Context: an optimization exercise on an open-source flow, tuned for small area. The choices shown serve that exercise and are no tape-out recipe. Where RTL was checked, it was by simulation tests only, not by an equivalence proof against the original. Some runs may be left out. An edit can pass the tests and still lose a function that they never use. Function not checked in runs 3 to 5: the RTL went through the layout flow alone. Power figures rest on the tool's default switching activity, not on a simulated workload.

**flow/config.mk**
```make
export PLATFORM = sky130hd
export DESIGN_NAME = cross_bar_top
export DESIGN_NICKNAME = cross_bar_top
export VERILOG_FILES = /design/flow/design.v
export SDC_FILE = /design/flow/constraint.sdc
export NUM_CORES = 4
export LEC_CHECK = 0
export CAP_MARGIN = 20
export CORE_AREA = 6 6 294 294
export DIE_AREA = 0 0 300 300
export SLEW_MARGIN = 20
```
**flow/constraint.sdc**
```tcl
create_clock -name core_clock -period 5.0 [get_ports {clk}]
set_input_delay 1.0000 -clock core_clock [delete_from_list [all_inputs] [get_ports {clk}]]
set_output_delay 1.0000 -clock core_clock [all_outputs]
set_load 0.01 [all_outputs]
```
**flow/run.sh**
```bash
#!/bin/bash
# synth_recipe.tcl (not shown) runs the flow's synth.tcl, then flattens the netlist and writes it again
# the make line also repeats each setting of config.mk as NAME=value (left out here)
make -C /OpenROAD-flow-scripts/flow DESIGN_CONFIG=/design/flow/config.mk WORK_HOME=/design/flow/orfs CLKGATE_MAP_FILE= SYNTH_SCRIPT=/design/flow/synth_recipe.tcl finish
```
**flow/design.v**
```verilog
module cross_bar_rr_arbiter
#(
    parameter MASTER_N = 4  
)
(
    input  wire                  clk,
    input  wire                  aresetn,
    input  wire [MASTER_N - 1: 0] req,
    output reg  [MASTER_N - 1: 0] grant
);
reg  [MASTER_N - 1: 0] rotate_ptr;
wire [MASTER_N - 1: 0] mask_req;
wire [MASTER_N - 1: 0] mask_grant;
wire [MASTER_N - 1: 0] grant_comb;
wire                   nomask_req;
wire [MASTER_N - 1: 0] nomask_grant;
wire                   update_ptr;
reg [MASTER_N - 1: 0] rsync0;
always @(posedge clk or negedge aresetn)
  if (!aresetn)
      rsync0 <= {MASTER_N{1'b0}};
  else
      rsync0 <= req;
reg [MASTER_N - 1: 0] rsync1;
always @(posedge clk or negedge aresetn)
  if (!aresetn)
      rsync1 <= {MASTER_N{1'b0}};
  else
      rsync1 <= rsync0;
reg [MASTER_N - 1: 0] rsync2;
always @(posedge clk or negedge aresetn)
  if (!aresetn)
      rsync2 <= {MASTER_N{1'b0}};
  else
      rsync2 <= rsync1;
wire [MASTER_N - 1: 0] rsync;
assign rsync = ~rsync1 & rsync2;               
reg lsync0;
always @(posedge clk or negedge aresetn)
  if (!aresetn)
      lsync0 <= 1'b0;
  else
      lsync0 <= |req;
reg lsync1;
always @(posedge clk or negedge aresetn)
  if (!aresetn)
      lsync1 <= 1'b0;
  else
      lsync1 <= lsync0;
reg lsync2;
always @(posedge clk or negedge aresetn)
  if (!aresetn)
      lsync2 <= 1'b0;
  else
      lsync2 <= lsync1;
wire   lsync;
assign lsync = lsync1 & ~lsync2;               
wire   roll;
assign roll = |rsync | lsync;
assign update_ptr = |grant[MASTER_N - 1: 0];
always @(posedge clk or negedge aresetn)
  if (!aresetn)
  begin
      rotate_ptr[0] <= 1'b1;
      rotate_ptr[1] <= 1'b1;
  end
  else if (update_ptr)
  begin
      rotate_ptr[0] <= grant[MASTER_N - 1];
      rotate_ptr[1] <= grant[MASTER_N - 1] | grant[0];
  end
genvar i;
generate
  for (i = 2; i < MASTER_N; i = i + 1) begin: rotate_ptr_gen
      always @(posedge clk or negedge aresetn)
        if (!aresetn)
            rotate_ptr[i] <= 1'b1;
        else if (update_ptr)
            rotate_ptr[i] <= grant[MASTER_N - 1] | (|grant[i - 1: 0]);
  end
endgenerate
assign mask_req[MASTER_N - 1: 0] = req[MASTER_N - 1: 0] & rotate_ptr[MASTER_N - 1: 0];
assign mask_grant[0] = mask_req[0];
generate
  for (i = 1; i < MASTER_N; i = i + 1) begin: mask_grant_gen
      assign mask_grant[i] = (~(|mask_req[i - 1: 0])) & mask_req[i];
  end
endgenerate
assign nomask_grant[0] = req[0];
generate
  for (i = 1; i < MASTER_N; i = i + 1) begin: nomask_grant_gen
      assign nomask_grant[i] = (~(|req[i - 1: 0])) & req[i];
  end
endgenerate
assign nomask_req = ~(|mask_req[MASTER_N - 1: 0]);
assign grant_comb[MASTER_N - 1: 0] = mask_grant[MASTER_N - 1: 0] |
                                  (nomask_grant[MASTER_N - 1: 0] & {MASTER_N{nomask_req}});
always @(posedge clk or negedge aresetn)
  if (!aresetn)
      grant[MASTER_N - 1: 0] <= {MASTER_N{1'b0}};
  else if (roll)
      grant[MASTER_N - 1: 0] <= grant_comb[MASTER_N - 1: 0] & ~grant[MASTER_N - 1: 0];
endmodule
module cross_bar_master
#(
    parameter SLAVE_N = 4,
    parameter DATA_W  = 32
)
(
    output reg                            master_ack,
    output reg  [DATA_W - 1: 0]           master_rdata,
    input  wire [SLAVE_N - 1: 0]          slave_ack,
    input  wire [SLAVE_N * DATA_W - 1: 0] slave_rdata,
    input  wire [SLAVE_N - 1: 0]          sgrant
);
integer index;
always @*
begin
    master_ack   =         1'b0;
    master_rdata = {DATA_W{1'b0}};
    for (index = 0; index < SLAVE_N; index = index + 1)
    begin
        master_ack   = master_ack   | (        sgrant[index]   &   slave_ack[index]);
        master_rdata = master_rdata | ({DATA_W{sgrant[index]}} & slave_rdata[index * DATA_W +: DATA_W]);
    end
end
endmodule
module cross_bar_slave
#(
    parameter MASTER_N = 4,
    parameter SLAVE_N  = 4,
    parameter SLAVE_W  = 2,
    parameter ADDR_W   = 32,
    parameter DATA_W   = 32
)
(
    input  wire                             clk,
    input  wire                             aresetn,
    input  wire [MASTER_N - 1: 0]           master_req,
    input  wire [MASTER_N * ADDR_W - 1: 0]  master_addr,
    input  wire [MASTER_N - 1: 0]           master_cmd,
    input  wire [MASTER_N * DATA_W - 1: 0]  master_wdata,
    output reg                              slave_req,
    output reg  [ADDR_W - 1: 0]             slave_addr,
    output reg                              slave_cmd,
    output reg  [DATA_W - 1: 0]             slave_wdata,
    input  wire [SLAVE_N - 1: 0]            saddr,                       
    output wire [MASTER_N * SLAVE_N - 1: 0] msgrant
);
wire [MASTER_N - 1: 0] req;
wire [MASTER_N - 1: 0] grant;
genvar i;
generate
  for (i = 0; i < MASTER_N; i = i + 1) begin: req_gen
      assign req[i] =
                  (master_req[i] && saddr == (1 << master_addr[i * ADDR_W + ADDR_W - 1 -: SLAVE_W])) ? 1'b1 : 1'b0;
  end
endgenerate
cross_bar_rr_arbiter #(.MASTER_N(MASTER_N)) arbiter (
                              .clk     (clk),
                              .aresetn (aresetn),
                              .req     (req),
                              .grant   (grant)
                             );
integer index;
always @*
begin
    slave_req   =         1'b0;
    slave_addr  = {ADDR_W{1'b0}};
    slave_cmd   =         1'b0;
    slave_wdata = {DATA_W{1'b0}};
    for (index = 0; index < MASTER_N; index = index + 1)
    begin
        slave_req   = slave_req   | (        grant[index]   &   master_req[index]);
        slave_addr  = slave_addr  | ({ADDR_W{grant[index]}} &  master_addr[index * ADDR_W +: ADDR_W]);
        slave_cmd   = slave_cmd   | (        grant[index]   &   master_cmd[index]);
        slave_wdata = slave_wdata | ({DATA_W{grant[index]}} & master_wdata[index * DATA_W +: DATA_W]);
    end
end
generate
  for (i = 0; i < MASTER_N; i = i + 1) begin: msgrant_gen
      assign msgrant[i * SLAVE_N +: SLAVE_N] = (grant[i]) ? saddr : {SLAVE_N{1'b0}};
  end
endgenerate
endmodule
module cross_bar_top
(
    input  wire           clk,
    input  wire           aresetn,
    input  wire [3:0]     master_req,
    input  wire [127:0]   master_addr,
    input  wire [3:0]     master_cmd,
    input  wire [127:0]   master_wdata,
    output wire [3:0]     master_ack,
    output wire [127:0]   master_rdata,
    output wire [3:0]     slave_req,
    output wire [127:0]   slave_addr,
    output wire [3:0]     slave_cmd,
    output wire [127:0]   slave_wdata,
    input  wire [3:0]     slave_ack,
    input  wire [127:0]   slave_rdata
);
localparam MASTER_N = 4;                   
localparam SLAVE_N  = 4;                   
localparam SLAVE_W  = 2;                   
localparam ADDR_W   = 32;
localparam DATA_W   = 32;
wire [MASTER_N * SLAVE_N - 1: 0] msgrant [SLAVE_N - 1: 0];
reg  [MASTER_N * SLAVE_N - 1: 0] sgrant;
integer index;
always @*
begin
    sgrant = 0;
    for (index = 0; index < SLAVE_N; index = index + 1)
    begin
        sgrant = sgrant | msgrant[index];
    end
end
genvar i;
generate
  for (i = 0; i < MASTER_N; i = i + 1) begin: master_instance_gen
      cross_bar_master #(.SLAVE_N(SLAVE_N), .DATA_W(DATA_W)) mst (
                              .master_ack   (master_ack[i]),
                              .master_rdata (master_rdata[i * DATA_W +: DATA_W]),
                              .slave_ack    (slave_ack),
                              .slave_rdata  (slave_rdata),
                              .sgrant       (sgrant[i * SLAVE_N +: SLAVE_N])
                           );
  end
endgenerate
wire [SLAVE_N - 1: 0] saddr [SLAVE_N - 1: 0];
generate
  for (i = 0; i < SLAVE_N; i = i + 1) begin: slave_instance_gen
      assign saddr[i] = 1 << i;
      cross_bar_slave #(.MASTER_N(MASTER_N), .SLAVE_N(SLAVE_N), .SLAVE_W(SLAVE_W),
                        .ADDR_W(ADDR_W), .DATA_W(DATA_W)) slv (
                              .clk          (clk),
                              .aresetn      (aresetn),
                              .master_req   (master_req),
                              .master_addr  (master_addr),
                              .master_cmd   (master_cmd),
                              .master_wdata (master_wdata),
                              .slave_req    (slave_req[i]),
                              .slave_addr   (slave_addr[i * ADDR_W +: ADDR_W]),
                              .slave_cmd    (slave_cmd[i]),
                              .slave_wdata  (slave_wdata[i * DATA_W +: DATA_W]),
                              .saddr        (saddr[i]),  
                              .msgrant      (msgrant[i])
                           );
  end
endgenerate
endmodule
```
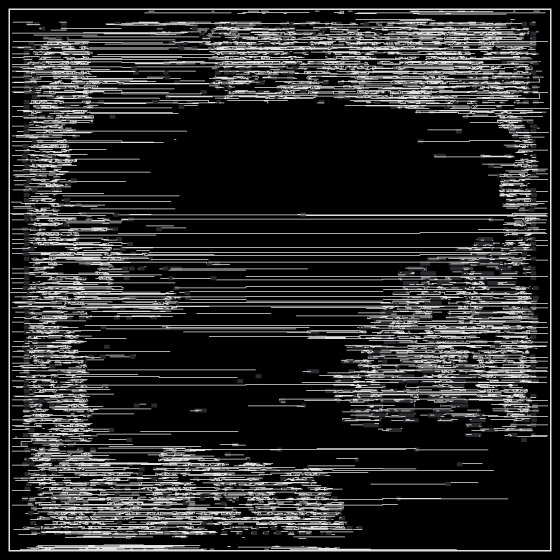
run_1/met1.png
share of all routed wire: 41%
wire length on this layer: 42.2 mm
main direction: horizontal
longest straight run: 219 um
nets with wire on the layer: 2465
M1 GR Usage: 0.2818
Total Wirelength: 102200 um
via count: 18300

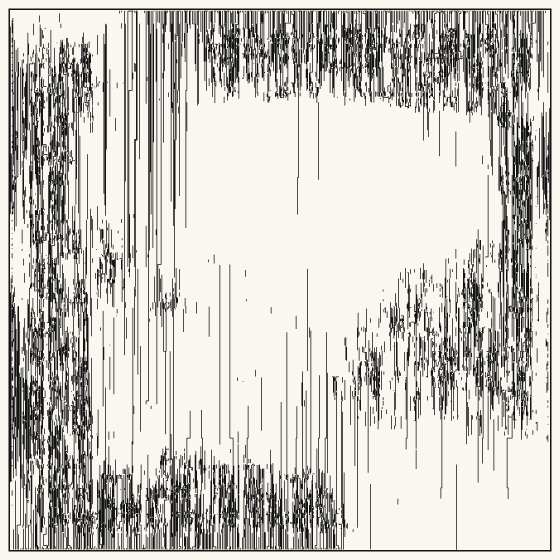
run_1/met2.png
main direction: vertical
longest straight run: 217 um
nets with wire on the layer: 2284
wire length on this layer: 46.4 mm
share of all routed wire: 45%
met2 Use GR: 0.3309

==> results.cfg, run 1 <==
[outcome]
status = timing/DRC/antenna clean

[cts]
cts_sinks = 92
cts.hold.buffers_added = 0
cts_buffers = 9
post_cts_buffers = 0
clockRootBuffer = clkbuf_16
cts_tree = built
worstSkewPairLatency_ps = 350
clock_path_buffers = 2
clk_pin_slew_ps = 70
h-tree-depth = 3
ctsResizeCount = 0

[sta]
max_freq_mhz = 256.2
slew_violations = 0
clock_skew_ps = 5.327
setup_violations = 0
finalHoldViolations = 0
setup-tns-final_ps = 0
finalCritPeriodShare = 0.7806
slew_headroom = 0.3440
post-route-min-period_ps = 3903
rsz0062_at_grt = no
worst-slew-pin-transition_ps = 983.9

[drt]
wl_per_cell_um = 30.01
drc = 0
drt_first_pass_iters = 6
viasPerCell = 5.370
ant_nets = 0
drtIter0Drc = 2199

[grt]
grt_usage = 0.2093
grt_pass1_wl_um = 140300
grt-ovfl-total = 0
grt_max_degree = 68
grt_pass1_vias = 17410
antenna_found_initial = 13

[setup_path]
cp_max_fo = 45
crit_path_end_kind = primary output
required_ps = 4000
path_class = reg2out
arrival_ps = 2900
r2r_cells = 3
start_kind = flop

[power]
leakage_nw = 8.433
total_power_mw = 6.116
peakVddDrop_v = 0.0001673
p_per_area_nw_per_um2 = 287.5

[synthesis]
ys_async_sr_fraction = 1.000
synth_cell_types = 60
yosysSeqAreaShare = 0.1975
synth_area_per_cell_um2 = 7.065
synthesis.area_um2 = 11760
synth-edff-count = 0
synth_seq_cells = 92
yosysWarnings = 4
synth_cells = 1664
ys.flop_type = dfrtp_1
synth_nets = 2062

[min_path]
hold_depth = 0
hold_path.class = reg2reg

[placement]
portBuffers = 793
dp_cells = 3381
place.gp.congestion = 0.9577
dp_hpwl_um = 78670

[floorplanning]
die_w_um = 300
initial_utilization = 0.1432
coreArea_um2 = 82110
die_area_um2 = 90000
rows = 105
ios = 794
die_h_um = 300

[final_layout]
finalNonFillerCells = 3407
multiInputGateArea_um2 = 8416
layout_commonest_cell = a22oi_1
nNetsFinal = 2720
drive_above_1_share = 0.05415
layout_common_cells = a22oi_1 (795), clkdlybuf4s50_1 (792), nand2_1 (409)
area_growth_pct = 80.97
regArea_um2 = 2382
fill_cells = 8964

[run]
maxCapViolations = 0
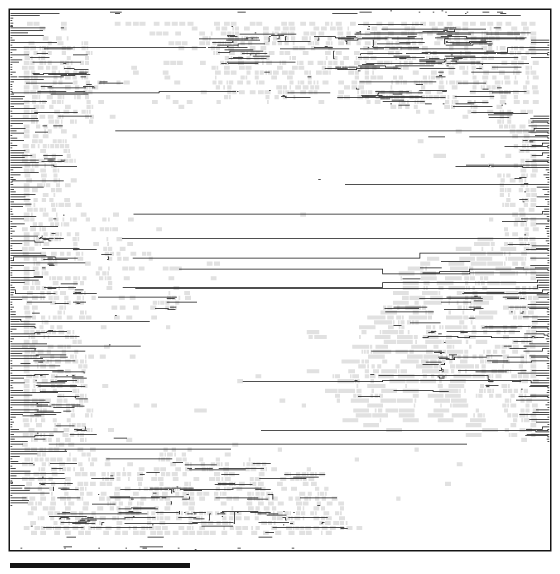
run_1/met3.png
The bar under the picture is 100 um long.
share of all routed wire: 11%
main direction: horizontal
nets with wire on the layer: 615
longest straight run: 237 um
wire length on this layer: 11100 um
GR met3 Demand/Resource: 0.06491

[run 1: synthesized netlist by cell type (2+ instances only)]
cell / count / share of area
nor3_1: 4 / 0.0017
dfstp_2: 16 / 0.036
inv_1: 36 / 0.011
nand2_1: 409 / 0.13
nand2b_1: 2 / 0.0011
nand4_1: 2 / 0.0011
o31ai_1: 2 / 0.0013
a211o_1: 4 / 0.0030
nand3b_1: 5 / 0.0032
and3_1: 2 / 0.0011
nor3b_1: 3 / 0.0019
nand4b_1: 4 / 0.0030
mux2_2: 3 / 0.0029
a22o_1: 5 / 0.0037
nand3_1: 6 / 0.0026
a21oi_1: 6 / 0.0026
clkbuf_1: 144 / 0.046
o2bb2ai_1: 3 / 0.0022
a22oi_1: 795 / 0.51
buf_2: 16 / 0.0068
a32o_1: 6 / 0.0051
a31oi_1: 5 / 0.0027
and2_1: 3 / 0.0016
nor3b_4: 2 / 0.0032
buf_1: 30 / 0.0096
nor4b_1: 2 / 0.0015
a222oi_1: 3 / 0.0026
or2_2: 2 / 0.0011
a21o_1: 2 / 0.0013
o221ai_1: 2 / 0.0015
dfrtp_1: 76 / 0.16
or4_1: 2 / 0.0013
o21ai_0: 3 / 0.0013
nor2_1: 13 / 0.0042
buf_4: 18 / 0.011
a31o_2: 2 / 0.0015
a211oi_1: 3 / 0.0019
[run 1: per-layer routing]
metal  GRT usage  up-vias  routed length [um]
li1            -     7871                   -
met1      0.2818     8968               42180
met2      0.3309     1313               46420
met3     0.06491      138               11060
met4     0.04378        6                2540
met5           0        -                  43
[run 1: registers in the layout (all words and copies together), names as in the netlist]
| name | flops |
|---|---|
| slave_instance_gen.slv.arbiter.rsync0 | 16 |
| slave_instance_gen.slv.arbiter.rsync2 | 16 |
| slave_instance_gen.slv.arbiter.rotate_ptr | 16 |
| slave_instance_gen.slv.arbiter.grant | 16 |
| slave_instance_gen.slv.arbiter.lsync1 | 4 |
| slave_instance_gen.slv.arbiter.rsync1 | 16 |
| slave_instance_gen.slv.arbiter.lsync0 | 4 |
| slave_instance_gen.slv.arbiter.lsync2 | 4 |
[run 1: per-stage QoR]
| step | hold WS (ps) | setup WS (ps) | utilization | area [um2] |
|---|---|---|---|---|
| 2_1_floorplan | 331.2 | 2493 | - | 11760 |
| 3_3_place_gp | 331.2 | 1129 | 0.2546 | 20910 |
| 3_5_place_dp | 334.7 | 1120 | 0.2546 | 20910 |
| 4_1_cts | 349.2 | 1117 | 0.2588 | 21250 |
| 5_1_grt | 354.3 | 1002 | 0.2589 | 21260 |
| 6_report | 348.9 | 1097 | 0.2591 | 21280 |
[run 1: report_power, final]
part | internal [mW] | switching, mW
logic | 1.99 | 2.17
registers | 0.869 | 0.322
clock network | 0.453 | 0.314
[run 1: final timing paths]
| path | startpoint | to | slack, ps |
|---|---|---|---|
| max | slave_instance_gen[2].slv.arbiter.grant[2] | slave_wdata[68] | 1100 |
| min | slave_instance_gen[3].slv.arbiter.lsync0 | slave_instance_gen[3].slv.arbiter.lsync1 | 350 |
| max reg2reg | slave_instance_gen[2].slv.arbiter.grant[2] | slave_instance_gen[2].slv.arbiter.rotate_ptr[1] | 3210 |
| min reg2reg | slave_instance_gen[3].slv.arbiter.lsync0 | slave_instance_gen[3].slv.arbiter.lsync1 | 350 |
| max in group asynchronous | aresetn | slave_instance_gen[0].slv.arbiter.rotate_ptr[0] | 3320 |
| min in group asynchronous | aresetn | slave_instance_gen[3].slv.arbiter.rsync2[3] | 740 |
[run 1: area by class of cell]
| type | instances | area share |
|---|---|---|
| antenna | 10 | 0.001176 |
| clock buffer | 9 | 0.01059 |
| clock inverter | 7 | 0.005469 |
| inverter | 37 | 0.006528 |
| multi-input combinational | 1326 | 0.3956 |
| sequential | 92 | 0.1120 |
| tap | 1070 | 0.06293 |
| timing repair buffer | 856 | 0.4058 |
[run 1: cells by family after synthesis]
| kind of cell | count (synthesis) | synth area share |
|---|---|---|
| compound gates | 851 | 0.5457 |
| mux | 4 | 0.003831 |
| buf+inv | 246 | 0.08663 |
| simple gates | 471 | 0.1663 |
| flops | 92 | 0.1975 |
[run 1: worst max-delay path, stage by stage, from the launching register on]
cell	delay, ps
dfrtp_4	970
buf_4	460
a22oi_1	140
nand2_1	90
clkdlybuf4s50_1	810
==> run 2, diff against run 1 <==
==> flow/flow/run.sh (new file) <==
#!/bin/bash
# Standard layout, with every port buffered by the smallest buffer (buf_1) instead of the default
# choice.
set -euo pipefail
export BUFFER_PORTS_ARGS="-buffer_cell sky130_fd_sc_hd__buf_1"
bash standard.sh > standard.log 2>&1
==> flow/standard.sh (new file) <==
#!/bin/bash
# synth_recipe.tcl (not shown) runs the flow's synth.tcl, then flattens the netlist and writes it again
# the make line also repeats each setting of config.mk as NAME=value (left out here)
make -C /OpenROAD-flow-scripts/flow DESIGN_CONFIG=/design/flow/config.mk WORK_HOME=/design/flow/orfs CLKGATE_MAP_FILE= SYNTH_SCRIPT=/design/flow/synth_recipe.tcl "${@:-finish}"
removed: flow/run.sh
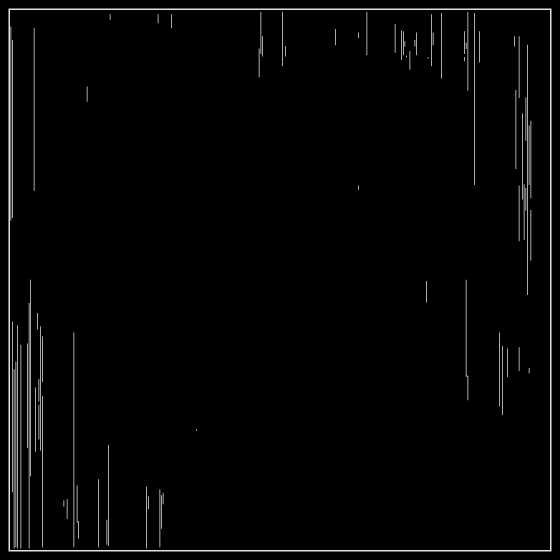
run_2/met4.png
longest straight run: 139 um
wire length on this layer: 2880 um
Total Wirelength: 95170 um
via count: 18370

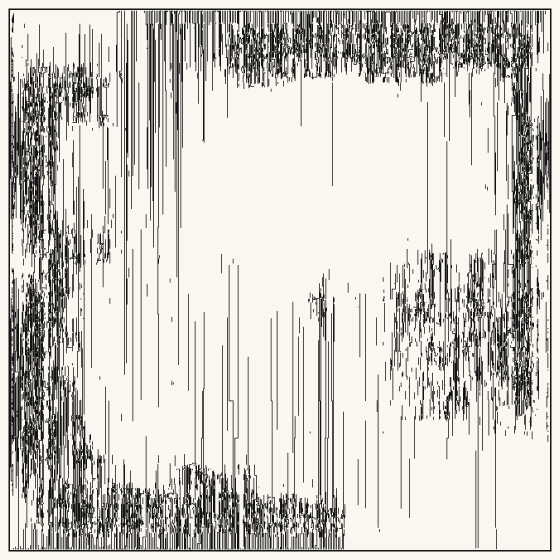
run_2/met2.png
share of all routed wire: 45%
wire length on this layer: 42.9 mm
main direction: vertical
nets with wire on the layer: 2275
met2 Use GR: 0.3121

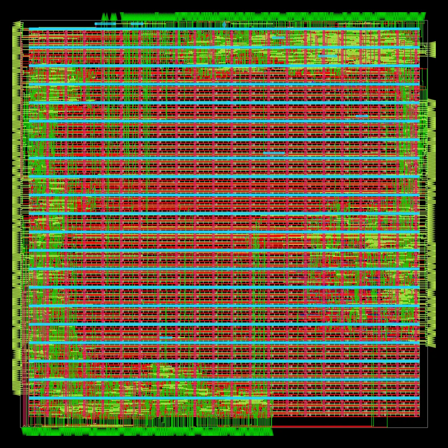
run_2/final_all.png
final instance area: 15980 um2
final core utilization: 0.1947

==> run 2 against run 1 <==
Fmax is 13% higher. Worst setup slack improved by 450 ps. Die area did not move. Sequential share of layout area grew 3.7 points. Global-route usage fell by 1.5 points. First-iteration DRC count up 12%. Design area down 25%. Clock power decreased by 16%. Wire length fell by 6.9%. Sequential power hardly changed. Largest power group unchanged.
==> results.cfg, run 2 <==
[cts]
cts.hold.buffers_added = 0
clk_pin_slew_ps = 70
h-tree-depth = 3
cts_buffers = 9
clockRootBuffer = clkbuf_16
post_cts_buffers = 0
clock_path_buffers = 2
cts_tree = built
cts_sinks = 92
worstSkewPairLatency_ps = 340
ctsResizeCount = 0

[placement]
portBuffers = 793
dp_hpwl_um = 74520
place.gp.congestion = 0.9425
post-place-ws_ps = 1418

[drt]
drtIter0Drc = 2462
drc = 0
viasPerCell = 5.432
drt_first_pass_iters = 7
ant_nets = 0
wl_per_cell_um = 28.14

[final_layout]
layout_common_cells = a22oi_1 (795), buf_1 (792), nand2_1 (409)
drive_above_1_share = 0.04052
nNetsFinal = 2688
layout_commonest_cell = a22oi_1
area_growth_pct = 35.95

[sta]
holdWs_ps = 344.5
slew_violations = 0
setup_violations = 0
slew_headroom = 0.2455
finalWorstSetupSlack_ps = 1551
finalCritPeriodShare = 0.6898
clock_skew_ps = 6.684
setup-tns-final_ps = 0
post-route-min-period_ps = 3449
rsz0062_at_grt = no
worst-slew-pin-transition_ps = 1132
finalHoldViolations = 0
max_freq_mhz = 289.9

[synthesis]
ys_top_cells_by_count = a22oi_1 (795), nand2_1 (409), clkbuf_1 (144)
yosysWarnings = 4
synth_top_area_share = 0.5077
synth_seq_cells = 92
synth_area_per_cell_um2 = 7.065
synth-edff-count = 0
yosysSeqAreaShare = 0.1975
synthesis.area_um2 = 11760
synth_cell_types = 60
yosysMostFrequentCell = a22oi_1
synth_nets = 2062
synth_cells = 1664
synth_top_area_cell = a22oi_1
ys_async_sr_fraction = 1.000
ys.flop_type = dfrtp_1
synthTopCellsByArea = a22oi_1 (51%), dfrtp_1 (16%), nand2_1 (13%)

[power]
seq_power_share = 0.252
peakVddDrop_v = 0.0001707
total_power_mw = 4.834
p_sw_frac = 0.5543
p_sw_mw = 2.680
p_clk_frac = 0.134
p_int_mw = 2.154
p_per_area_nw_per_um2 = 302.4
leakage_nw = 6.195
p_comb_frac = 0.614

[setup_path]
path_cells = a22oi_1 -> nand2_1 -> buf_1
worst_path_max_delay_cell = dfrtp_4
arrival_ps = 2450
crit_path_end_kind = primary output
r2r_slack_ps = 2790
required_ps = 4000
cpPeakStageDelay_ps = 1070
r2r_cells = 3
r2r_start = slave_instance_gen[3].slv.arbiter.grant[1]
path_class = reg2out
cp_max_fo = 70
start_kind = flop
r2r-end = slave_instance_gen[3].slv.arbiter.rotate_ptr[3]

[floorplanning]
initial_utilization = 0.1432
rows = 105
die_w_um = 300
coreArea_um2 = 82110
die_area_um2 = 90000
ios = 794
die_h_um = 300

[min_path]
hold_path.class = reg2reg
hp-start = slave_instance_gen[3].slv.arbiter.rsync0[0]
hold_depth = 0
min_to = slave_instance_gen[3].slv.arbiter.rsync1[0]

[run]
maxCapViolations = 0

[grt]
grt_pass1_wl_um = 132000
grt_max_degree = 74
grt_pass1_vias = 17420
antenna_found_initial = 23
grt-ovfl-total = 0
grt_usage = 0.1944

[outcome]
status = timing/DRC/antenna clean
[run 2: cell counts after synthesis]
Identical to the previous run, type by type.
[run 2: worst max-delay path by stage]
stage / start / to / slack, ps / cells after the start
2_1_floorplan: master_req[2] / slave_req[2] / 2490 / 4
3_3_place_gp: master_wdata[31] / slave_wdata[127] / 1440 / 4
3_5_place_dp: master_wdata[31] / slave_wdata[127] / 1420 / 4
4_1_cts: slave_instance_gen[3].slv.arbiter.grant[0] / slave_wdata[127] / 1320 / 3
5_1_grt: slave_instance_gen[3].slv.arbiter.grant[0] / slave_wdata[127] / 1300 / 3
6_report: slave_instance_gen[2].slv.arbiter.grant[0] / slave_wdata[85] / 1550 / 3
[run 2: area by class of cell]
class                      count  area (um2)
timing repair buffer         824        3376
tap                         1070        1339
multi-input combinational   1326        8416
clock buffer                  12       256.5
fill                        9482       66130
inverter                      37       138.9
clock inverter                 4       32.53
antenna                       17       42.54
sequential                    92        2382
[run 2: cells by family (layout without fill, tap and decap cells)]
logic type      count (synthesis)  count (layout)  share of synthesized area
simple gates                  471             471                     0.1663
compound gates                851             851                     0.5457
buf+inv                       246             877                    0.08663
flops                          92              92                     0.1975
other cells                     0              17                          0
mux                             4               4                   0.003831
[run 2: per-layer routing]
layer  part of all wire  vias to the layer above  GRT usage
met2               0.45                     1458     0.3121
met5            0.00073                        -          0
met4              0.030                       14    0.04542
met1               0.40                     8905     0.2534
li1                   -                     7812          -
met3               0.12                      182    0.06477
[run 2: worst max-delay path: cells and delay by family, from the launching register on]
kind	cells	cell delay [ps]
compound gates	1	220
flops	1	1070
simple gates	1	120
buf+inv	1	530
[run 2: power by group through the flow]
| stage | Combinational [mW] | Clock [mW] | Sequential (mW) |
|---|---|---|---|
| detailed placement | 2.96 | 0 | 1.23 |
| global route | 3.17 | 0.692 | 1.24 |
| CTS | 2.97 | 0.661 | 1.22 |
| floorplan | 1.65 | 0 | 0.914 |
| global placement | 2.95 | 0 | 1.23 |
| finish | 2.97 | 0.647 | 1.22 |
[run 2: metrics by stage]
| stage | instance area, um2 | instances |
|---|---|---|
| after floorplan | 11760 | 1664 |
| after global placement | 15650 | 3349 |
| after detailed placement | 15650 | 3349 |
| after CTS | 15940 | 3365 |
| after global routing | 15950 | 3370 |
| final | 15980 | 3382 |
--- run 3 (changed files replaced; the others as in run 2) ---
removed: flow/flow/run.sh
removed: flow/standard.sh
==> flow/design.v <==
module cross_bar_rr_arbiter
#(
    parameter SLAVE = 0                     
)
(
    input  wire [3:0] master_req,           
    input  wire [7:0] master_sel,           
    input  wire [3:0] preq_v,               
    input  wire [7:0] preq_s,
    input  wire       roll,
    input  wire [3:0] grant,
    input  wire [2:0] nptr,                 
    output wire       roll_early,
    output wire [3:0] grant_next,
    output wire [2:0] nptr_next
);
wire [3:0] req;
wire [3:0] preq;
genvar j;
generate
  for (j = 0; j < 4; j = j + 1) begin: req_gen
      assign req[j]  = master_req[j] & (master_sel[2 * j +: 2] == SLAVE);
      assign preq[j] = preq_v[j]     & (preq_s[2 * j +: 2]     == SLAVE);
  end
endgenerate
assign roll_early = (|(preq & ~req)) | (~(|preq) & (|req));
wire       update_ptr = |grant;
assign nptr_next[0] = update_ptr ? ~grant[3]                        : nptr[0];
assign nptr_next[1] = update_ptr ? ~(grant[3] | grant[0])           : nptr[1];
assign nptr_next[2] = update_ptr ? ~(grant[3] | grant[0] | grant[1]) : nptr[2];
wire [3:0] mask_req   = req & {1'b1, ~nptr};
wire [3:0] sel_req    = (|mask_req) ? mask_req : req;
wire [3:0] grant_comb = sel_req & ~(sel_req - 1'b1);
assign grant_next = roll ? (grant_comb & ~grant) : grant;
endmodule
module cross_bar_master
#(
    parameter SLAVE_N = 4,
    parameter DATA_W  = 32
)
(
    output wire                           master_ack,
    output wire [DATA_W - 1: 0]           master_rdata,
    input  wire [SLAVE_N - 1: 0]          slave_ack,
    input  wire [SLAVE_N * DATA_W - 1: 0] slave_rdata,
    input  wire [SLAVE_N - 1: 0]          sgrant
);
cross_bar_ao4 #(.W(1 + DATA_W)) mux (
                              .sel (sgrant),
                              .in0 ({slave_ack[0], slave_rdata[0 * DATA_W +: DATA_W]}),
                              .in1 ({slave_ack[1], slave_rdata[1 * DATA_W +: DATA_W]}),
                              .in2 ({slave_ack[2], slave_rdata[2 * DATA_W +: DATA_W]}),
                              .in3 ({slave_ack[3], slave_rdata[3 * DATA_W +: DATA_W]}),
                              .out ({master_ack, master_rdata})
                           );
endmodule
module cross_bar_ao4
#(
    parameter W = 1
)
(
    input  wire [3:0]     sel,
    input  wire [W - 1:0] in0,
    input  wire [W - 1:0] in1,
    input  wire [W - 1:0] in2,
    input  wire [W - 1:0] in3,
    output wire [W - 1:0] out
);
genvar b;
generate
  for (b = 0; b < W; b = b + 1) begin: bit_gen
      wire n012;
      wire n3;
      cross_bar_aoi222 g012 (.a0(sel[0]), .b0(in0[b]), .a1(sel[1]), .b1(in1[b]), .a2(sel[2]), .b2(in2[b]), .y(n012));
      cross_bar_nand2  g3   (.a(sel[3]), .b(in3[b]), .y(n3));
      cross_bar_nand2  gout (.a(n012),   .b(n3),     .y(out[b]));
  end
endgenerate
endmodule
module cross_bar_aoi222
(
    input  wire a0, b0, a1, b1, a2, b2,
    output wire y
);
assign y = ~((a0 & b0) | (a1 & b1) | (a2 & b2));
endmodule
module cross_bar_nand2
(
    input  wire a, b,
    output wire y
);
assign y = ~(a & b);
endmodule
module cross_bar_slave
#(
    parameter MASTER_N = 4,
    parameter ADDR_W   = 32,
    parameter DATA_W   = 32
)
(
    input  wire [MASTER_N - 1: 0]           grant,
    input  wire [MASTER_N - 1: 0]           master_req,
    input  wire [MASTER_N * ADDR_W - 1: 0]  master_addr,
    input  wire [MASTER_N - 1: 0]           master_cmd,
    input  wire [MASTER_N * DATA_W - 1: 0]  master_wdata,
    output wire                             slave_req,
    output wire [ADDR_W - 1: 0]             slave_addr,
    output wire                             slave_cmd,
    output wire [DATA_W - 1: 0]             slave_wdata
);
localparam W = 2 + ADDR_W + DATA_W;
wire [W - 1: 0] in0 = {master_req[0], master_cmd[0], master_addr[0 * ADDR_W +: ADDR_W], master_wdata[0 * DATA_W +: DATA_W]};
wire [W - 1: 0] in1 = {master_req[1], master_cmd[1], master_addr[1 * ADDR_W +: ADDR_W], master_wdata[1 * DATA_W +: DATA_W]};
wire [W - 1: 0] in2 = {master_req[2], master_cmd[2], master_addr[2 * ADDR_W +: ADDR_W], master_wdata[2 * DATA_W +: DATA_W]};
wire [W - 1: 0] in3 = {master_req[3], master_cmd[3], master_addr[3 * ADDR_W +: ADDR_W], master_wdata[3 * DATA_W +: DATA_W]};
cross_bar_ao4 #(.W(W)) mux (
                              .sel (grant),
                              .in0 (in0),
                              .in1 (in1),
                              .in2 (in2),
                              .in3 (in3),
                              .out ({slave_req, slave_cmd, slave_addr, slave_wdata})
                           );
endmodule
module cross_bar_top
(
    input  wire           clk,
    input  wire           aresetn,
    input  wire [3:0]     master_req,
    input  wire [127:0]   master_addr,
    input  wire [3:0]     master_cmd,
    input  wire [127:0]   master_wdata,
    output wire [3:0]     master_ack,
    output wire [127:0]   master_rdata,
    output wire [3:0]     slave_req,
    output wire [127:0]   slave_addr,
    output wire [3:0]     slave_cmd,
    output wire [127:0]   slave_wdata,
    input  wire [3:0]     slave_ack,
    input  wire [127:0]   slave_rdata
);
localparam MASTER_N = 4;
localparam SLAVE_N  = 4;
localparam ADDR_W   = 32;
localparam DATA_W   = 32;
reg [MASTER_N - 1: 0]     preq_v;
reg [2 * MASTER_N - 1: 0] preq_s;
integer m;
always @(posedge clk or negedge aresetn)
  if (!aresetn)
  begin
      preq_v <= {MASTER_N{1'b0}};
      preq_s <= {2 * MASTER_N{1'b0}};
  end
  else
  begin
      preq_v <= master_req;
      for (m = 0; m < MASTER_N; m = m + 1)
          preq_s[2 * m +: 2] <= master_addr[m * ADDR_W + ADDR_W - 1 -: 2];
  end
reg  [SLAVE_N - 1: 0]            roll_d1;
reg  [SLAVE_N - 1: 0]            roll;
reg  [SLAVE_N * MASTER_N - 1: 0] grant;              
reg  [SLAVE_N * 3 - 1: 0]        nptr;               
wire [SLAVE_N - 1: 0]            roll_early;
wire [SLAVE_N * MASTER_N - 1: 0] grant_next;
wire [SLAVE_N * 3 - 1: 0]        nptr_next;
genvar i;
generate
  for (i = 0; i < SLAVE_N; i = i + 1) begin: arbiter_gen
      cross_bar_rr_arbiter #(.SLAVE(i)) arbiter (
                              .master_req (master_req),
                              .master_sel ({master_addr[3 * ADDR_W + ADDR_W - 1 -: 2],
                                            master_addr[2 * ADDR_W + ADDR_W - 1 -: 2],
                                            master_addr[1 * ADDR_W + ADDR_W - 1 -: 2],
                                            master_addr[0 * ADDR_W + ADDR_W - 1 -: 2]}),
                              .preq_v     (preq_v),
                              .preq_s     (preq_s),
                              .roll       (roll[i]),
                              .grant      (grant[i * MASTER_N +: MASTER_N]),
                              .nptr       (nptr[i * 3 +: 3]),
                              .roll_early (roll_early[i]),
                              .grant_next (grant_next[i * MASTER_N +: MASTER_N]),
                              .nptr_next  (nptr_next[i * 3 +: 3])
                             );
  end
endgenerate
always @(posedge clk or negedge aresetn)
  if (!aresetn)
  begin
      roll_d1 <= {SLAVE_N{1'b0}};
      roll    <= {SLAVE_N{1'b0}};
      grant   <= {SLAVE_N * MASTER_N{1'b0}};
      nptr    <= {SLAVE_N * 3{1'b0}};
  end
  else
  begin
      roll_d1 <= roll_early;
      roll    <= roll_d1;
      grant   <= grant_next;
      nptr    <= nptr_next;
  end
generate
  for (i = 0; i < SLAVE_N; i = i + 1) begin: slave_instance_gen
      cross_bar_slave #(.MASTER_N(MASTER_N), .ADDR_W(ADDR_W), .DATA_W(DATA_W)) slv (
                              .grant        (grant[i * MASTER_N +: MASTER_N]),
                              .master_req   (master_req),
                              .master_addr  (master_addr),
                              .master_cmd   (master_cmd),
                              .master_wdata (master_wdata),
                              .slave_req    (slave_req[i]),
                              .slave_addr   (slave_addr[i * ADDR_W +: ADDR_W]),
                              .slave_cmd    (slave_cmd[i]),
                              .slave_wdata  (slave_wdata[i * DATA_W +: DATA_W])
                           );
  end
endgenerate
generate
  for (i = 0; i < MASTER_N; i = i + 1) begin: master_instance_gen
      cross_bar_master #(.SLAVE_N(SLAVE_N), .DATA_W(DATA_W)) mst (
                              .master_ack   (master_ack[i]),
                              .master_rdata (master_rdata[i * DATA_W +: DATA_W]),
                              .slave_ack    (slave_ack),
                              .slave_rdata  (slave_rdata),
                              .sgrant       ({grant[3 * MASTER_N + i], grant[2 * MASTER_N + i],
                                              grant[1 * MASTER_N + i], grant[0 * MASTER_N + i]})
                           );
  end
endgenerate
endmodule
==> flow/run.sh <==
#!/bin/bash
# synth_recipe.tcl (not shown) runs the flow's synth.tcl, then flattens the netlist and writes it again
# the make line also repeats each setting of config.mk as NAME=value (left out here)
make -C /OpenROAD-flow-scripts/flow DESIGN_CONFIG=/design/flow/config.mk WORK_HOME=/design/flow/orfs CLKGATE_MAP_FILE= SYNTH_SCRIPT=/design/flow/synth_recipe.tcl finish
==> flow/config.mk <==
export PLATFORM = sky130hd
export DESIGN_NAME = cross_bar_top
export DESIGN_NICKNAME = cross_bar_top
export VERILOG_FILES = /design/flow/design.v
export SDC_FILE = /design/flow/constraint.sdc
export NUM_CORES = 4
export LEC_CHECK = 0
export CAP_MARGIN = 20
export CORE_AREA = 6 6 294 294
export DIE_AREA = 0 0 300 300
export SLEW_MARGIN = 20
export SYNTH_HIERARCHICAL = 1
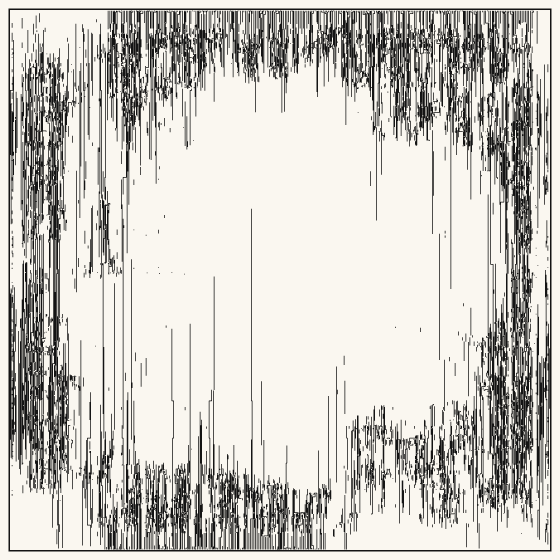
run_3/met2.png
nets with wire on the layer: 2195
share of all routed wire: 44%
main direction: vertical
Total Wirelength: 98370 um
via count: 18320
met2 Use GR: 0.3097

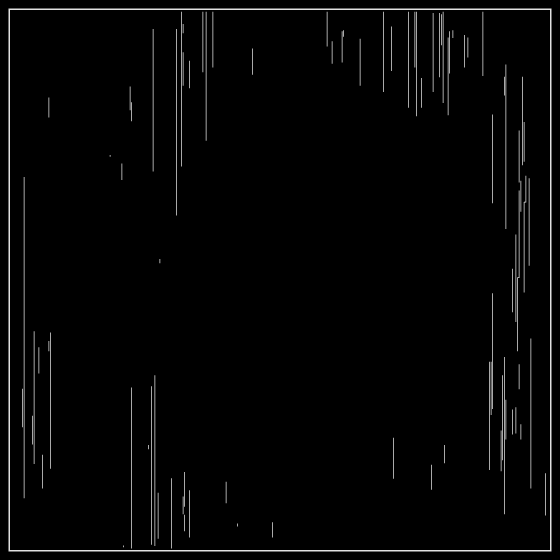
run_3/met4.png
main direction: vertical
share of all routed wire: 3.0%
wire length on this layer: 2980 um
longest straight run: 178 um
nets with wire on the layer: 75

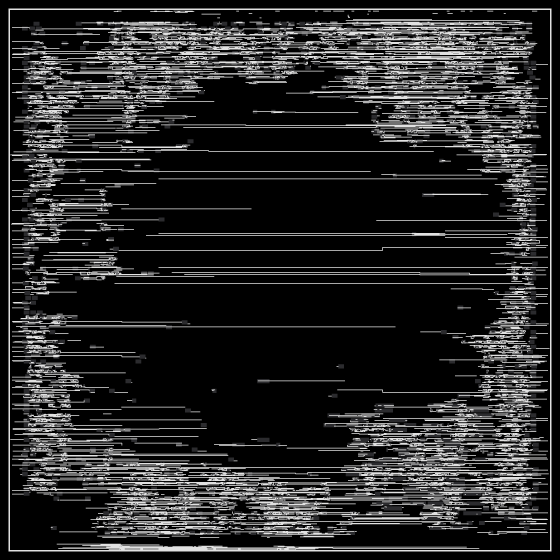
run_3/met1.png
main direction: horizontal
nets with wire on the layer: 2415
wire length on this layer: 37.5 mm
share of all routed wire: 38%
M1 GR Usage: 0.2481

==> run 3 against run 2 <==
Worst setup slack lost 600 ps. Area after synthesis shrank 21%. Largest power group unchanged. Critical path type is now in2out. Still clean on timing, DRC and antenna. Flip-flop and latch count shrank 44.
==> results.cfg, run 3 <==
[synthesis]
synth_seq_cells = 48
yosysMostFrequentCell = nand2_1
synthTopCellsByArea = a222oi_1 (43%), nand2_1 (33%), dfrtp_1 (13%)
synth_area_per_cell_um2 = 6.570
ys_top_cells_by_count = nand2_1 (806), a222oi_1 (396), dfrtp_1 (48)
synth_cells = 1408
synth-edff-count = 0
synthesis.area_um2 = 9250
synth_top_area_cell = a222oi_1
synth_top_area_share = 0.4285
synth_nets = 1806
ys_async_sr_fraction = 1.000
yosysSeqAreaShare = 0.1299
yosysWarnings = 7
ys.flop_type = dfrtp_1
synth_cell_types = 41

[setup_path]
required_ps = 4000
r2r_cells = 4
arrival_ps = 3050
r2r-end = grant[4]
cp_max_fo = 4
r2r_slack_ps = 3190
path_class = in2out
r2r_start = grant[4]
crit_path_end_kind = primary output
start_kind = input port

[power]
total_power_mw = 5.030
peakVddDrop_v = 0.0001378
p_per_area_nw_per_um2 = 260.9
leakage_nw = 7.750

[grt]
grt_max_degree = 59
grt_usage = 0.1965
grt_pass1_vias = 16960
grt.busiest_layer = met2
grt_util_met3 = 0.08377
grt_pass1_wl_um = 133000
antenna_found_initial = 25
grt-ovfl-total = 0

[sta]
post-route-min-period_ps = 4050
rsz0062_at_grt = no
finalCritPeriodShare = 0.8101
max_freq_mhz = 246.9
holdWs_ps = 352.4
setup-tns-final_ps = 0
slew_violations = 0
clock_skew_ps = 8.420
setup_violations = 0
finalWorstSetupSlack_ps = 949.5
slew_headroom = 0.3319
worst-slew-pin-transition_ps = 1002
finalHoldViolations = 0

[floorplanning]
die_area_um2 = 90000
die_w_um = 300
ios = 794
rows = 105
die_h_um = 300
initial_utilization = 0.1127
coreArea_um2 = 82110

[final_layout]
multiInputGateArea_um2 = 8015
finalNonFillerCells = 3331
regArea_um2 = 1261
largest_register_ffs = 16
area_growth_pct = 108.4
finish.utilization = 0.2348
layout_commonest_cell = nand2_1
fill_cells = 9014
drive_above_1_share = 0.03908
reg.largest.list = grant x16, nptr x12, preq_s x8
finalInstanceArea_um2 = 19280
top_register = grant
nNetsFinal = 2649
layout_common_cells = nand2_1 (806), clkdlybuf4s50_1 (792), a222oi_1 (396)

[run]
maxCapViolations = 0

[outcome]
status = timing/DRC/antenna clean

[cts]
post_cts_buffers = 0
clockRootBuffer = clkbuf_16
cts_tree = built
ctsResizeCount = 0
clk_pin_slew_ps = 60
cts_sinks = 48
h-tree-depth = 2
worstSkewPairLatency_ps = 290
clock_path_buffers = 2
cts_buffers = 5
cts.hold.buffers_added = 0

[min_path]
min_to = roll[2]
hold_path.class = reg2reg
hold_depth = 0
hp-start = roll_d1[2]

[placement]
dp_hpwl_um = 74040
place.gp.congestion = 0.9647
postPlaceCellArea_um2 = 19070
post-place-ws_ps = 954.5
portBuffers = 793
dp_cells = 3314

[drt]
wl_per_cell_um = 29.53
drc = 0
drtIter0Drc = 4091
ant_nets = 0
drt_first_pass_iters = 15
viasPerCell = 5.500
run 3: worst max-delay path by stage:
stage / depth (start not counted) / end / slack (ps) / start
4_1_cts: 4 / slave_addr[21] / 940 / master_addr[21]
3_5_place_dp: 4 / slave_addr[21] / 950 / master_addr[21]
6_report: 4 / slave_addr[21] / 950 / master_addr[85]
3_3_place_gp: 4 / slave_addr[21] / 960 / master_addr[21]
5_1_grt: 4 / slave_addr[21] / 900 / master_addr[21]
2_1_floorplan: 2 / master_ack[1] / 1610 / grant[1]
run 3: kinds of logic (layout without fill, tap and decap cells):
group                  Yosys count  after routing  share of synthesized area
flip-flops                      48             48                     0.1299
AO/OA/AOI/OAI                  451            451                     0.4725
buffers and inverters            9            853                   0.003652
AND/OR/NAND/NOR                900            900                     0.3940
other                            0              9                          0
run 3: report_power, final:
part           switching [mW]  total (mW)  leakage (nW)  internal [mW]
Combinational            1.92        3.82          7.10           1.90
Clock                   0.142       0.429        0.0911          0.287
Sequential              0.315       0.781         0.564          0.466
run 3: final cells by class:
cell class              count  share of cell area
inverters                   9            0.001752
clock buffers               6            0.006685
repair buffers            836              0.4367
well taps                1070             0.06944
multi-input cells        1351              0.4158
flip-flops and latches     48             0.06542
clock inverters             2            0.003115
diodes                      9            0.001168
run 3: critical path, cell delays in order:
cell	delay, ps
clkdlybuf4s50_1	500
a222oi_1	720
nand2_1	250
clkdlybuf4s50_1	570
run 3: modules after synthesis (local to each module, per instance), excerpt:
module	flops+latches	area, um2	cells	times used
cross_bar_nand2	0	3.754	1	792
cross_bar_top	48	1201	48	1
cross_bar_aoi222	0	10.01	1	396
run 3: metal layers:
metal  wire length (um)  vias up
li1                   -     7700
met1              37510     8800
met2              43270     1601
met3              14480      200
met4               2984       18
met5                122        -
==> run 4, diff against run 3 <==
==> flow/flow/run.sh (new file) <==
#!/bin/bash
# Standard layout, with every port buffered by the smallest buffer (buf_1) instead of the default
# choice, and pins allowed on every routing track.
set -euo pipefail
export BUFFER_PORTS_ARGS="-buffer_cell sky130_fd_sc_hd__buf_1"
export PLACE_PINS_ARGS="-min_distance 1 -min_distance_in_tracks"
bash standard.sh > standard.log 2>&1
==> flow/standard.sh (new file) <==
#!/bin/bash
# synth_recipe.tcl (not shown) runs the flow's synth.tcl, then flattens the netlist and writes it again
# the make line also repeats each setting of config.mk as NAME=value (left out here)
make -C /OpenROAD-flow-scripts/flow DESIGN_CONFIG=/design/flow/config.mk WORK_HOME=/design/flow/orfs CLKGATE_MAP_FILE= SYNTH_SCRIPT=/design/flow/synth_recipe.tcl "${@:-finish}"
--- a/flow/config.mk
+++ b/flow/config.mk
@@ -6,7 +6,7 @@
 export NUM_CORES = 4
 export LEC_CHECK = 0
 export CAP_MARGIN = 20
-export CORE_AREA = 6 6 294 294
-export DIE_AREA = 0 0 300 300
+export CORE_AREA = 4 4 156 156
+export DIE_AREA = 0 0 160 160
 export SLEW_MARGIN = 20
 export SYNTH_HIERARCHICAL = 1
removed: flow/run.sh
==> run 4 against run 3 <==
The run now fails in 5_1_grt. Area after synthesis is the same. Synthesized cell count is the same.
==> results.cfg, run 4 <==
[grt]
grt_pass1_vias = 18500
grt_usage = 0.5167
grt_max_degree = 86
grt_pass1_wl_um = 107000
grt-ovfl-total = 4

[synthesis]
yosysWarnings = 7
synth_top_area_share = 0.4285
synth_cells = 1408
synth_top_area_cell = a222oi_1
yosysSeqAreaShare = 0.1299
synth_nets = 1806
synth_area_per_cell_um2 = 6.570
ys_async_sr_fraction = 1.000
ys_top_cells_by_count = nand2_1 (806), a222oi_1 (396), dfrtp_1 (48)
synth-edff-count = 0
synth_seq_cells = 48
yosysMostFrequentCell = nand2_1
ys.flop_type = dfrtp_1
synthTopCellsByArea = a222oi_1 (43%), nand2_1 (33%), dfrtp_1 (13%)
synthesis.area_um2 = 9250
synth_cell_types = 41

[cts]
cts_sinks = 48
cts.hold.buffers_added = 0
ctsResizeCount = 0
clock_path_buffers = 2
h-tree-depth = 2
cts_buffers = 5
clockRootBuffer = clkbuf_16
post_cts_buffers = 0

[floorplanning]
die_w_um = 160
initial_utilization = 0.4073
ios = 794
rows = 55
die_h_um = 160

[placement]
postPlaceCellArea_um2 = 12890
place.gp.congestion = 1.181
dp_hpwl_um = 47220
portBuffers = 793

[outcome]
firstError = [ERROR GRT-0116] Global routing finished with congestion. Check the congestion regions in the DRC Viewer.
haltStage = 5_1_grt
status = aborted with a tool error
==> run 4: worst max path at each step <==
stage,endpoint,cells past startpoint
2_1_floorplan,master_ack[1],2
3_3_place_gp,slave_wdata[124],4
3_5_place_dp,slave_req[3],4
4_1_cts,slave_wdata[124],4
==> run 4: power groups by stage <==
stage,Combinational (mW),Sequential (mW),Clock [mW]
after floorplan,1.23,0.763,0
after global placement,2.38,0.832,0
after detailed placement,2.38,0.834,0
after CTS,2.39,0.827,0.434
==> run 4: metal layers <==
metal,GRT overflow,track usage
met5,0,0.02841
met4,2,0.4083
met3,0,0.2645
met2,2,0.7484
met1,0,0.5659
==> run 4: per-module statistics from Yosys (local to each module, per instance), excerpt <==
module	times used	area (um2)	flops+latches	cells
cross_bar_aoi222	396	10.01	0	1
cross_bar_top	1	1201	48	48
cross_bar_nand2	792	3.754	0	1
==> run 4: through the flow <==
stage          power, mW    util  worst slack, ps  hold slack (ps)  instances
4_1_cts            3.654  0.5760             1698            352.1       2522
3_5_place_dp       3.215  0.5677             1983            340.4       2514
3_3_place_gp       3.207  0.5677             2027            333.6       2514
2_1_floorplan      1.998       -             1606            331.2       1408
==> run 4: cell families after synthesis <==
| logic type | share of synthesized area |
|---|---|
| and+or+nand+nor | 0.3940 |
| AOI/OAI and AO/OA | 0.4725 |
| buffers and inverters | 0.003652 |
| DFF | 0.1299 |
==> run 5: a larger rewrite; changed files in full <==
==> flow/design.v <==
module cross_bar_rr_arbiter
(
    input  wire [3:0] r,                    
    input  wire [3:0] nq,                   
    input  wire       roll,
    input  wire [3:0] grant,
    input  wire [2:0] ptr,
    output wire       roll_early,
    output wire [3:0] grant_next,
    output wire [2:0] ptr_next
);
wire fall01, fall23, any_q, none_r, rise;
cross_bar_o22ai  u_fall01 (.a1(nq[0]), .a2(r[0]), .b1(nq[1]), .b2(r[1]), .y(fall01));
cross_bar_o22ai  u_fall23 (.a1(nq[2]), .a2(r[2]), .b1(nq[3]), .b2(r[3]), .y(fall23));
cross_bar_nand4  u_any_q  (.a(nq[0]), .b(nq[1]), .c(nq[2]), .d(nq[3]), .y(any_q));
cross_bar_nor4   u_none_r (.a(r[0]), .b(r[1]), .c(r[2]), .d(r[3]), .y(none_r));
cross_bar_nor2   u_rise   (.a(any_q), .b(none_r), .y(rise));
cross_bar_or3    u_roll   (.a(fall01), .b(fall23), .c(rise), .y(roll_early));
wire nm0, nm2, nm01, u0, u1, u2;
wire [3:0] x;
cross_bar_nand2   u_nm0  (.a(r[0]), .b(ptr[0]), .y(nm0));
cross_bar_nand2   u_nm2  (.a(r[2]), .b(ptr[2]), .y(nm2));
cross_bar_a22oi   u_nm01 (.a1(r[0]), .a2(ptr[0]), .b1(r[1]), .b2(ptr[1]), .y(nm01));
cross_bar_and3b   u_u0   (.an(r[3]), .b(nm2), .c(nm01), .y(u0));
cross_bar_nor3b   u_u1   (.a(r[0]), .b(r[3]), .cn(nm2), .y(u1));
cross_bar_nor3    u_u2   (.a(r[0]), .b(r[1]), .c(r[3]), .y(u2));
cross_bar_o211ai  u_x0   (.a1(ptr[0]), .a2(u0), .b1(r[0]), .c1(roll), .y(x[0]));
cross_bar_o2111ai u_x1   (.a1(ptr[1]), .a2(u1), .b1(r[1]), .c1(nm0), .d1(roll), .y(x[1]));
cross_bar_o2111ai u_x2   (.a1(ptr[2]), .a2(u2), .b1(r[2]), .c1(nm01), .d1(roll), .y(x[2]));
cross_bar_nand4   u_x3   (.a(roll), .b(r[3]), .c(nm01), .d(nm2), .y(x[3]));
genvar k;
generate
  for (k = 0; k < 4; k = k + 1) begin: next_gen
      cross_bar_mux2i u_next (.s(grant[k]), .a0(x[k]), .a1(roll), .y(grant_next[k]));
  end
endgenerate
wire h0, h1, h2;
cross_bar_nor2 u_h0 (.a(grant[3]), .b(ptr[0]), .y(h0));
cross_bar_nor4 u_p0 (.a(grant[0]), .b(grant[1]), .c(grant[2]), .d(h0), .y(ptr_next[0]));
cross_bar_nor3 u_h1 (.a(grant[3]), .b(grant[0]), .c(ptr[1]), .y(h1));
cross_bar_nor3 u_p1 (.a(grant[1]), .b(grant[2]), .c(h1), .y(ptr_next[1]));
cross_bar_nor4 u_h2 (.a(grant[3]), .b(grant[0]), .c(grant[1]), .d(ptr[2]), .y(h2));
cross_bar_nor2 u_p2 (.a(grant[2]), .b(h2), .y(ptr_next[2]));
endmodule
module cross_bar_nand3  (input wire a, b, c, output wire y);         assign y = ~(a & b & c);          endmodule
module cross_bar_nand3b (input wire an, b, c, output wire y);        assign y = ~(~an & b & c);        endmodule
module cross_bar_nand4  (input wire a, b, c, d, output wire y);      assign y = ~(a & b & c & d);      endmodule
module cross_bar_and3   (input wire a, b, c, output wire y);         assign y = a & b & c;             endmodule
module cross_bar_and3b  (input wire an, b, c, output wire y);        assign y = ~an & b & c;           endmodule
module cross_bar_nor2   (input wire a, b, output wire y);            assign y = ~(a | b);              endmodule
module cross_bar_nor3   (input wire a, b, c, output wire y);         assign y = ~(a | b | c);          endmodule
module cross_bar_nor3b  (input wire a, b, cn, output wire y);        assign y = ~(a | b | ~cn);        endmodule
module cross_bar_nor4   (input wire a, b, c, d, output wire y);      assign y = ~(a | b | c | d);      endmodule
module cross_bar_or3    (input wire a, b, c, output wire y);         assign y = a | b | c;             endmodule
module cross_bar_or3b   (input wire a, b, cn, output wire y);        assign y = a | b | ~cn;           endmodule
module cross_bar_a22oi  (input wire a1, a2, b1, b2, output wire y);  assign y = ~((a1 & a2) | (b1 & b2)); endmodule
module cross_bar_o22ai  (input wire a1, a2, b1, b2, output wire y);  assign y = ~((a1 | a2) & (b1 | b2)); endmodule
module cross_bar_o211ai (input wire a1, a2, b1, c1, output wire y);  assign y = ~((a1 | a2) & b1 & c1);   endmodule
module cross_bar_o2111ai(input wire a1, a2, b1, c1, d1, output wire y); assign y = ~((a1 | a2) & b1 & c1 & d1); endmodule
module cross_bar_mux2i  (input wire s, a0, a1, output wire y);       assign y = ~(s ? a1 : a0);        endmodule
module cross_bar_master
#(
    parameter SLAVE_N = 4,
    parameter DATA_W  = 32
)
(
    output wire                           master_ack,
    output wire [DATA_W - 1: 0]           master_rdata,
    input  wire [SLAVE_N - 1: 0]          slave_ack,
    input  wire [SLAVE_N * DATA_W - 1: 0] slave_rdata,
    input  wire [SLAVE_N - 1: 0]          sgrant
);
cross_bar_ao4 #(.W(1 + DATA_W)) mux (
                              .sel (sgrant),
                              .in0 ({slave_ack[0], slave_rdata[0 * DATA_W +: DATA_W]}),
                              .in1 ({slave_ack[1], slave_rdata[1 * DATA_W +: DATA_W]}),
                              .in2 ({slave_ack[2], slave_rdata[2 * DATA_W +: DATA_W]}),
                              .in3 ({slave_ack[3], slave_rdata[3 * DATA_W +: DATA_W]}),
                              .out ({master_ack, master_rdata})
                           );
endmodule
module cross_bar_ao4
#(
    parameter W = 1
)
(
    input  wire [3:0]     sel,
    input  wire [W - 1:0] in0,
    input  wire [W - 1:0] in1,
    input  wire [W - 1:0] in2,
    input  wire [W - 1:0] in3,
    output wire [W - 1:0] out
);
genvar b;
generate
  for (b = 0; b < W; b = b + 1) begin: bit_gen
      wire n012;
      wire n3;
      cross_bar_aoi222 g012 (.a0(sel[0]), .b0(in0[b]), .a1(sel[1]), .b1(in1[b]), .a2(sel[2]), .b2(in2[b]), .y(n012));
      cross_bar_nand2  g3   (.a(sel[3]), .b(in3[b]), .y(n3));
      cross_bar_nand2  gout (.a(n012),   .b(n3),     .y(out[b]));
  end
endgenerate
endmodule
module cross_bar_aoi222
(
    input  wire a0, b0, a1, b1, a2, b2,
    output wire y
);
assign y = ~((a0 & b0) | (a1 & b1) | (a2 & b2));
endmodule
module cross_bar_nand2
(
    input  wire a, b,
    output wire y
);
assign y = ~(a & b);
endmodule
module cross_bar_slave
#(
    parameter MASTER_N = 4,
    parameter ADDR_W   = 32,
    parameter DATA_W   = 32
)
(
    input  wire [MASTER_N - 1: 0]           grant,
    input  wire [MASTER_N - 1: 0]           master_req,
    input  wire [MASTER_N * ADDR_W - 1: 0]  master_addr,
    input  wire [MASTER_N - 1: 0]           master_cmd,
    input  wire [MASTER_N * DATA_W - 1: 0]  master_wdata,
    output wire                             slave_req,
    output wire [ADDR_W - 1: 0]             slave_addr,
    output wire                             slave_cmd,
    output wire [DATA_W - 1: 0]             slave_wdata
);
localparam W = 2 + ADDR_W + DATA_W;
wire [W - 1: 0] in0 = {master_req[0], master_cmd[0], master_addr[0 * ADDR_W +: ADDR_W], master_wdata[0 * DATA_W +: DATA_W]};
wire [W - 1: 0] in1 = {master_req[1], master_cmd[1], master_addr[1 * ADDR_W +: ADDR_W], master_wdata[1 * DATA_W +: DATA_W]};
wire [W - 1: 0] in2 = {master_req[2], master_cmd[2], master_addr[2 * ADDR_W +: ADDR_W], master_wdata[2 * DATA_W +: DATA_W]};
wire [W - 1: 0] in3 = {master_req[3], master_cmd[3], master_addr[3 * ADDR_W +: ADDR_W], master_wdata[3 * DATA_W +: DATA_W]};
cross_bar_ao4 #(.W(W)) mux (
                              .sel (grant),
                              .in0 (in0),
                              .in1 (in1),
                              .in2 (in2),
                              .in3 (in3),
                              .out ({slave_req, slave_cmd, slave_addr, slave_wdata})
                           );
endmodule
module cross_bar_top
(
    input  wire           clk,
    input  wire           aresetn,
    input  wire [3:0]     master_req,
    input  wire [127:0]   master_addr,
    input  wire [3:0]     master_cmd,
    input  wire [127:0]   master_wdata,
    output wire [3:0]     master_ack,
    output wire [127:0]   master_rdata,
    output wire [3:0]     slave_req,
    output wire [127:0]   slave_addr,
    output wire [3:0]     slave_cmd,
    output wire [127:0]   slave_wdata,
    input  wire [3:0]     slave_ack,
    input  wire [127:0]   slave_rdata
);
localparam MASTER_N = 4;
localparam SLAVE_N  = 4;
localparam ADDR_W   = 32;
localparam DATA_W   = 32;
reg [MASTER_N - 1: 0] preq_v;
reg [MASTER_N - 1: 0] preq_s1;
reg [MASTER_N - 1: 0] preq_s0;
integer m;
always @(posedge clk or negedge aresetn)
  if (!aresetn)
  begin
      preq_v  <= {MASTER_N{1'b0}};
      preq_s1 <= {MASTER_N{1'b0}};
      preq_s0 <= {MASTER_N{1'b0}};
  end
  else
  begin
      preq_v <= master_req;
      for (m = 0; m < MASTER_N; m = m + 1)
      begin
          preq_s1[m] <= master_addr[m * ADDR_W + ADDR_W - 1];
          preq_s0[m] <= master_addr[m * ADDR_W + ADDR_W - 2];
      end
  end
wire [SLAVE_N * MASTER_N - 1: 0] r;
wire [SLAVE_N * MASTER_N - 1: 0] nq;
genvar i;
generate
  for (i = 0; i < MASTER_N; i = i + 1) begin: decode_gen
      wire v  = master_req[i];
      wire a1 = master_addr[i * ADDR_W + ADDR_W - 1];
      wire a0 = master_addr[i * ADDR_W + ADDR_W - 2];
      cross_bar_nor3b u_r0  (.a(a1), .b(a0), .cn(v), .y(r[0 * MASTER_N + i]));
      cross_bar_and3b u_r1  (.an(a1), .b(a0), .c(v), .y(r[1 * MASTER_N + i]));
      cross_bar_and3b u_r2  (.an(a0), .b(a1), .c(v), .y(r[2 * MASTER_N + i]));
      cross_bar_and3  u_r3  (.a(a1), .b(a0), .c(v), .y(r[3 * MASTER_N + i]));
      cross_bar_or3b  u_nq0 (.a(preq_s1[i]), .b(preq_s0[i]), .cn(preq_v[i]), .y(nq[0 * MASTER_N + i]));
      cross_bar_nand3b u_nq1 (.an(preq_s1[i]), .b(preq_s0[i]), .c(preq_v[i]), .y(nq[1 * MASTER_N + i]));
      cross_bar_nand3b u_nq2 (.an(preq_s0[i]), .b(preq_s1[i]), .c(preq_v[i]), .y(nq[2 * MASTER_N + i]));
      cross_bar_nand3 u_nq3 (.a(preq_s1[i]), .b(preq_s0[i]), .c(preq_v[i]), .y(nq[3 * MASTER_N + i]));
  end
endgenerate
reg  [SLAVE_N - 1: 0]            roll_d1;
reg  [SLAVE_N - 1: 0]            roll;
reg  [SLAVE_N * MASTER_N - 1: 0] grant;              
reg  [SLAVE_N * 3 - 1: 0]        ptr;                
wire [SLAVE_N - 1: 0]            roll_early;
wire [SLAVE_N * MASTER_N - 1: 0] grant_next;
wire [SLAVE_N * 3 - 1: 0]        ptr_next;
generate
  for (i = 0; i < SLAVE_N; i = i + 1) begin: arbiter_gen
      cross_bar_rr_arbiter arbiter (
                              .r          (r[i * MASTER_N +: MASTER_N]),
                              .nq         (nq[i * MASTER_N +: MASTER_N]),
                              .roll       (roll[i]),
                              .grant      (grant[i * MASTER_N +: MASTER_N]),
                              .ptr        (ptr[i * 3 +: 3]),
                              .roll_early (roll_early[i]),
                              .grant_next (grant_next[i * MASTER_N +: MASTER_N]),
                              .ptr_next   (ptr_next[i * 3 +: 3])
                             );
  end
endgenerate
always @(posedge clk or negedge aresetn)
  if (!aresetn)
  begin
      roll_d1 <= {SLAVE_N{1'b0}};
      roll    <= {SLAVE_N{1'b0}};
      grant   <= {SLAVE_N * MASTER_N{1'b0}};
      ptr     <= {SLAVE_N * 3{1'b1}};
  end
  else
  begin
      roll_d1 <= roll_early;
      roll    <= roll_d1;
      grant   <= grant_next;
      ptr     <= ptr_next;
  end
generate
  for (i = 0; i < SLAVE_N; i = i + 1) begin: slave_instance_gen
      cross_bar_slave #(.MASTER_N(MASTER_N), .ADDR_W(ADDR_W), .DATA_W(DATA_W)) slv (
                              .grant        (grant[i * MASTER_N +: MASTER_N]),
                              .master_req   (master_req),
                              .master_addr  (master_addr),
                              .master_cmd   (master_cmd),
                              .master_wdata (master_wdata),
                              .slave_req    (slave_req[i]),
                              .slave_addr   (slave_addr[i * ADDR_W +: ADDR_W]),
                              .slave_cmd    (slave_cmd[i]),
                              .slave_wdata  (slave_wdata[i * DATA_W +: DATA_W])
                           );
  end
endgenerate
generate
  for (i = 0; i < MASTER_N; i = i + 1) begin: master_instance_gen
      cross_bar_master #(.SLAVE_N(SLAVE_N), .DATA_W(DATA_W)) mst (
                              .master_ack   (master_ack[i]),
                              .master_rdata (master_rdata[i * DATA_W +: DATA_W]),
                              .slave_ack    (slave_ack),
                              .slave_rdata  (slave_rdata),
                              .sgrant       ({grant[3 * MASTER_N + i], grant[2 * MASTER_N + i],
                                              grant[1 * MASTER_N + i], grant[0 * MASTER_N + i]})
                           );
  end
endgenerate
endmodule
==> flow/flow/run.sh <==
#!/bin/bash
# Standard layout (standard.sh), with two changes:
#  - every port is buffered by the smallest buffer (buf_1) instead of the default choice;
#  - before floorplan, combinational cells that synthesis sized up get their smallest drive strength
#    (flow/downsize.tcl); the flow's own repair steps size up again where timing needs it.
# Each tool's full output stays in orfs/logs/; the output of standard.sh is also kept in standard.log.
set -euo pipefail
export BUFFER_PORTS_ARGS="-buffer_cell sky130_fd_sc_hd__buf_1"
export PRE_FLOORPLAN_TCL="$PWD/flow/downsize.tcl"
bash standard.sh > standard.log 2>&1
==> flow/flow/downsize.tcl <==
# Sourced before floorplan (PRE_FLOORPLAN_TCL): give every combinational cell that synthesis sized up
# the smallest drive strength of its kind (same function, _0 or _1). Timing repair later in the flow
# sizes cells up again where a path needs it. Registers, taps and fill cells are left alone.
set db [ord::get_db]
set block [ord::get_db_block]
set swapped 0
foreach inst [$block getInsts] {
  set master [$inst getMaster]
  set name [$master getName]
  if {![regexp {^(sky130_fd_sc_hd__([a-z0-9]+))_([0-9]+)$} $name -> base kind drive]} { continue }
  if {[regexp {^(df|sdf|edf|dl|tap|fill|decap|conb|diode|clk)} $kind]} { continue }
  set best $master
  set best_area [expr {[$master getWidth] * [$master getHeight]}]
  foreach d {0 1} {
    set cand [$db findMaster ${base}_$d]
    if {$cand eq "NULL" || $cand eq ""} { continue }
    set area [expr {[$cand getWidth] * [$cand getHeight]}]
    if {$area < $best_area} { set best $cand; set best_area $area }
  }
  if {$best ne $master} {
    $inst swapMaster $best
    incr swapped
  }
}
puts "downsize: $swapped cells given their smallest drive strength"
==> flow/config.mk <==
export PLATFORM = sky130hd
export DESIGN_NAME = cross_bar_top
export DESIGN_NICKNAME = cross_bar_top
export VERILOG_FILES = /design/flow/design.v
export SDC_FILE = /design/flow/constraint.sdc
export NUM_CORES = 4
export LEC_CHECK = 0
export CAP_MARGIN = 5
export CELL_PAD_IN_SITES_DETAIL_PLACEMENT = 1
export CELL_PAD_IN_SITES_GLOBAL_PLACEMENT = 2
export CORE_AREA = 4 4 196 196
export CTS_BUF_LIST = sky130_fd_sc_hd__clkbuf_8
export DIE_AREA = 0 0 200 200
export GPL_TIMING_DRIVEN = 0
export SLEW_MARGIN = 5
export SYNTH_HIERARCHICAL = 1
==> run 5 against run 4 <==
The run fails in 3_2_place_iop. Synthesized cell count down 2.6%.
==> results.cfg, run 5 <==
[outcome]
status = aborted with a tool error
haltStage = 3_2_place_iop
firstError = [ERROR PPL-0024] Number of IO pins (794) exceeds maximum number of available positions (718). Increase the die perimeter from 800.00um to 1079.84um.

[synthesis]
synth_nets = 1770
yosysWarnings = 7
synth_cells = 1372

[floorplanning]
die_w_um = 200
die_h_um = 200
initial_utilization = 0.2487
rows = 70
==> run 6, diff against run 5 <==
--- a/flow/design.v
+++ b/flow/design.v
@@ -4,10 +4,10 @@
     input  wire [3:0] nq,                   
     input  wire       roll,
     input  wire [3:0] grant,
-    input  wire [2:0] ptr,
+    input  wire [1:0] ptr_e,
     output wire       roll_early,
     output wire [3:0] grant_next,
-    output wire [2:0] ptr_next
+    output wire [1:0] ptr_e_next
 );
 wire fall01, fall23, any_q, none_r, rise;
 cross_bar_o22ai  u_fall01 (.a1(nq[0]), .a2(r[0]), .b1(nq[1]), .b2(r[1]), .y(fall01));
@@ -16,6 +16,10 @@
 cross_bar_nor4   u_none_r (.a(r[0]), .b(r[1]), .c(r[2]), .d(r[3]), .y(none_r));
 cross_bar_nor2   u_rise   (.a(any_q), .b(none_r), .y(rise));
 cross_bar_or3    u_roll   (.a(fall01), .b(fall23), .c(rise), .y(roll_early));
+wire [2:0] ptr;
+cross_bar_and2    u_ptr0 (.a(ptr_e[1]), .b(ptr_e[0]), .y(ptr[0]));
+assign ptr[1] = ptr_e[1];
+cross_bar_or2     u_ptr2 (.a(ptr_e[1]), .b(ptr_e[0]), .y(ptr[2]));
 wire nm0, nm2, nm01, u0, u1, u2;
 wire [3:0] x;
 cross_bar_nand2   u_nm0  (.a(r[0]), .b(ptr[0]), .y(nm0));
@@ -34,19 +38,19 @@
       cross_bar_mux2i u_next (.s(grant[k]), .a0(x[k]), .a1(roll), .y(grant_next[k]));
   end
 endgenerate
-wire h0, h1, h2;
-cross_bar_nor2 u_h0 (.a(grant[3]), .b(ptr[0]), .y(h0));
-cross_bar_nor4 u_p0 (.a(grant[0]), .b(grant[1]), .c(grant[2]), .d(h0), .y(ptr_next[0]));
-cross_bar_nor3 u_h1 (.a(grant[3]), .b(grant[0]), .c(ptr[1]), .y(h1));
-cross_bar_nor3 u_p1 (.a(grant[1]), .b(grant[2]), .c(h1), .y(ptr_next[1]));
-cross_bar_nor4 u_h2 (.a(grant[3]), .b(grant[0]), .c(grant[1]), .d(ptr[2]), .y(h2));
-cross_bar_nor2 u_p2 (.a(grant[2]), .b(h2), .y(ptr_next[2]));
+wire h1, h0;
+cross_bar_nor3 u_h1 (.a(grant[3]), .b(grant[0]), .c(ptr_e[1]), .y(h1));
+cross_bar_nor3 u_p1 (.a(grant[1]), .b(grant[2]), .c(h1), .y(ptr_e_next[1]));
+cross_bar_nor3 u_h0 (.a(grant[3]), .b(grant[1]), .c(ptr_e[0]), .y(h0));
+cross_bar_nor3 u_p0 (.a(grant[0]), .b(grant[2]), .c(h0), .y(ptr_e_next[0]));
 endmodule
 module cross_bar_nand3  (input wire a, b, c, output wire y);         assign y = ~(a & b & c);          endmodule
 module cross_bar_nand3b (input wire an, b, c, output wire y);        assign y = ~(~an & b & c);        endmodule
 module cross_bar_nand4  (input wire a, b, c, d, output wire y);      assign y = ~(a & b & c & d);      endmodule
 module cross_bar_and3   (input wire a, b, c, output wire y);         assign y = a & b & c;             endmodule
 module cross_bar_and3b  (input wire an, b, c, output wire y);        assign y = ~an & b & c;           endmodule
+module cross_bar_and2   (input wire a, b, output wire y);            assign y = a & b;                 endmodule
+module cross_bar_or2    (input wire a, b, output wire y);            assign y = a | b;                 endmodule
 module cross_bar_nor2   (input wire a, b, output wire y);            assign y = ~(a | b);              endmodule
 module cross_bar_nor3   (input wire a, b, c, output wire y);         assign y = ~(a | b | c);          endmodule
 module cross_bar_nor3b  (input wire a, b, cn, output wire y);        assign y = ~(a | b | ~cn);        endmodule
@@ -209,10 +213,10 @@
 reg  [SLAVE_N - 1: 0]            roll_d1;
 reg  [SLAVE_N - 1: 0]            roll;
 reg  [SLAVE_N * MASTER_N - 1: 0] grant;              
-reg  [SLAVE_N * 3 - 1: 0]        ptr;                
+reg  [SLAVE_N * 2 - 1: 0]        ptr_e;              
 wire [SLAVE_N - 1: 0]            roll_early;
 wire [SLAVE_N * MASTER_N - 1: 0] grant_next;
-wire [SLAVE_N * 3 - 1: 0]        ptr_next;
+wire [SLAVE_N * 2 - 1: 0]        ptr_e_next;
 generate
   for (i = 0; i < SLAVE_N; i = i + 1) begin: arbiter_gen
       cross_bar_rr_arbiter arbiter (
@@ -220,10 +224,10 @@
                               .nq         (nq[i * MASTER_N +: MASTER_N]),
                               .roll       (roll[i]),
                               .grant      (grant[i * MASTER_N +: MASTER_N]),
-                              .ptr        (ptr[i * 3 +: 3]),
+                              .ptr_e      (ptr_e[i * 2 +: 2]),
                               .roll_early (roll_early[i]),
                               .grant_next (grant_next[i * MASTER_N +: MASTER_N]),
-                              .ptr_next   (ptr_next[i * 3 +: 3])
+                              .ptr_e_next (ptr_e_next[i * 2 +: 2])
                              );
   end
 endgenerate
@@ -233,14 +237,14 @@
       roll_d1 <= {SLAVE_N{1'b0}};
       roll    <= {SLAVE_N{1'b0}};
       grant   <= {SLAVE_N * MASTER_N{1'b0}};
-      ptr     <= {SLAVE_N * 3{1'b1}};
+      ptr_e   <= {SLAVE_N * 2{1'b1}};
   end
   else
   begin
       roll_d1 <= roll_early;
       roll    <= roll_d1;
       grant   <= grant_next;
-      ptr     <= ptr_next;
+      ptr_e   <= ptr_e_next;
   end
 generate
   for (i = 0; i < SLAVE_N; i = i + 1) begin: slave_instance_gen
==> flow/flow/run.sh (replaced) <==
#!/bin/bash
# Standard layout (standard.sh), with these changes:
#  - every port is buffered by the smallest buffer (buf_1) instead of the default choice;
#  - pins may sit on every routing track (the die is smaller than the default pin spacing allows);
#  - before floorplan, combinational cells that synthesis sized up get their smallest drive strength
#    (flow/downsize.tcl); the flow's own repair steps size up again where timing needs it.
# Each tool's full output stays in orfs/logs/; the output of standard.sh is also kept in standard.log.
set -euo pipefail
export BUFFER_PORTS_ARGS="-buffer_cell sky130_fd_sc_hd__buf_1"
export PLACE_PINS_ARGS="-min_distance 1 -min_distance_in_tracks"
export PRE_FLOORPLAN_TCL="$PWD/flow/downsize.tcl"
bash standard.sh > standard.log 2>&1
--- a/flow/config.mk
+++ b/flow/config.mk
@@ -8,9 +8,9 @@
 export CAP_MARGIN = 5
 export CELL_PAD_IN_SITES_DETAIL_PLACEMENT = 1
 export CELL_PAD_IN_SITES_GLOBAL_PLACEMENT = 2
-export CORE_AREA = 4 4 196 196
+export CORE_AREA = 5 5 215 215
 export CTS_BUF_LIST = sky130_fd_sc_hd__clkbuf_8
-export DIE_AREA = 0 0 200 200
+export DIE_AREA = 0 0 220 220
 export GPL_TIMING_DRIVEN = 0
 export SLEW_MARGIN = 5
 export SYNTH_HIERARCHICAL = 1
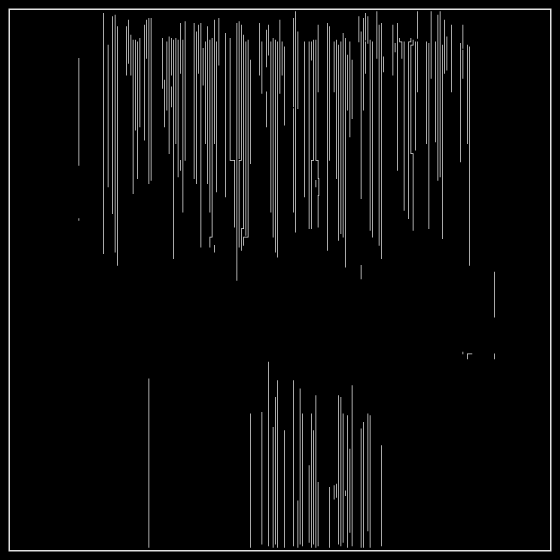
run_6/met4.png
share of all routed wire: 8.4%
wire length on this layer: 7490 um
Total Wirelength: 89150 um
via count: 18170

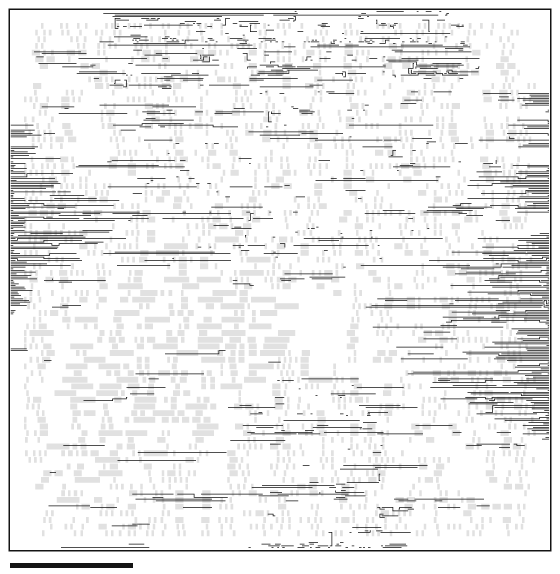
run_6/met3.png
The bar under the picture is 50 um long.
main direction: horizontal
nets with wire on the layer: 570
longest straight run: 78.9 um
GR met3 Demand/Resource: 0.1006

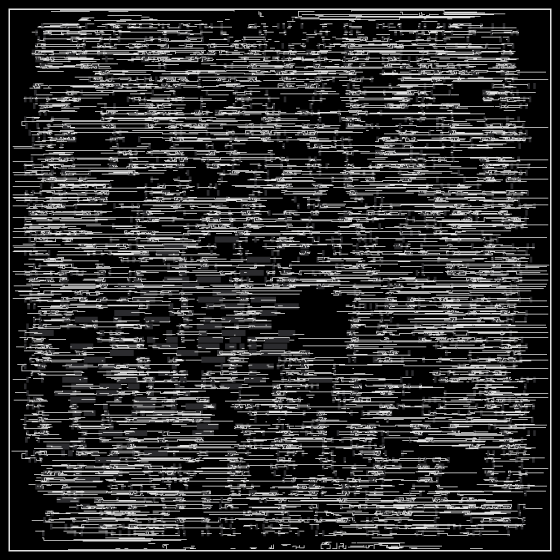
run_6/met1.png
wire length on this layer: 32.2 mm
share of all routed wire: 36%
M1 GR Usage: 0.3851

==> run 6 against run 5 <==
Now clean on timing, DRC and antenna. Synthesized cell count decreased by 0.29%.
==> results.cfg, run 6 <==
[floorplanning]
rows = 77
die_w_um = 220
die_h_um = 220
initial_utilization = 0.2046
ios = 794
die_area_um2 = 48400
coreArea_um2 = 43930

[sta]
finalHoldViolations = 0
worst-slew-pin-transition_ps = 942.3
max_freq_mhz = 302.0
finalWorstSetupSlack_ps = 1689
post-route-min-period_ps = 3311
rsz0062_at_grt = no
clock_skew_ps = 9.960
finalCritPeriodShare = 0.6621
setup_violations = 0
holdWs_ps = 354.4
slew_violations = 0
slew_headroom = 0.3718

[run]
maxCapViolations = 0

[setup_path]
r2r_start = grant[1]
crit_path_end_kind = primary output
r2r_cells = 3
path_buf_inv = 2
worst_path_max_delay_cell = dfrtp_4
required_ps = 4000
r2r_slack_ps = 3350
arrival_ps = 2310
crit_start = grant[2]
cp_max_fo = 57
cpPeakStageDelay_ps = 900
start_kind = flop
r2r-end = ptr_e[0]
cp.depth = 4
path_class = reg2out
critical_path.top_delay_family = flip-flops
cp-endpoint = master_rdata[87]
path_cells = buf_16 -> a222oi_1 -> nand2_1 -> buf_1

[cts]
clk_pin_slew_ps = 100
h-tree-depth = 2
cts_buffers = 5
post_cts_buffers = 0
cts_sinks = 44
ctsResizeCount = 0
clock_path_buffers = 2
clockRootBuffer = clkbuf_8
worstSkewPairLatency_ps = 300
cts.hold.buffers_added = 0
cts_tree = built

[drt]
drt_first_pass_iters = 14
drc = 0
drtIter0Drc = 3547
viasPerCell = 6.416
ant_nets = 0
wl_per_cell_um = 31.48

[outcome]
status = timing/DRC/antenna clean

[placement]
place.gp.congestion = 0.9444
post-place-ws_ps = 2034
portBuffers = 793
postPlaceCellArea_um2 = 13320
dp_hpwl_um = 59780

[power]
leakage_nw = 5.428
p_sw_mw = 2.441
p_comb_frac = 0.743
p_sw_frac = 0.6103
seq_power_share = 0.196
peakVddDrop_v = 0.0001434
p_int_mw = 1.559
p_per_area_nw_per_um2 = 295.5
total_power_mw = 4.000
p_clk_frac = 0.061

[synthesis]
synth_nets = 1766
yosysWarnings = 7
synth_cells = 1368

[final_layout]
reg.largest.list = grant x16, ptr_e x8
largest_register_ffs = 16
top_register = grant
finalInstanceArea_um2 = 13540
layout_commonest_cell = nand2_1
layout_common_cells = nand2_1 (800), buf_1 (792), a222oi_1 (396)
nNetsFinal = 2587
drive_above_1_share = 0.02466

[grt]
grt-ovfl-total = 0
grt_pass1_vias = 17390
antenna_found_initial = 57
grt_max_degree = 62
grt_pass1_wl_um = 123300
grt_usage = 0.3339

[min_path]
hold_path.class = reg2reg
run 6: area by class of cell:
class	instances	area, um2
multi-input combinational	1324	7878
sequential	44	1171
clock buffer	6	82.58
timing repair buffer	814	3526
clock inverter	2	15.01
fill	5953	30390
antenna	50	125.1
tap	592	740.7
run 6: stage by stage:
step	setup TNS (ps)	instances	util
global route	0	2825	0.3078
floorplan	0	1368	-
global placement	-330070	2753	0.2892
finish	0	2832	0.3082
detailed placement	0	2774	0.3031
CTS	0	2782	0.3053
run 6: metal layers:
metal,share of wire,global-route usage,vias up
met5,0.0012,0,-
met1,0.36,0.3851,8995
met2,0.46,0.5199,1256
li1,-,-,7578
met3,0.097,0.1006,325
met4,0.084,0.2503,16
run 6: power by group through the flow:
stage,Clock (mW),Combinational (mW),Sequential (mW)
floorplan,0,1.33,0.754
global placement,0,2.54,1.12
detailed placement,0,2.89,0.787
CTS,0.256,2.90,0.779
global route,0.272,3.14,0.799
finish,0.245,2.97,0.783
run 6: worst min-delay path by stage:
stage | from | end | slack, ps | depth (start not counted)
final | roll_d1[3] | roll[3] | 350 | 0
after global routing | roll_d1[1] | roll[1] | 360 | 0
after CTS | roll_d1[3] | roll[3] | 360 | 0
after detailed placement | roll_d1[3] | roll[3] | 340 | 0
after global placement | roll_d1[2] | roll[2] | 330 | 0
after floorplan | roll_d1[0] | roll[0] | 330 | 0
==> run 7, diff against run 6 <==
==> flow/flow/run.sh (replaced) <==
#!/bin/bash
# Standard layout (standard.sh), with these changes:
#  - every port is buffered by the smallest buffer (buf_1) instead of the default choice;
#  - pins may sit on every routing track (the die is smaller than the default pin spacing allows);
#  - before floorplan, combinational cells that synthesis sized up get their smallest drive strength
#    (flow/downsize.tcl); the flow's own repair steps size up again where timing needs it;
#  - before repair_design, each net with 40 or more loads is split into groups of at most 50 nearby
#    loads, each driven by a buf_2 at its centre (flow/fanout.tcl).
# Each tool's full output stays in orfs/logs/; the output of standard.sh is also kept in standard.log.
set -euo pipefail
export BUFFER_PORTS_ARGS="-buffer_cell sky130_fd_sc_hd__buf_1"
export PLACE_PINS_ARGS="-min_distance 1 -min_distance_in_tracks"
export PRE_FLOORPLAN_TCL="$PWD/flow/downsize.tcl"
export PRE_RESIZE_TCL="$PWD/flow/fanout.tcl"
bash standard.sh > standard.log 2>&1
==> flow/flow/fanout.tcl (new file) <==
# Sourced before repair_design (PRE_RESIZE_TCL), after global placement: split each high-fanout signal net
# into groups of nearby loads and give each group a small buffer at the group's centre, instead of
# leaving repair_design to drive the whole net through one large buffer.
set fo_max   50
set fo_cell  sky130_fd_sc_hd__buf_2
set fo_limit 40

proc fo_split {items maxn} {
  # items: list of {x y name}; recursive bisection along the wider side
  if {[llength $items] <= $maxn} { return [list $items] }
  set xs [lmap i $items {lindex $i 0}]
  set ys [lmap i $items {lindex $i 1}]
  set dx [expr {[tcl::mathfunc::max {*}$xs] - [tcl::mathfunc::min {*}$xs]}]
  set dy [expr {[tcl::mathfunc::max {*}$ys] - [tcl::mathfunc::min {*}$ys]}]
  set k [expr {$dx >= $dy ? 0 : 1}]
  set sorted [lsort -real -index $k $items]
  set n [llength $sorted]
  # split so that the first half holds a multiple of maxn where possible
  set groups [expr {($n + $maxn - 1) / $maxn}]
  set h [expr {(($groups + 1) / 2) * $n / $groups}]
  return [concat [fo_split [lrange $sorted 0 [expr {$h - 1}]] $maxn] [fo_split [lrange $sorted $h end] $maxn]]
}

set block [ord::get_db_block]
set dbu [$block getDbUnitsPerMicron]
set nbuf 0
set nnet 0
foreach net [$block getNets] {
  if {[$net getSigType] ne "SIGNAL"} { continue }
  if {[llength [$net getBTerms]] > 0} { continue }
  set snet [sta::db_net_to_sta $net]
  set loads {}
  foreach pin [sta::net_load_pins $snet] {
    set it [sta::sta_to_db_pin $pin]
    if {$it eq "NULL" || $it eq ""} { continue }
    set b [[$it getInst] getBBox]
    lappend loads [list [expr {([$b xMin] + [$b xMax]) / 2}] [expr {([$b yMin] + [$b yMax]) / 2}] $pin]
  }
  if {[llength $loads] < $fo_limit} { continue }
  incr nnet
  foreach g [fo_split $loads $fo_max] {
    set sx 0; set sy 0
    foreach i $g { set sx [expr {$sx + [lindex $i 0]}]; set sy [expr {$sy + [lindex $i 1]}] }
    set cx [expr {$sx / [llength $g] / double($dbu)}]
    set cy [expr {$sy / [llength $g] / double($dbu)}]
    set pins [lmap i $g {lindex $i 2}]
    insert_buffer -buffer_cell $fo_cell -net $snet -load_pins $pins -location [list $cx $cy]
    incr nbuf
  }
}
puts "fanout: $nbuf buffers ($fo_cell, groups of at most $fo_max) on $nnet nets"
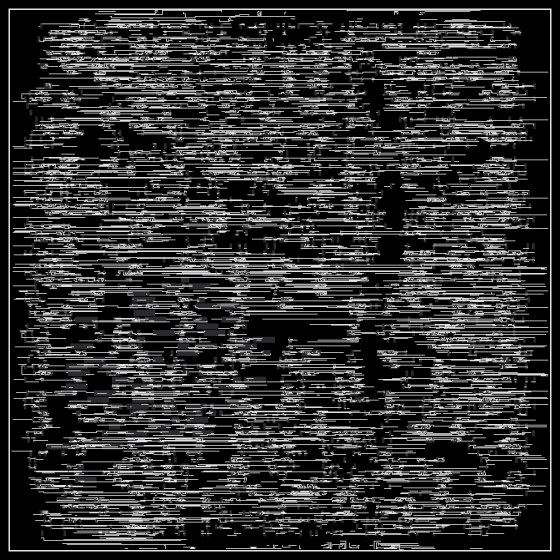
run_7/met1.png
main direction: horizontal
wire length on this layer: 32.2 mm
Total Wirelength: 92890 um
M1 GR Usage: 0.3954
via count: 18580

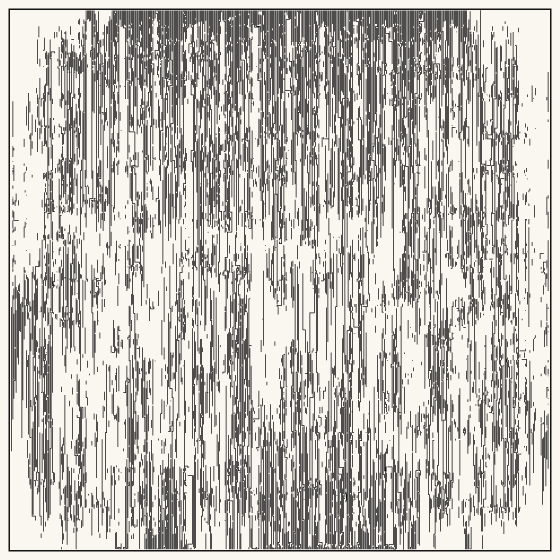
run_7/met2.png
nets with wire on the layer: 2309
share of all routed wire: 45%
met2 Use GR: 0.5393

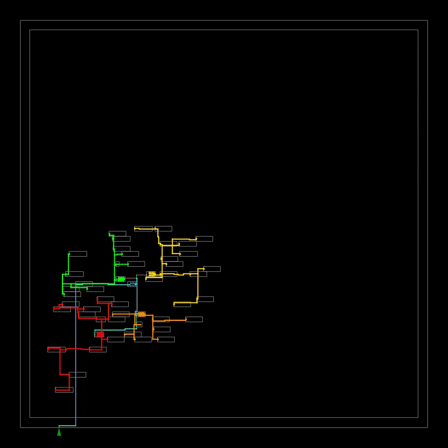
run_7/cts_layout.png
CTS Buf Count: 5
Clock Sinks: 44

==> run 7 against run 6 <==
Still clean on timing, DRC and antenna. Register-to-register slack worse by 310 ps. Core utilization shrank 0.84 points. Flip-flop and latch count unchanged. Non-clock buffer count rose by 28. Design area shrank 2.7%. Sequential share of layout area down 0.21 points. Critical path depth stayed put. Power fell by 0.38%. Largest cell class unchanged.
==> results.cfg, run 7 <==
[outcome]
status = timing/DRC/antenna clean

[setup_path]
cp_max_fo = 34
crit_path_end_kind = primary output
r2r_start = grant[1]
cpPeakStageDelay_ps = 840
r2r_slack_ps = 3040
cp-endpoint = master_rdata[45]
required_ps = 4000
worst_path_max_delay_cell = buf_2
path_class = reg2out
critical_path.top_delay_family = buffers and inverters
path_buf_inv = 2
arrival_ps = 2570
r2r-end = ptr_e[0]
crit_start = grant[1]
r2r_cells = 3
cp.depth = 4
start_kind = flop
path_cells = buf_2 -> a222oi_1 -> nand2_1 -> buf_1

[power]
p_per_area_nw_per_um2 = 302.6
p_comb_frac = 0.802
p_sw_mw = 2.493
peakVddDrop_v = 0.0001117
p_sw_frac = 0.6256
leakage_nw = 5.489
seq_power_share = 0.135
p_clk_frac = 0.062
p_int_mw = 1.492
total_power_mw = 3.985

[drt]
wl_per_cell_um = 32.50
ant_nets = 0
drt_first_pass_iters = 13
drc = 0
viasPerCell = 6.502
drtIter0Drc = 3332

[cts]
cts_tree = built
cts.hold.buffers_added = 0
h-tree-depth = 2
ctsResizeCount = 0
clock_path_buffers = 2
worstSkewPairLatency_ps = 300
clockRootBuffer = clkbuf_8
post_cts_buffers = 0
clk_pin_slew_ps = 100

[final_layout]
fill_cells = 6044
nNetsFinal = 2615
regArea_um2 = 1111
layout_commonest_cell = nand2_1
multiInputGateArea_um2 = 7878
top_register = grant
largest_register_ffs = 16
layout_common_cells = nand2_1 (800), buf_1 (793), a222oi_1 (396)
drive_above_1_share = 0.02931
finalNonFillerCells = 2858
reg.largest.list = grant x16, ptr_e x8

[sta]
finalHoldViolations = 0
setup_violations = 0
setup-tns-final_ps = 0
post-route-min-period_ps = 3569
slew_violations = 0
worst-slew-pin-transition_ps = 1044
max_freq_mhz = 280.2
slew_headroom = 0.3039
rsz0062_at_grt = no
finalCritPeriodShare = 0.7137
clock_skew_ps = 13.98
holdWs_ps = 353.9

[placement]
dp_cells = 2802
portBuffers = 793
place.gp.congestion = 0.9444
dp_hpwl_um = 63200

[floorplanning]
ios = 794
die_area_um2 = 48400
rows = 77
die_w_um = 220
coreArea_um2 = 43930
die_h_um = 220
initial_utilization = 0.2046

[grt]
grt_usage = 0.3467
grt_max_degree = 45
grt_pass1_vias = 17710
antenna_found_initial = 61
grt_pass1_wl_um = 127100
grt-ovfl-total = 0

[min_path]
hold_depth = 0
hold_path.class = reg2reg

[synthesis]
synth_cells = 1368
yosysWarnings = 7
synth_nets = 1766

[run]
maxCapViolations = 0
-- run 7: cell types whose count changed in the layout (fill, tap and decap cells not counted), sizes merged --
cell | previous run | this run
diode | 50 | 48
buf | 814 | 842
clkinv | 0 | 1
inv | 0 | 1
clkinvlp | 2 | 0
-- run 7: how the worst min path moves through the flow --
stage	start	endpoint	slack, ps
floorplan	roll_d1[0]	roll[0]	330
global placement	roll_d1[2]	roll[2]	330
detailed placement	roll_d1[3]	roll[3]	340
CTS	roll_d1[3]	roll[3]	360
global route	roll_d1[0]	roll[0]	360
finish	roll_d1[3]	roll[3]	350
-- run 7: worst register-to-register path: stages (launching register included) --
cell	delay [ps]
dfrtp_1	720
buf_2	840
nor3_1	150
nor3_1	170
-- run 7: per-layer routing --
metal	part of all wire	global-route usage	vias to the layer above
li1	-	-	7625
met1	0.35	0.3954	9057
met2	0.45	0.5393	1507
met3	0.11	0.1085	366
met4	0.088	0.2659	28
met5	0.0020	0	-
-- run 7: through the flow --
step                      instance area [um2]  worst slack (ps)    util
after floorplan                          8989              1625       -
after global placement                  12710             -1031  0.2892
after detailed placement                12950              1904  0.2948
after CTS                               13050              1555  0.2970
after global routing                    13160              1393  0.2995
final                                   13170              1431  0.2997
-- run 7: layout make-up --
class / instances / share of cell area
Multi-Input combinational cell: 1324 / 0.5983
Clock inverter: 2 / 0.001045
Tap cell: 592 / 0.05625
Timing Repair Buffer: 842 / 0.2447
Clock buffer: 6 / 0.006271
Antenna cell: 48 / 0.009122
Sequential cell: 44 / 0.08438
-- run 7: power by group through the flow --
stage               Clock, mW  Sequential [mW]  Combinational (mW)
floorplan                   0            0.754                1.33
global placement            0             1.12                2.54
detailed placement          0            0.542                3.09
CTS                     0.253            0.535                3.10
global route            0.269            0.547                3.35
finish                  0.248            0.539                3.20
==> run 8, diff against run 7 <==
--- a/flow/flow/run.sh
+++ b/flow/flow/run.sh
@@ -5,11 +5,13 @@
 #  - before floorplan, combinational cells that synthesis sized up get their smallest drive strength
 #    (flow/downsize.tcl); the flow's own repair steps size up again where timing needs it;
 #  - before repair_design, each net with 40 or more loads is split into groups of at most 50 nearby
-#    loads, each driven by a buf_2 at its centre (flow/fanout.tcl).
+#    loads, each driven by a buf_2 at its centre (flow/fanout.tcl);
+#  - clock tree synthesis inserts no dummy loads.
 # Each tool's full output stays in orfs/logs/; the output of standard.sh is also kept in standard.log.
 set -euo pipefail
 export BUFFER_PORTS_ARGS="-buffer_cell sky130_fd_sc_hd__buf_1"
 export PLACE_PINS_ARGS="-min_distance 1 -min_distance_in_tracks"
 export PRE_FLOORPLAN_TCL="$PWD/flow/downsize.tcl"
 export PRE_RESIZE_TCL="$PWD/flow/fanout.tcl"
+export CTS_ARGS="-sink_clustering_enable -repair_clock_nets -buf_list sky130_fd_sc_hd__clkbuf_8 -dont_use_dummy_load"
 bash standard.sh > standard.log 2>&1
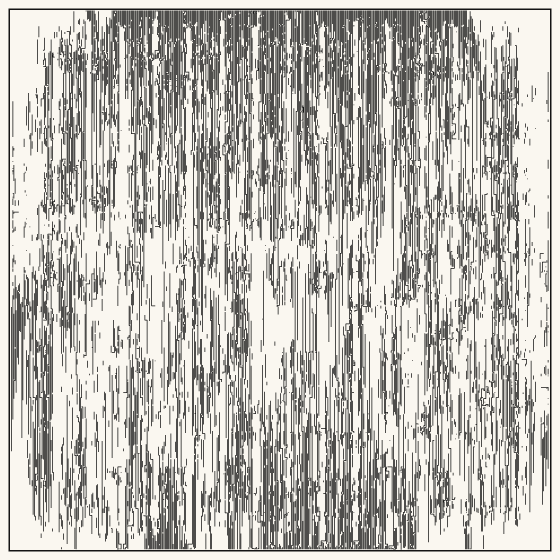
run_8/met2.png
longest straight run: 108 um
share of all routed wire: 45%
main direction: vertical
nets with wire on the layer: 2306
wire length on this layer: 41.7 mm
via count: 18570
Total Wirelength: 92910 um
met2 Use GR: 0.5388

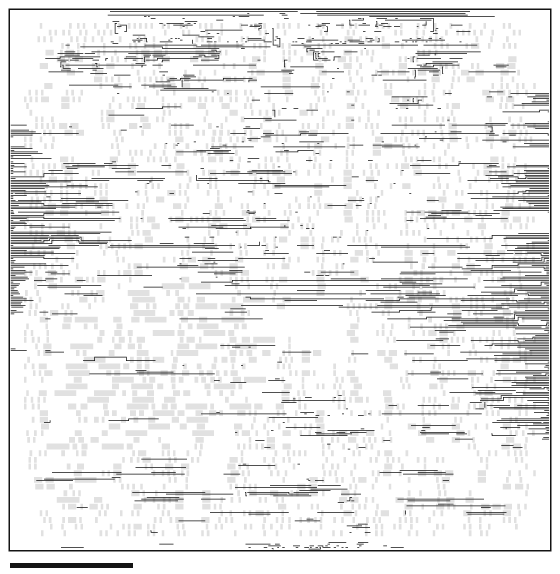
run_8/met3.png
The bar under the picture is 50 um long.
share of all routed wire: 11%
main direction: horizontal
wire length on this layer: 9920 um
GR met3 Demand/Resource: 0.1085

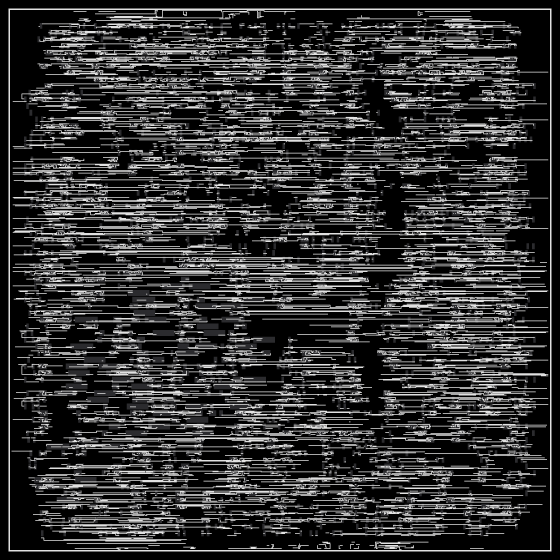
run_8/met1.png
main direction: horizontal
wire length on this layer: 33.1 mm
share of all routed wire: 36%
longest straight run: 67.6 um
M1 GR Usage: 0.3951

==> run 8 against run 7 <==
Critical path type unchanged. Critical endpoint is now master_rdata[109]. Critical path depth did not move. Flip-flop and latch count did not move. Wire length is essentially flat. Combinational power is essentially flat. Design area down 0.15%. Core utilization about the same. Still clean. Largest cell class unchanged.
==> results.cfg, run 8 <==
[setup_path]
worst_path_max_delay_cell = buf_2
path_class = reg2out
critical_path.top_delay_family = buffers and inverters
path_cells = buf_2 -> a222oi_1 -> nand2_1 -> buf_1
r2r_slack_ps = 3060
required_ps = 4000
path_buf_inv = 2
arrival_ps = 2580
crit_path_end_kind = primary output
cpPeakStageDelay_ps = 830
start_kind = flop
r2r_cells = 3
cp_max_fo = 34
cp.depth = 4

[power]
total_power_mw = 3.942
p_per_area_nw_per_um2 = 299.8
leakage_nw = 5.473
peakVddDrop_v = 0.0001117

[floorplanning]
coreArea_um2 = 43930
die_w_um = 220
ios = 794
die_h_um = 220
rows = 77
die_area_um2 = 48400
initial_utilization = 0.2046

[cts]
clk_pin_slew_ps = 70
post_cts_buffers = 0
clockRootBuffer = clkbuf_8
ctsResizeCount = 0
cts_buffers = 5
h-tree-depth = 2
clock_path_buffers = 2
cts.hold.buffers_added = 0
cts_tree = built
cts_sinks = 44
worstSkewPairLatency_ps = 300

[drt]
viasPerCell = 6.497
wl_per_cell_um = 32.51
drtIter0Drc = 3504
ant_nets = 0
drc = 0
drt_first_pass_iters = 14

[final_layout]
layout_commonest_cell = nand2_1
top_register = grant
largest_register_ffs = 16
nNetsFinal = 2615
reg.largest.list = grant x16, ptr_e x8
layout_common_cells = nand2_1 (800), buf_1 (793), a222oi_1 (396)
fill_cells = 6042
drive_above_1_share = 0.02799

[sta]
finalCritPeriodShare = 0.7163
clock_skew_ps = 31.97
slew_violations = 0
finalHoldViolations = 0
setup_violations = 0
slew_headroom = 0.3120
worst-slew-pin-transition_ps = 1032
post-route-min-period_ps = 3582
rsz0062_at_grt = no
max_freq_mhz = 279.2
finalWorstSetupSlack_ps = 1418

[outcome]
status = timing/DRC/antenna clean

[grt]
antenna_found_initial = 61
grt-ovfl-total = 0
grt_max_degree = 45
grt_pass1_vias = 17700
grt_usage = 0.3467
grt_pass1_wl_um = 127100

[synthesis]
synth_cells = 1368
yosysWarnings = 7
synth_nets = 1766

[run]
maxCapViolations = 0

[placement]
place.gp.congestion = 0.9444
portBuffers = 793
post-place-ws_ps = 1904
dp_hpwl_um = 63200

[min_path]
hold_path.class = reg2reg
hold_depth = 0
==> run 8: cell count changes in the layout (fill, tap and decap cells not counted), sizes merged <==
| cell | before | now |
|---|---|---|
| diode | 48 | 51 |
| inv | 1 | 0 |
| clkinv | 1 | 0 |
| clkbuf | 6 | 5 |
==> run 8: final cells by class <==
type	instances	area [um2]	share of cell area
Sequential cell	44	1111	0.08451
Tap cell	592	740.7	0.05634
Multi-Input combinational cell	1324	7878	0.5992
Antenna cell	51	127.6	0.009707
Timing Repair Buffer	842	3222	0.2451
Clock buffer	5	68.82	0.005234
==> run 8: layer usage <==
| metal | up-vias | track usage | part of all wire | routed length [um] |
|---|---|---|---|---|
| met1 | 9121 | 0.3951 | 0.36 | 33060 |
| met3 | 352 | 0.1085 | 0.11 | 9922 |
| met4 | 24 | 0.2671 | 0.087 | 8050 |
| met2 | 1443 | 0.5388 | 0.45 | 41730 |
| li1 | 7627 | - | - | - |
| met5 | - | 0 | 0.0016 | 148 |
==> run 8: metrics by stage <==
stage / util / instances / area [um2] / hold slack [ps] / setup TNS (ps)
after floorplan: - / 1368 / 8989 / 331.2 / 0
after global placement: 0.2892 / 2753 / 12710 / 333.9 / -330070
after detailed placement: 0.2948 / 2802 / 12950 / 335.8 / 0
after CTS: 0.2964 / 2807 / 13020 / 353.5 / 0
after global routing: 0.2989 / 2851 / 13130 / 362.4 / 0
final: 0.2993 / 2858 / 13150 / 351.0 / 0
==> run 8: path summary, 6_finish.rpt <==
check                                 from           endpoint
worst max-delay path              grant[3]  master_rdata[109]
worst min-delay path            roll_d1[3]            roll[3]
worst max register to register    grant[1]           ptr_e[0]
worst min register to register  roll_d1[3]            roll[3]
max in group asynchronous          aresetn          grant[10]
min in group asynchronous          aresetn         roll_d1[1]
==> run 8: where the power goes <==
| group | internal [mW] | switching (mW) |
|---|---|---|
| Sequential | 0.441 | 0.0972 |
| Combinational | 0.937 | 2.26 |
| Clock | 0.0904 | 0.116 |
==> run 9, diff against run 8 <==
==> flow/flow/run.sh (replaced) <==
#!/bin/bash
# Standard layout (standard.sh), with these changes:
#  - every port is buffered by the smallest buffer (buf_1) instead of the default choice;
#  - before floorplan, combinational cells that synthesis sized up get their smallest drive strength
#    (flow/downsize.tcl); the flow's own repair steps size up again where timing needs it;
#  - before repair_design, each net with 40 or more loads is split into groups of at most 50 nearby
#    loads, each driven by a buf_2 at its centre (flow/fanout.tcl);
#  - clock tree synthesis inserts no dummy loads.
# Each tool's full output stays in orfs/logs/; the output of standard.sh is also kept in standard.log.
set -euo pipefail
export BUFFER_PORTS_ARGS="-buffer_cell sky130_fd_sc_hd__buf_1"
export PRE_FLOORPLAN_TCL="$PWD/flow/downsize.tcl"
export PRE_RESIZE_TCL="$PWD/flow/fanout.tcl"
export CTS_ARGS="-sink_clustering_enable -repair_clock_nets -buf_list sky130_fd_sc_hd__clkbuf_8 -dont_use_dummy_load"
bash standard.sh > standard.log 2>&1
--- a/flow/config.mk
+++ b/flow/config.mk
@@ -8,9 +8,9 @@
 export CAP_MARGIN = 5
 export CELL_PAD_IN_SITES_DETAIL_PLACEMENT = 1
 export CELL_PAD_IN_SITES_GLOBAL_PLACEMENT = 2
-export CORE_AREA = 5 5 215 215
+export CORE_AREA = 5 5 285 125
 export CTS_BUF_LIST = sky130_fd_sc_hd__clkbuf_8
-export DIE_AREA = 0 0 220 220
+export DIE_AREA = 0 0 290 130
 export GPL_TIMING_DRIVEN = 0
 export SLEW_MARGIN = 5
 export SYNTH_HIERARCHICAL = 1
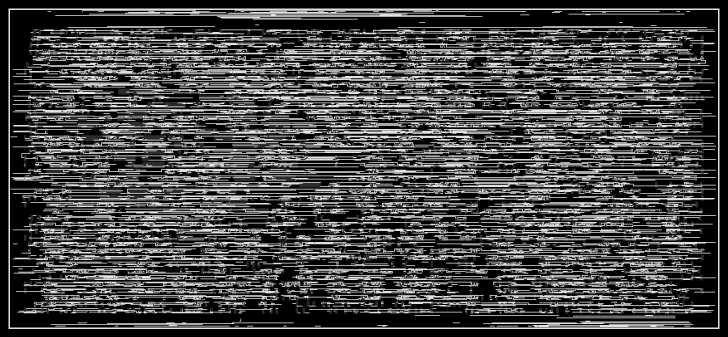
run_9/met1.png
main direction: horizontal
wire length on this layer: 36.0 mm
via count: 19130
Total Wirelength: 99090 um
M1 GR Usage: 0.6136

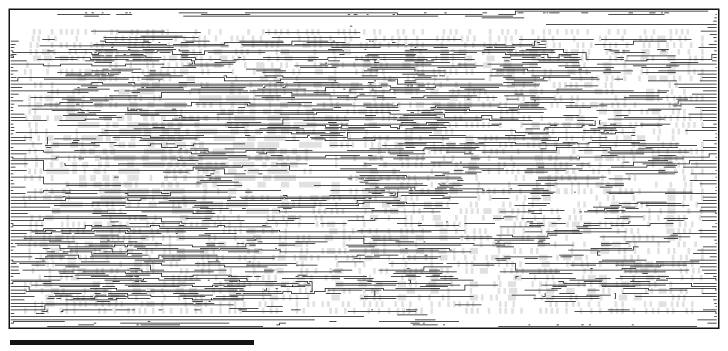
run_9/met3.png
The bar under the picture is 100 um long.
share of all routed wire: 21%
main direction: horizontal
nets with wire on the layer: 619
wire length on this layer: 20.9 mm
GR met3 Demand/Resource: 0.3088

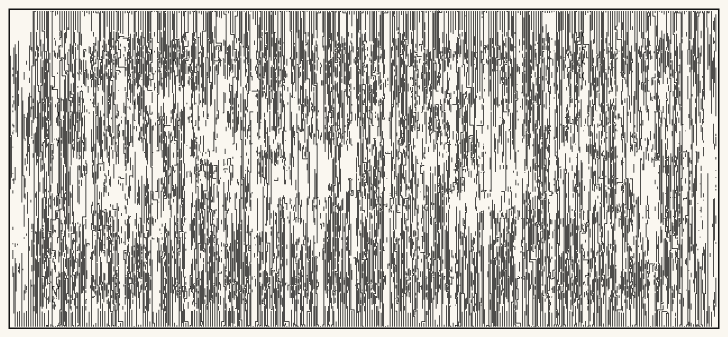
run_9/met2.png
share of all routed wire: 39%
wire length on this layer: 38.5 mm
longest straight run: 63.6 um
nets with wire on the layer: 2274
main direction: vertical
met2 Use GR: 0.6545

==> run 9 against run 8 <==
Sequential power about the same. Worst setup slack worse by 220 ps. Synthesized cell count unchanged. Clock skew down 15 ps. Register-to-register slack better by 70 ps. Highest routed layer unchanged.
==> results.cfg, run 9 <==
[placement]
dp_hpwl_um = 73530
place.gp.congestion = 0.9685
portBuffers = 793

[power]
p_per_area_nw_per_um2 = 308.7
total_power_mw = 3.994
leakage_nw = 5.473
peakVddDrop_v = 0.0001326

[floorplanning]
die_w_um = 290
die_h_um = 130
die_area_um2 = 37700
rows = 43
initial_utilization = 0.2748
coreArea_um2 = 32710
ios = 794

[synthesis]
yosysWarnings = 7
synth_cells = 1368
synth_nets = 1766

[cts]
cts.hold.buffers_added = 0
clk_pin_slew_ps = 90
cts_sinks = 44
cts_buffers = 5
clockRootBuffer = clkbuf_8
h-tree-depth = 2
cts_tree = built
post_cts_buffers = 0
worstSkewPairLatency_ps = 320
ctsResizeCount = 0
clock_path_buffers = 2

[drt]
drc = 0
drtIter0Drc = 5367
drt_first_pass_iters = 15
wl_per_cell_um = 36.66
ant_nets = 0
viasPerCell = 7.079

[sta]
setup_violations = 0
rsz0062_at_grt = no
slew_headroom = 0.3041
finalCritPeriodShare = 0.7606
finalHoldViolations = 0
clock_skew_ps = 16.65
setup-tns-final_ps = 0
post-route-min-period_ps = 3803
slew_violations = 0
max_freq_mhz = 263.0
worst-slew-pin-transition_ps = 1044

[grt]
antenna_found_initial = 62
grt_pass1_vias = 16360
grt_pass1_wl_um = 132300
grt_usage = 0.4739
grt-ovfl-total = 0
grt_max_degree = 45

[final_layout]
drive_above_1_share = 0.02799
fill_cells = 4635
layout_commonest_cell = nand2_1
layout_common_cells = nand2_1 (800), buf_1 (793), a222oi_1 (396)
largest_register_ffs = 16
regArea_um2 = 1111
finish.utilization = 0.3955
reg.largest.list = grant x16, ptr_e x8
nNetsFinal = 2615
top_register = grant
multiInputGateArea_um2 = 7878

[setup_path]
start_kind = flop
arrival_ps = 2800
cp_max_fo = 34
cpPeakStageDelay_ps = 810
path_cells = buf_2 -> a222oi_1 -> nand2_1 -> buf_1
worst_path_max_delay_cell = buf_2
crit_path_end_kind = primary output
required_ps = 4000
path_class = reg2out

[outcome]
status = timing/DRC/antenna clean

[min_path]
hold_path.class = reg2reg

[run]
maxCapViolations = 0
-- run 9: changes by cell type in the layout (fill, tap and decap cells not counted) --
| cell | previous run | this run |
|---|---|---|
| diode_2 | 51 | 38 |
-- run 9: path summary, 6_finish.rpt --
kind	slack [ps]	endpoint	depth (start not counted)	startpoint
min	350	roll[3]	0	roll_d1[3]
min reg2reg	350	roll[3]	0	roll_d1[3]
max in group asynchronous	3250	grant[5]	2	aresetn
max reg2reg	3130	ptr_e[7]	3	grant[12]
min in group asynchronous	1110	roll_d1[3]	2	aresetn
max	1200	master_rdata[35]	4	grant[1]
-- run 9: worst max-delay path, delay by kind of cell (launching register included) --
family / cells / cell delay (ps)
flops: 1 / 640
compound gates: 1 / 270
simple gates: 1 / 490
buf+inv: 2 / 1070
-- run 9: per-stage QoR --
step                instances  setup slack [ps]  hold WS, ps  instance area, um2
floorplan                1368              1625        331.2                8989
global placement         2611            -836.4        333.1               12530
detailed placement       2660              1833        335.6               12770
CTS                      2665              1495        355.7               12840
global route             2670              1325        363.1               12850
finish                   2703              1197        353.5               12940
-- run 9: report_power, final --
group          total [mW]  internal, mW  switching, mW
Sequential          0.542         0.442          0.101
Clock               0.215        0.0904          0.124
Combinational        3.24         0.936           2.30
Total                3.99          1.47           2.53
-- run 9: layout make-up --
type	instances	area share
antenna	38	0.007350
tap	450	0.04352
sequential	44	0.08588
clock buffer	5	0.005319
timing repair buffer	842	0.2490
multi-input combinational	1324	0.6089
-- run 9: per-layer routing --
metal	vias up	track usage	routed length, um
li1	7630	-	-
met1	9253	0.6136	36000
met2	1841	0.6545	38460
met3	334	0.3088	20940
met4	76	0.09848	3191
met5	-	0.03537	494
==> run 10, diff against run 9 <==
--- a/flow/design.v
+++ b/flow/design.v
@@ -72,15 +72,18 @@
     output wire [DATA_W - 1: 0]           master_rdata,
     input  wire [SLAVE_N - 1: 0]          slave_ack,
     input  wire [SLAVE_N * DATA_W - 1: 0] slave_rdata,
-    input  wire [SLAVE_N - 1: 0]          sgrant
+    input  wire [DATA_W: 0]               nslave3,
+    input  wire [SLAVE_N - 1: 0]          sgrant,
+    input  wire                           nsgrant3               
 );
 cross_bar_ao4 #(.W(1 + DATA_W)) mux (
-                              .sel (sgrant),
-                              .in0 ({slave_ack[0], slave_rdata[0 * DATA_W +: DATA_W]}),
-                              .in1 ({slave_ack[1], slave_rdata[1 * DATA_W +: DATA_W]}),
-                              .in2 ({slave_ack[2], slave_rdata[2 * DATA_W +: DATA_W]}),
-                              .in3 ({slave_ack[3], slave_rdata[3 * DATA_W +: DATA_W]}),
-                              .out ({master_ack, master_rdata})
+                              .sel  (sgrant[2:0]),
+                              .nsel3(nsgrant3),
+                              .in0  ({slave_ack[0], slave_rdata[0 * DATA_W +: DATA_W]}),
+                              .in1  ({slave_ack[1], slave_rdata[1 * DATA_W +: DATA_W]}),
+                              .in2  ({slave_ack[2], slave_rdata[2 * DATA_W +: DATA_W]}),
+                              .nin3 (nslave3),
+                              .out  ({master_ack, master_rdata})
                            );
 endmodule
 module cross_bar_ao4
@@ -88,21 +91,20 @@
     parameter W = 1
 )
 (
-    input  wire [3:0]     sel,
+    input  wire [2:0]     sel,
+    input  wire           nsel3,
     input  wire [W - 1:0] in0,
     input  wire [W - 1:0] in1,
     input  wire [W - 1:0] in2,
-    input  wire [W - 1:0] in3,
+    input  wire [W - 1:0] nin3,
     output wire [W - 1:0] out
 );
 genvar b;
 generate
   for (b = 0; b < W; b = b + 1) begin: bit_gen
       wire n012;
-      wire n3;
       cross_bar_aoi222 g012 (.a0(sel[0]), .b0(in0[b]), .a1(sel[1]), .b1(in1[b]), .a2(sel[2]), .b2(in2[b]), .y(n012));
-      cross_bar_nand2  g3   (.a(sel[3]), .b(in3[b]), .y(n3));
-      cross_bar_nand2  gout (.a(n012),   .b(n3),     .y(out[b]));
+      cross_bar_o21ai  gout (.a1(nsel3), .a2(nin3[b]), .b1(n012), .y(out[b]));
   end
 endgenerate
 endmodule
@@ -112,6 +114,20 @@
     output wire y
 );
 assign y = ~((a0 & b0) | (a1 & b1) | (a2 & b2));
+endmodule
+module cross_bar_o21ai
+(
+    input  wire a1, a2, b1,
+    output wire y
+);
+assign y = ~((a1 | a2) & b1);
+endmodule
+module cross_bar_inv
+(
+    input  wire a,
+    output wire y
+);
+assign y = ~a;
 endmodule
 module cross_bar_nand2
 (
@@ -128,6 +144,8 @@
 )
 (
     input  wire [MASTER_N - 1: 0]           grant,
+    input  wire                             ngrant3,
+    input  wire [1 + 1 + ADDR_W + DATA_W - 1: 0] nmaster3,    
     input  wire [MASTER_N - 1: 0]           master_req,
     input  wire [MASTER_N * ADDR_W - 1: 0]  master_addr,
     input  wire [MASTER_N - 1: 0]           master_cmd,
@@ -141,14 +159,14 @@
 wire [W - 1: 0] in0 = {master_req[0], master_cmd[0], master_addr[0 * ADDR_W +: ADDR_W], master_wdata[0 * DATA_W +: DATA_W]};
 wire [W - 1: 0] in1 = {master_req[1], master_cmd[1], master_addr[1 * ADDR_W +: ADDR_W], master_wdata[1 * DATA_W +: DATA_W]};
 wire [W - 1: 0] in2 = {master_req[2], master_cmd[2], master_addr[2 * ADDR_W +: ADDR_W], master_wdata[2 * DATA_W +: DATA_W]};
-wire [W - 1: 0] in3 = {master_req[3], master_cmd[3], master_addr[3 * ADDR_W +: ADDR_W], master_wdata[3 * DATA_W +: DATA_W]};
 cross_bar_ao4 #(.W(W)) mux (
-                              .sel (grant),
-                              .in0 (in0),
-                              .in1 (in1),
-                              .in2 (in2),
-                              .in3 (in3),
-                              .out ({slave_req, slave_cmd, slave_addr, slave_wdata})
+                              .sel  (grant[2:0]),
+                              .nsel3(ngrant3),
+                              .in0  (in0),
+                              .in1  (in1),
+                              .in2  (in2),
+                              .nin3 (nmaster3),
+                              .out  ({slave_req, slave_cmd, slave_addr, slave_wdata})
                            );
 endmodule
 module cross_bar_top
@@ -246,10 +264,35 @@
       grant   <= grant_next;
       ptr_e   <= ptr_e_next;
   end
+localparam MW = 1 + 1 + ADDR_W + DATA_W;
+localparam SW = 1 + DATA_W;
+wire [MW - 1: 0] master3 = {master_req[3], master_cmd[3], master_addr[3 * ADDR_W +: ADDR_W], master_wdata[3 * DATA_W +: DATA_W]};
+wire [SW - 1: 0] slave3  = {slave_ack[3], slave_rdata[3 * DATA_W +: DATA_W]};
+wire [MW - 1: 0] nmaster3;
+wire [SW - 1: 0] nslave3;
+wire [SLAVE_N - 1: 0]  ngrant_m3;                   
+wire [MASTER_N - 1: 0] ngrant_s3;                   
+generate
+  for (i = 0; i < MW; i = i + 1) begin: nmaster3_gen
+      cross_bar_inv u_inv (.a(master3[i]), .y(nmaster3[i]));
+  end
+  for (i = 0; i < SW; i = i + 1) begin: nslave3_gen
+      cross_bar_inv u_inv (.a(slave3[i]), .y(nslave3[i]));
+  end
+  for (i = 0; i < SLAVE_N; i = i + 1) begin: ngrant_m3_gen
+      cross_bar_inv u_inv (.a(grant[i * MASTER_N + 3]), .y(ngrant_m3[i]));
+  end
+  for (i = 0; i < MASTER_N - 1; i = i + 1) begin: ngrant_s3_gen
+      cross_bar_inv u_inv (.a(grant[3 * MASTER_N + i]), .y(ngrant_s3[i]));
+  end
+endgenerate
+assign ngrant_s3[MASTER_N - 1] = ngrant_m3[SLAVE_N - 1];
 generate
   for (i = 0; i < SLAVE_N; i = i + 1) begin: slave_instance_gen
       cross_bar_slave #(.MASTER_N(MASTER_N), .ADDR_W(ADDR_W), .DATA_W(DATA_W)) slv (
                               .grant        (grant[i * MASTER_N +: MASTER_N]),
+                              .ngrant3      (ngrant_m3[i]),
+                              .nmaster3     (nmaster3),
                               .master_req   (master_req),
                               .master_addr  (master_addr),
                               .master_cmd   (master_cmd),
@@ -268,6 +311,8 @@
                               .master_rdata (master_rdata[i * DATA_W +: DATA_W]),
                               .slave_ack    (slave_ack),
                               .slave_rdata  (slave_rdata),
+                              .nslave3      (nslave3),
+                              .nsgrant3     (ngrant_s3[i]),
                               .sgrant       ({grant[3 * MASTER_N + i], grant[2 * MASTER_N + i],
                                               grant[1 * MASTER_N + i], grant[0 * MASTER_N + i]})
                            );
--- a/flow/config.mk
+++ b/flow/config.mk
@@ -8,9 +8,9 @@
 export CAP_MARGIN = 5
 export CELL_PAD_IN_SITES_DETAIL_PLACEMENT = 1
 export CELL_PAD_IN_SITES_GLOBAL_PLACEMENT = 2
-export CORE_AREA = 5 5 285 125
+export CORE_AREA = 5 5 270 270
 export CTS_BUF_LIST = sky130_fd_sc_hd__clkbuf_8
-export DIE_AREA = 0 0 290 130
+export DIE_AREA = 0 0 275 275
 export GPL_TIMING_DRIVEN = 0
 export SLEW_MARGIN = 5
 export SYNTH_HIERARCHICAL = 1
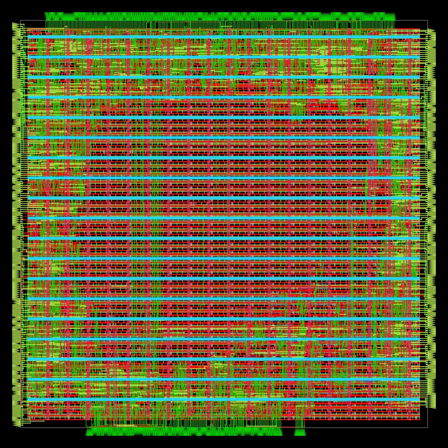
run_10/final_all.png
num rows: 97
final instance area: 12930 um2

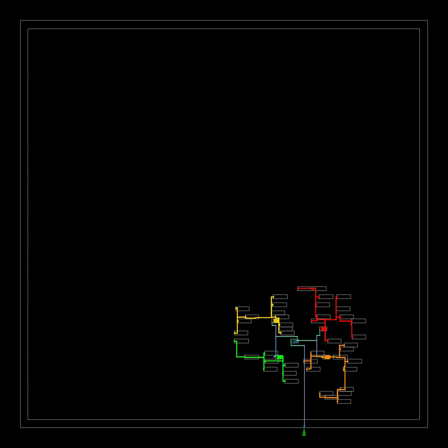
run_10/cts_layout.png
seq_cells: 44
H-tree Lvls: 2
Root Driver: clkbuf_8

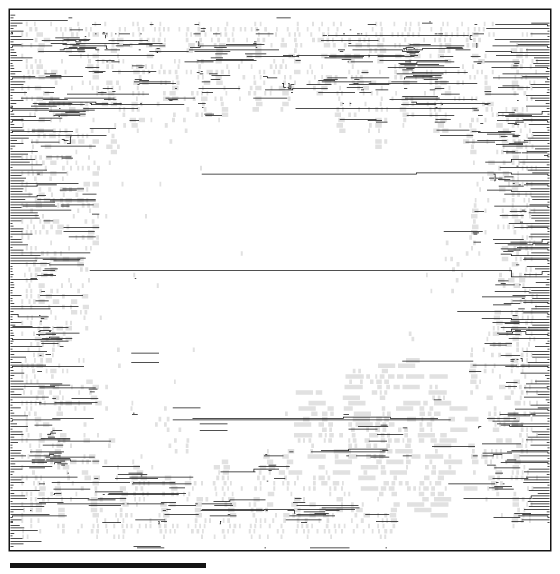
run_10/met3.png
The bar under the picture is 100 um long.
wire length on this layer: 10100 um
share of all routed wire: 11%
main direction: horizontal
nets with wire on the layer: 633
longest straight run: 215 um
Total Wirelength: 91030 um
GR met3 Demand/Resource: 0.04640

==> run 10 against run 9 <==
Core utilization decreased by 21 points. Worst hold slack better by 0.70 ps. Non-clock buffer count is 3 lower.
==> results.cfg, run 10 <==
[sta]
finalHoldViolations = 0
holdWs_ps = 354.2
clock_skew_ps = 17.56
worst-slew-pin-transition_ps = 1389
max_freq_mhz = 237.9
slew_headroom = 0.07388
post-route-min-period_ps = 4203
setup_violations = 0
slew_violations = 0
finalCritPeriodShare = 0.8406
rsz0062_at_grt = no

[synthesis]
synth_cells = 1078
synth_nets = 1476
yosysWarnings = 7

[final_layout]
top_register = grant
fill_cells = 8829
largest_register_ffs = 16
layout_commonest_cell = buf_1
drive_above_1_share = 0.03382
layout_common_cells = buf_1 (793), a222oi_1 (396), o21ai_1 (396)
finalNonFillerCells = 2871
multiInputGateArea_um2 = 6887
regArea_um2 = 1115
nNetsFinal = 2322
reg.largest.list = grant x16, ptr_e x8

[cts]
clock_path_buffers = 2
cts.hold.buffers_added = 0
post_cts_buffers = 0
cts_buffers = 5
cts_tree = built
worstSkewPairLatency_ps = 290
ctsResizeCount = 0
clk_pin_slew_ps = 80
cts_sinks = 44

[power]
peakVddDrop_v = 0.0001084
leakage_nw = 3.845

[placement]
dp_hpwl_um = 66630
dp_cells = 2856
portBuffers = 793
place.gp.congestion = 0.8737

[outcome]
status = timing/DRC/antenna clean

[setup_path]
path_cells = buf_2 -> inv_2 -> o21ai_1 -> buf_1
required_ps = 4000
path_buf_inv = 3
critical_path.top_delay_family = buffers and inverters
start_kind = flop
cpPeakStageDelay_ps = 910
crit_path_end_kind = primary output
path_class = reg2out
arrival_ps = 3200
cp_max_fo = 35
worst_path_max_delay_cell = buf_2

[floorplanning]
die_h_um = 275
coreArea_um2 = 69790
die_area_um2 = 75630
ios = 794
die_w_um = 275
initial_utilization = 0.1203

[drt]
ant_nets = 0
vias = 17100
drtIter0Drc = 3357
viasPerCell = 5.955
drc = 0
wl_per_cell_um = 31.70
drt_first_pass_iters = 14

[grt]
grt_pass1_wl_um = 123800
grt_pass1_vias = 16810
grt-ovfl-total = 0
grt_usage = 0.2145
grt_max_degree = 51
antenna_found_initial = 14

[run]
maxCapViolations = 0

[min_path]
hold_path.class = reg2reg
## run 10: cell types whose count changed in the layout (fill, tap and decap cells not counted), sizes merged
| cell | previous run | this run |
|---|---|---|
| nand2 | 800 | 8 |
| buf | 842 | 839 |
| diode | 38 | 9 |
| inv | 0 | 106 |
| o21ai | 0 | 396 |
## run 10: area by class of cell
| type | count | area share |
|---|---|---|
| Clock buffer | 5 | 0.005321 |
| Multi-Input combinational cell | 928 | 0.5325 |
| Tap cell | 940 | 0.09094 |
| Timing Repair Buffer | 839 | 0.2526 |
| Inverter | 106 | 0.03076 |
| Antenna cell | 9 | 0.001741 |
| Sequential cell | 44 | 0.08619 |
## run 10: final timing paths
| path | start | to | slack (ps) | cells after the start |
|---|---|---|---|---|
| worst max-delay path | grant[14] | master_rdata[66] | 800 | 4 |
| worst min-delay path | roll_d1[1] | roll[1] | 350 | 0 |
| worst max register to register | grant[6] | grant[6] | 2990 | 2 |
| worst min register to register | roll_d1[1] | roll[1] | 350 | 0 |
| max in group asynchronous | aresetn | grant[7] | 3250 | 2 |
| min in group asynchronous | aresetn | preq_s0[0] | 1060 | 2 |
## run 10: per-stage QoR
stage	util	power [mW]	TNS [ps]	cell area, um2	worst slack [ps]
after floorplan	-	2.050	0	8396	1486
after global placement	0.1798	3.612	-344990	12550	-1891
after detailed placement	0.1837	3.671	0	12820	1118
after CTS	0.1847	3.883	0	12890	784.2
after global routing	0.1852	4.117	0	12920	712.7
final	0.1853	3.893	0	12930	797.0
## run 10: report_power, final
part           leakage [nW]  switching, mW  internal (mW)  total, mW
Combinational          3.28           2.21          0.943       3.15
Clock                0.0360          0.106         0.0901      0.196
Sequential            0.529          0.101          0.442      0.543
Total                  3.85           2.42           1.47       3.89
## run 10: routing by layer
layer  GRT usage  up-vias  wire, um
met3     0.04640      173     10100
li1            -     7015         -
met4     0.07714        0      3305
met2      0.3652     1371     43460
met5           0        -         0
met1      0.2667     8539     34160

==> layout pictures side by side <==
The clock tree on the layout.
image #1
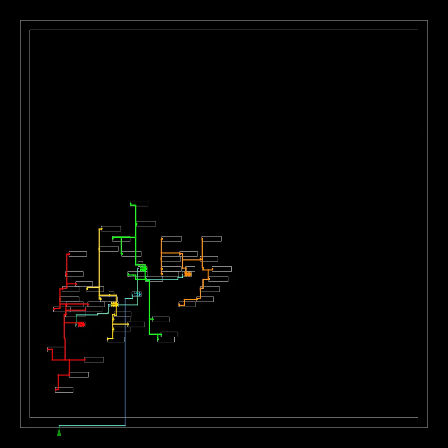
image #2
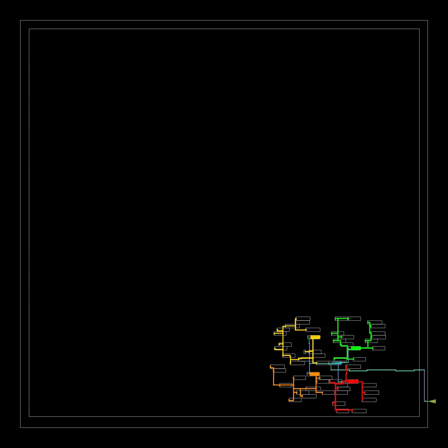
image #3
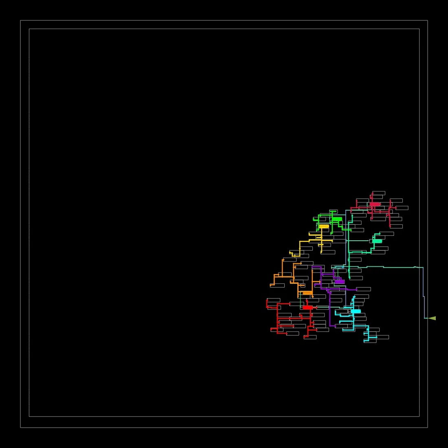
| from | picture |
|---|---|
| run 1 | image #3 |
| run 6 | image #1 |
| run 3 | image #2 |


==> gallery <==
Top view of the die.
(a)
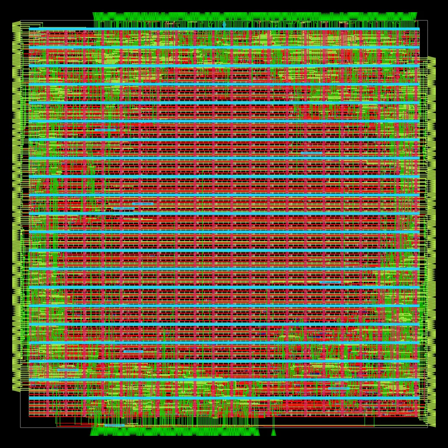
(b)
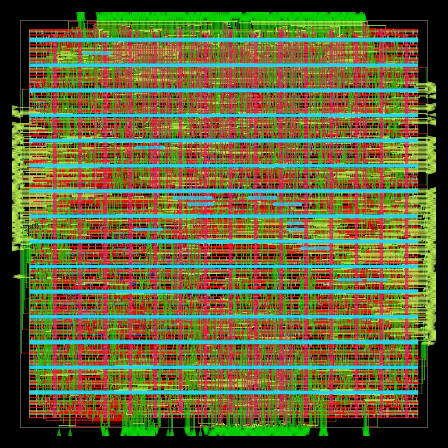
- run 3 = (a)
- run 8 = (b)
The one with the most cells is (a).

[afterwards: timing with drivers on the ports]
The flow's constraints put no driver on any port. The routed layouts listed below were extracted and timed again, unchanged, in two steps. Step 1 sets driving cells, clkbuf_16 on the clock port and buf_2 on the other inputs (assumed; they add their load-dependent delay and slew). Step 2, shift: input delay + t, output delay - t, t = (earliest + latest rising clock arrival at the registers) / 2. This alone moves slack from input paths to output paths. Slacks: ideal / step 1 / step 2; pairs: ideal / step 1.
| run | shift t [ns] | setup slack, ns | worst slew at a driven data input, ns |
|---|---|---|---|
| run 1 | 0.385 | 1.097 / 1.055 / 1.184 | 0.15 |
| run 2 | 0.374 | 1.551 / 1.511 / 1.621 | 0.19 |
| run 3 | 0.328 | 0.950 / 0.911 / 0.911 | 0.25 |
| run 6 | 0.336 | 1.689 / 1.653 / 1.989 | 0.25 |
| run 7 | 0.337 | 1.431 / 1.393 / 1.730 | 0.26 |
| run 8 | 0.323 | 1.418 / 1.380 / 1.703 | 0.25 |
| run 9 | 0.345 | 1.197 / 1.159 / 1.504 | 0.33 |
| run 10 | 0.315 | 0.797 / 0.768 / 1.083 | 0.24 |
After both steps setup and hold are still met in every run listed. For run 3, which loses most, drivers alone change the setup slack by -0.039 ns; drivers and shift together by -0.039 ns.
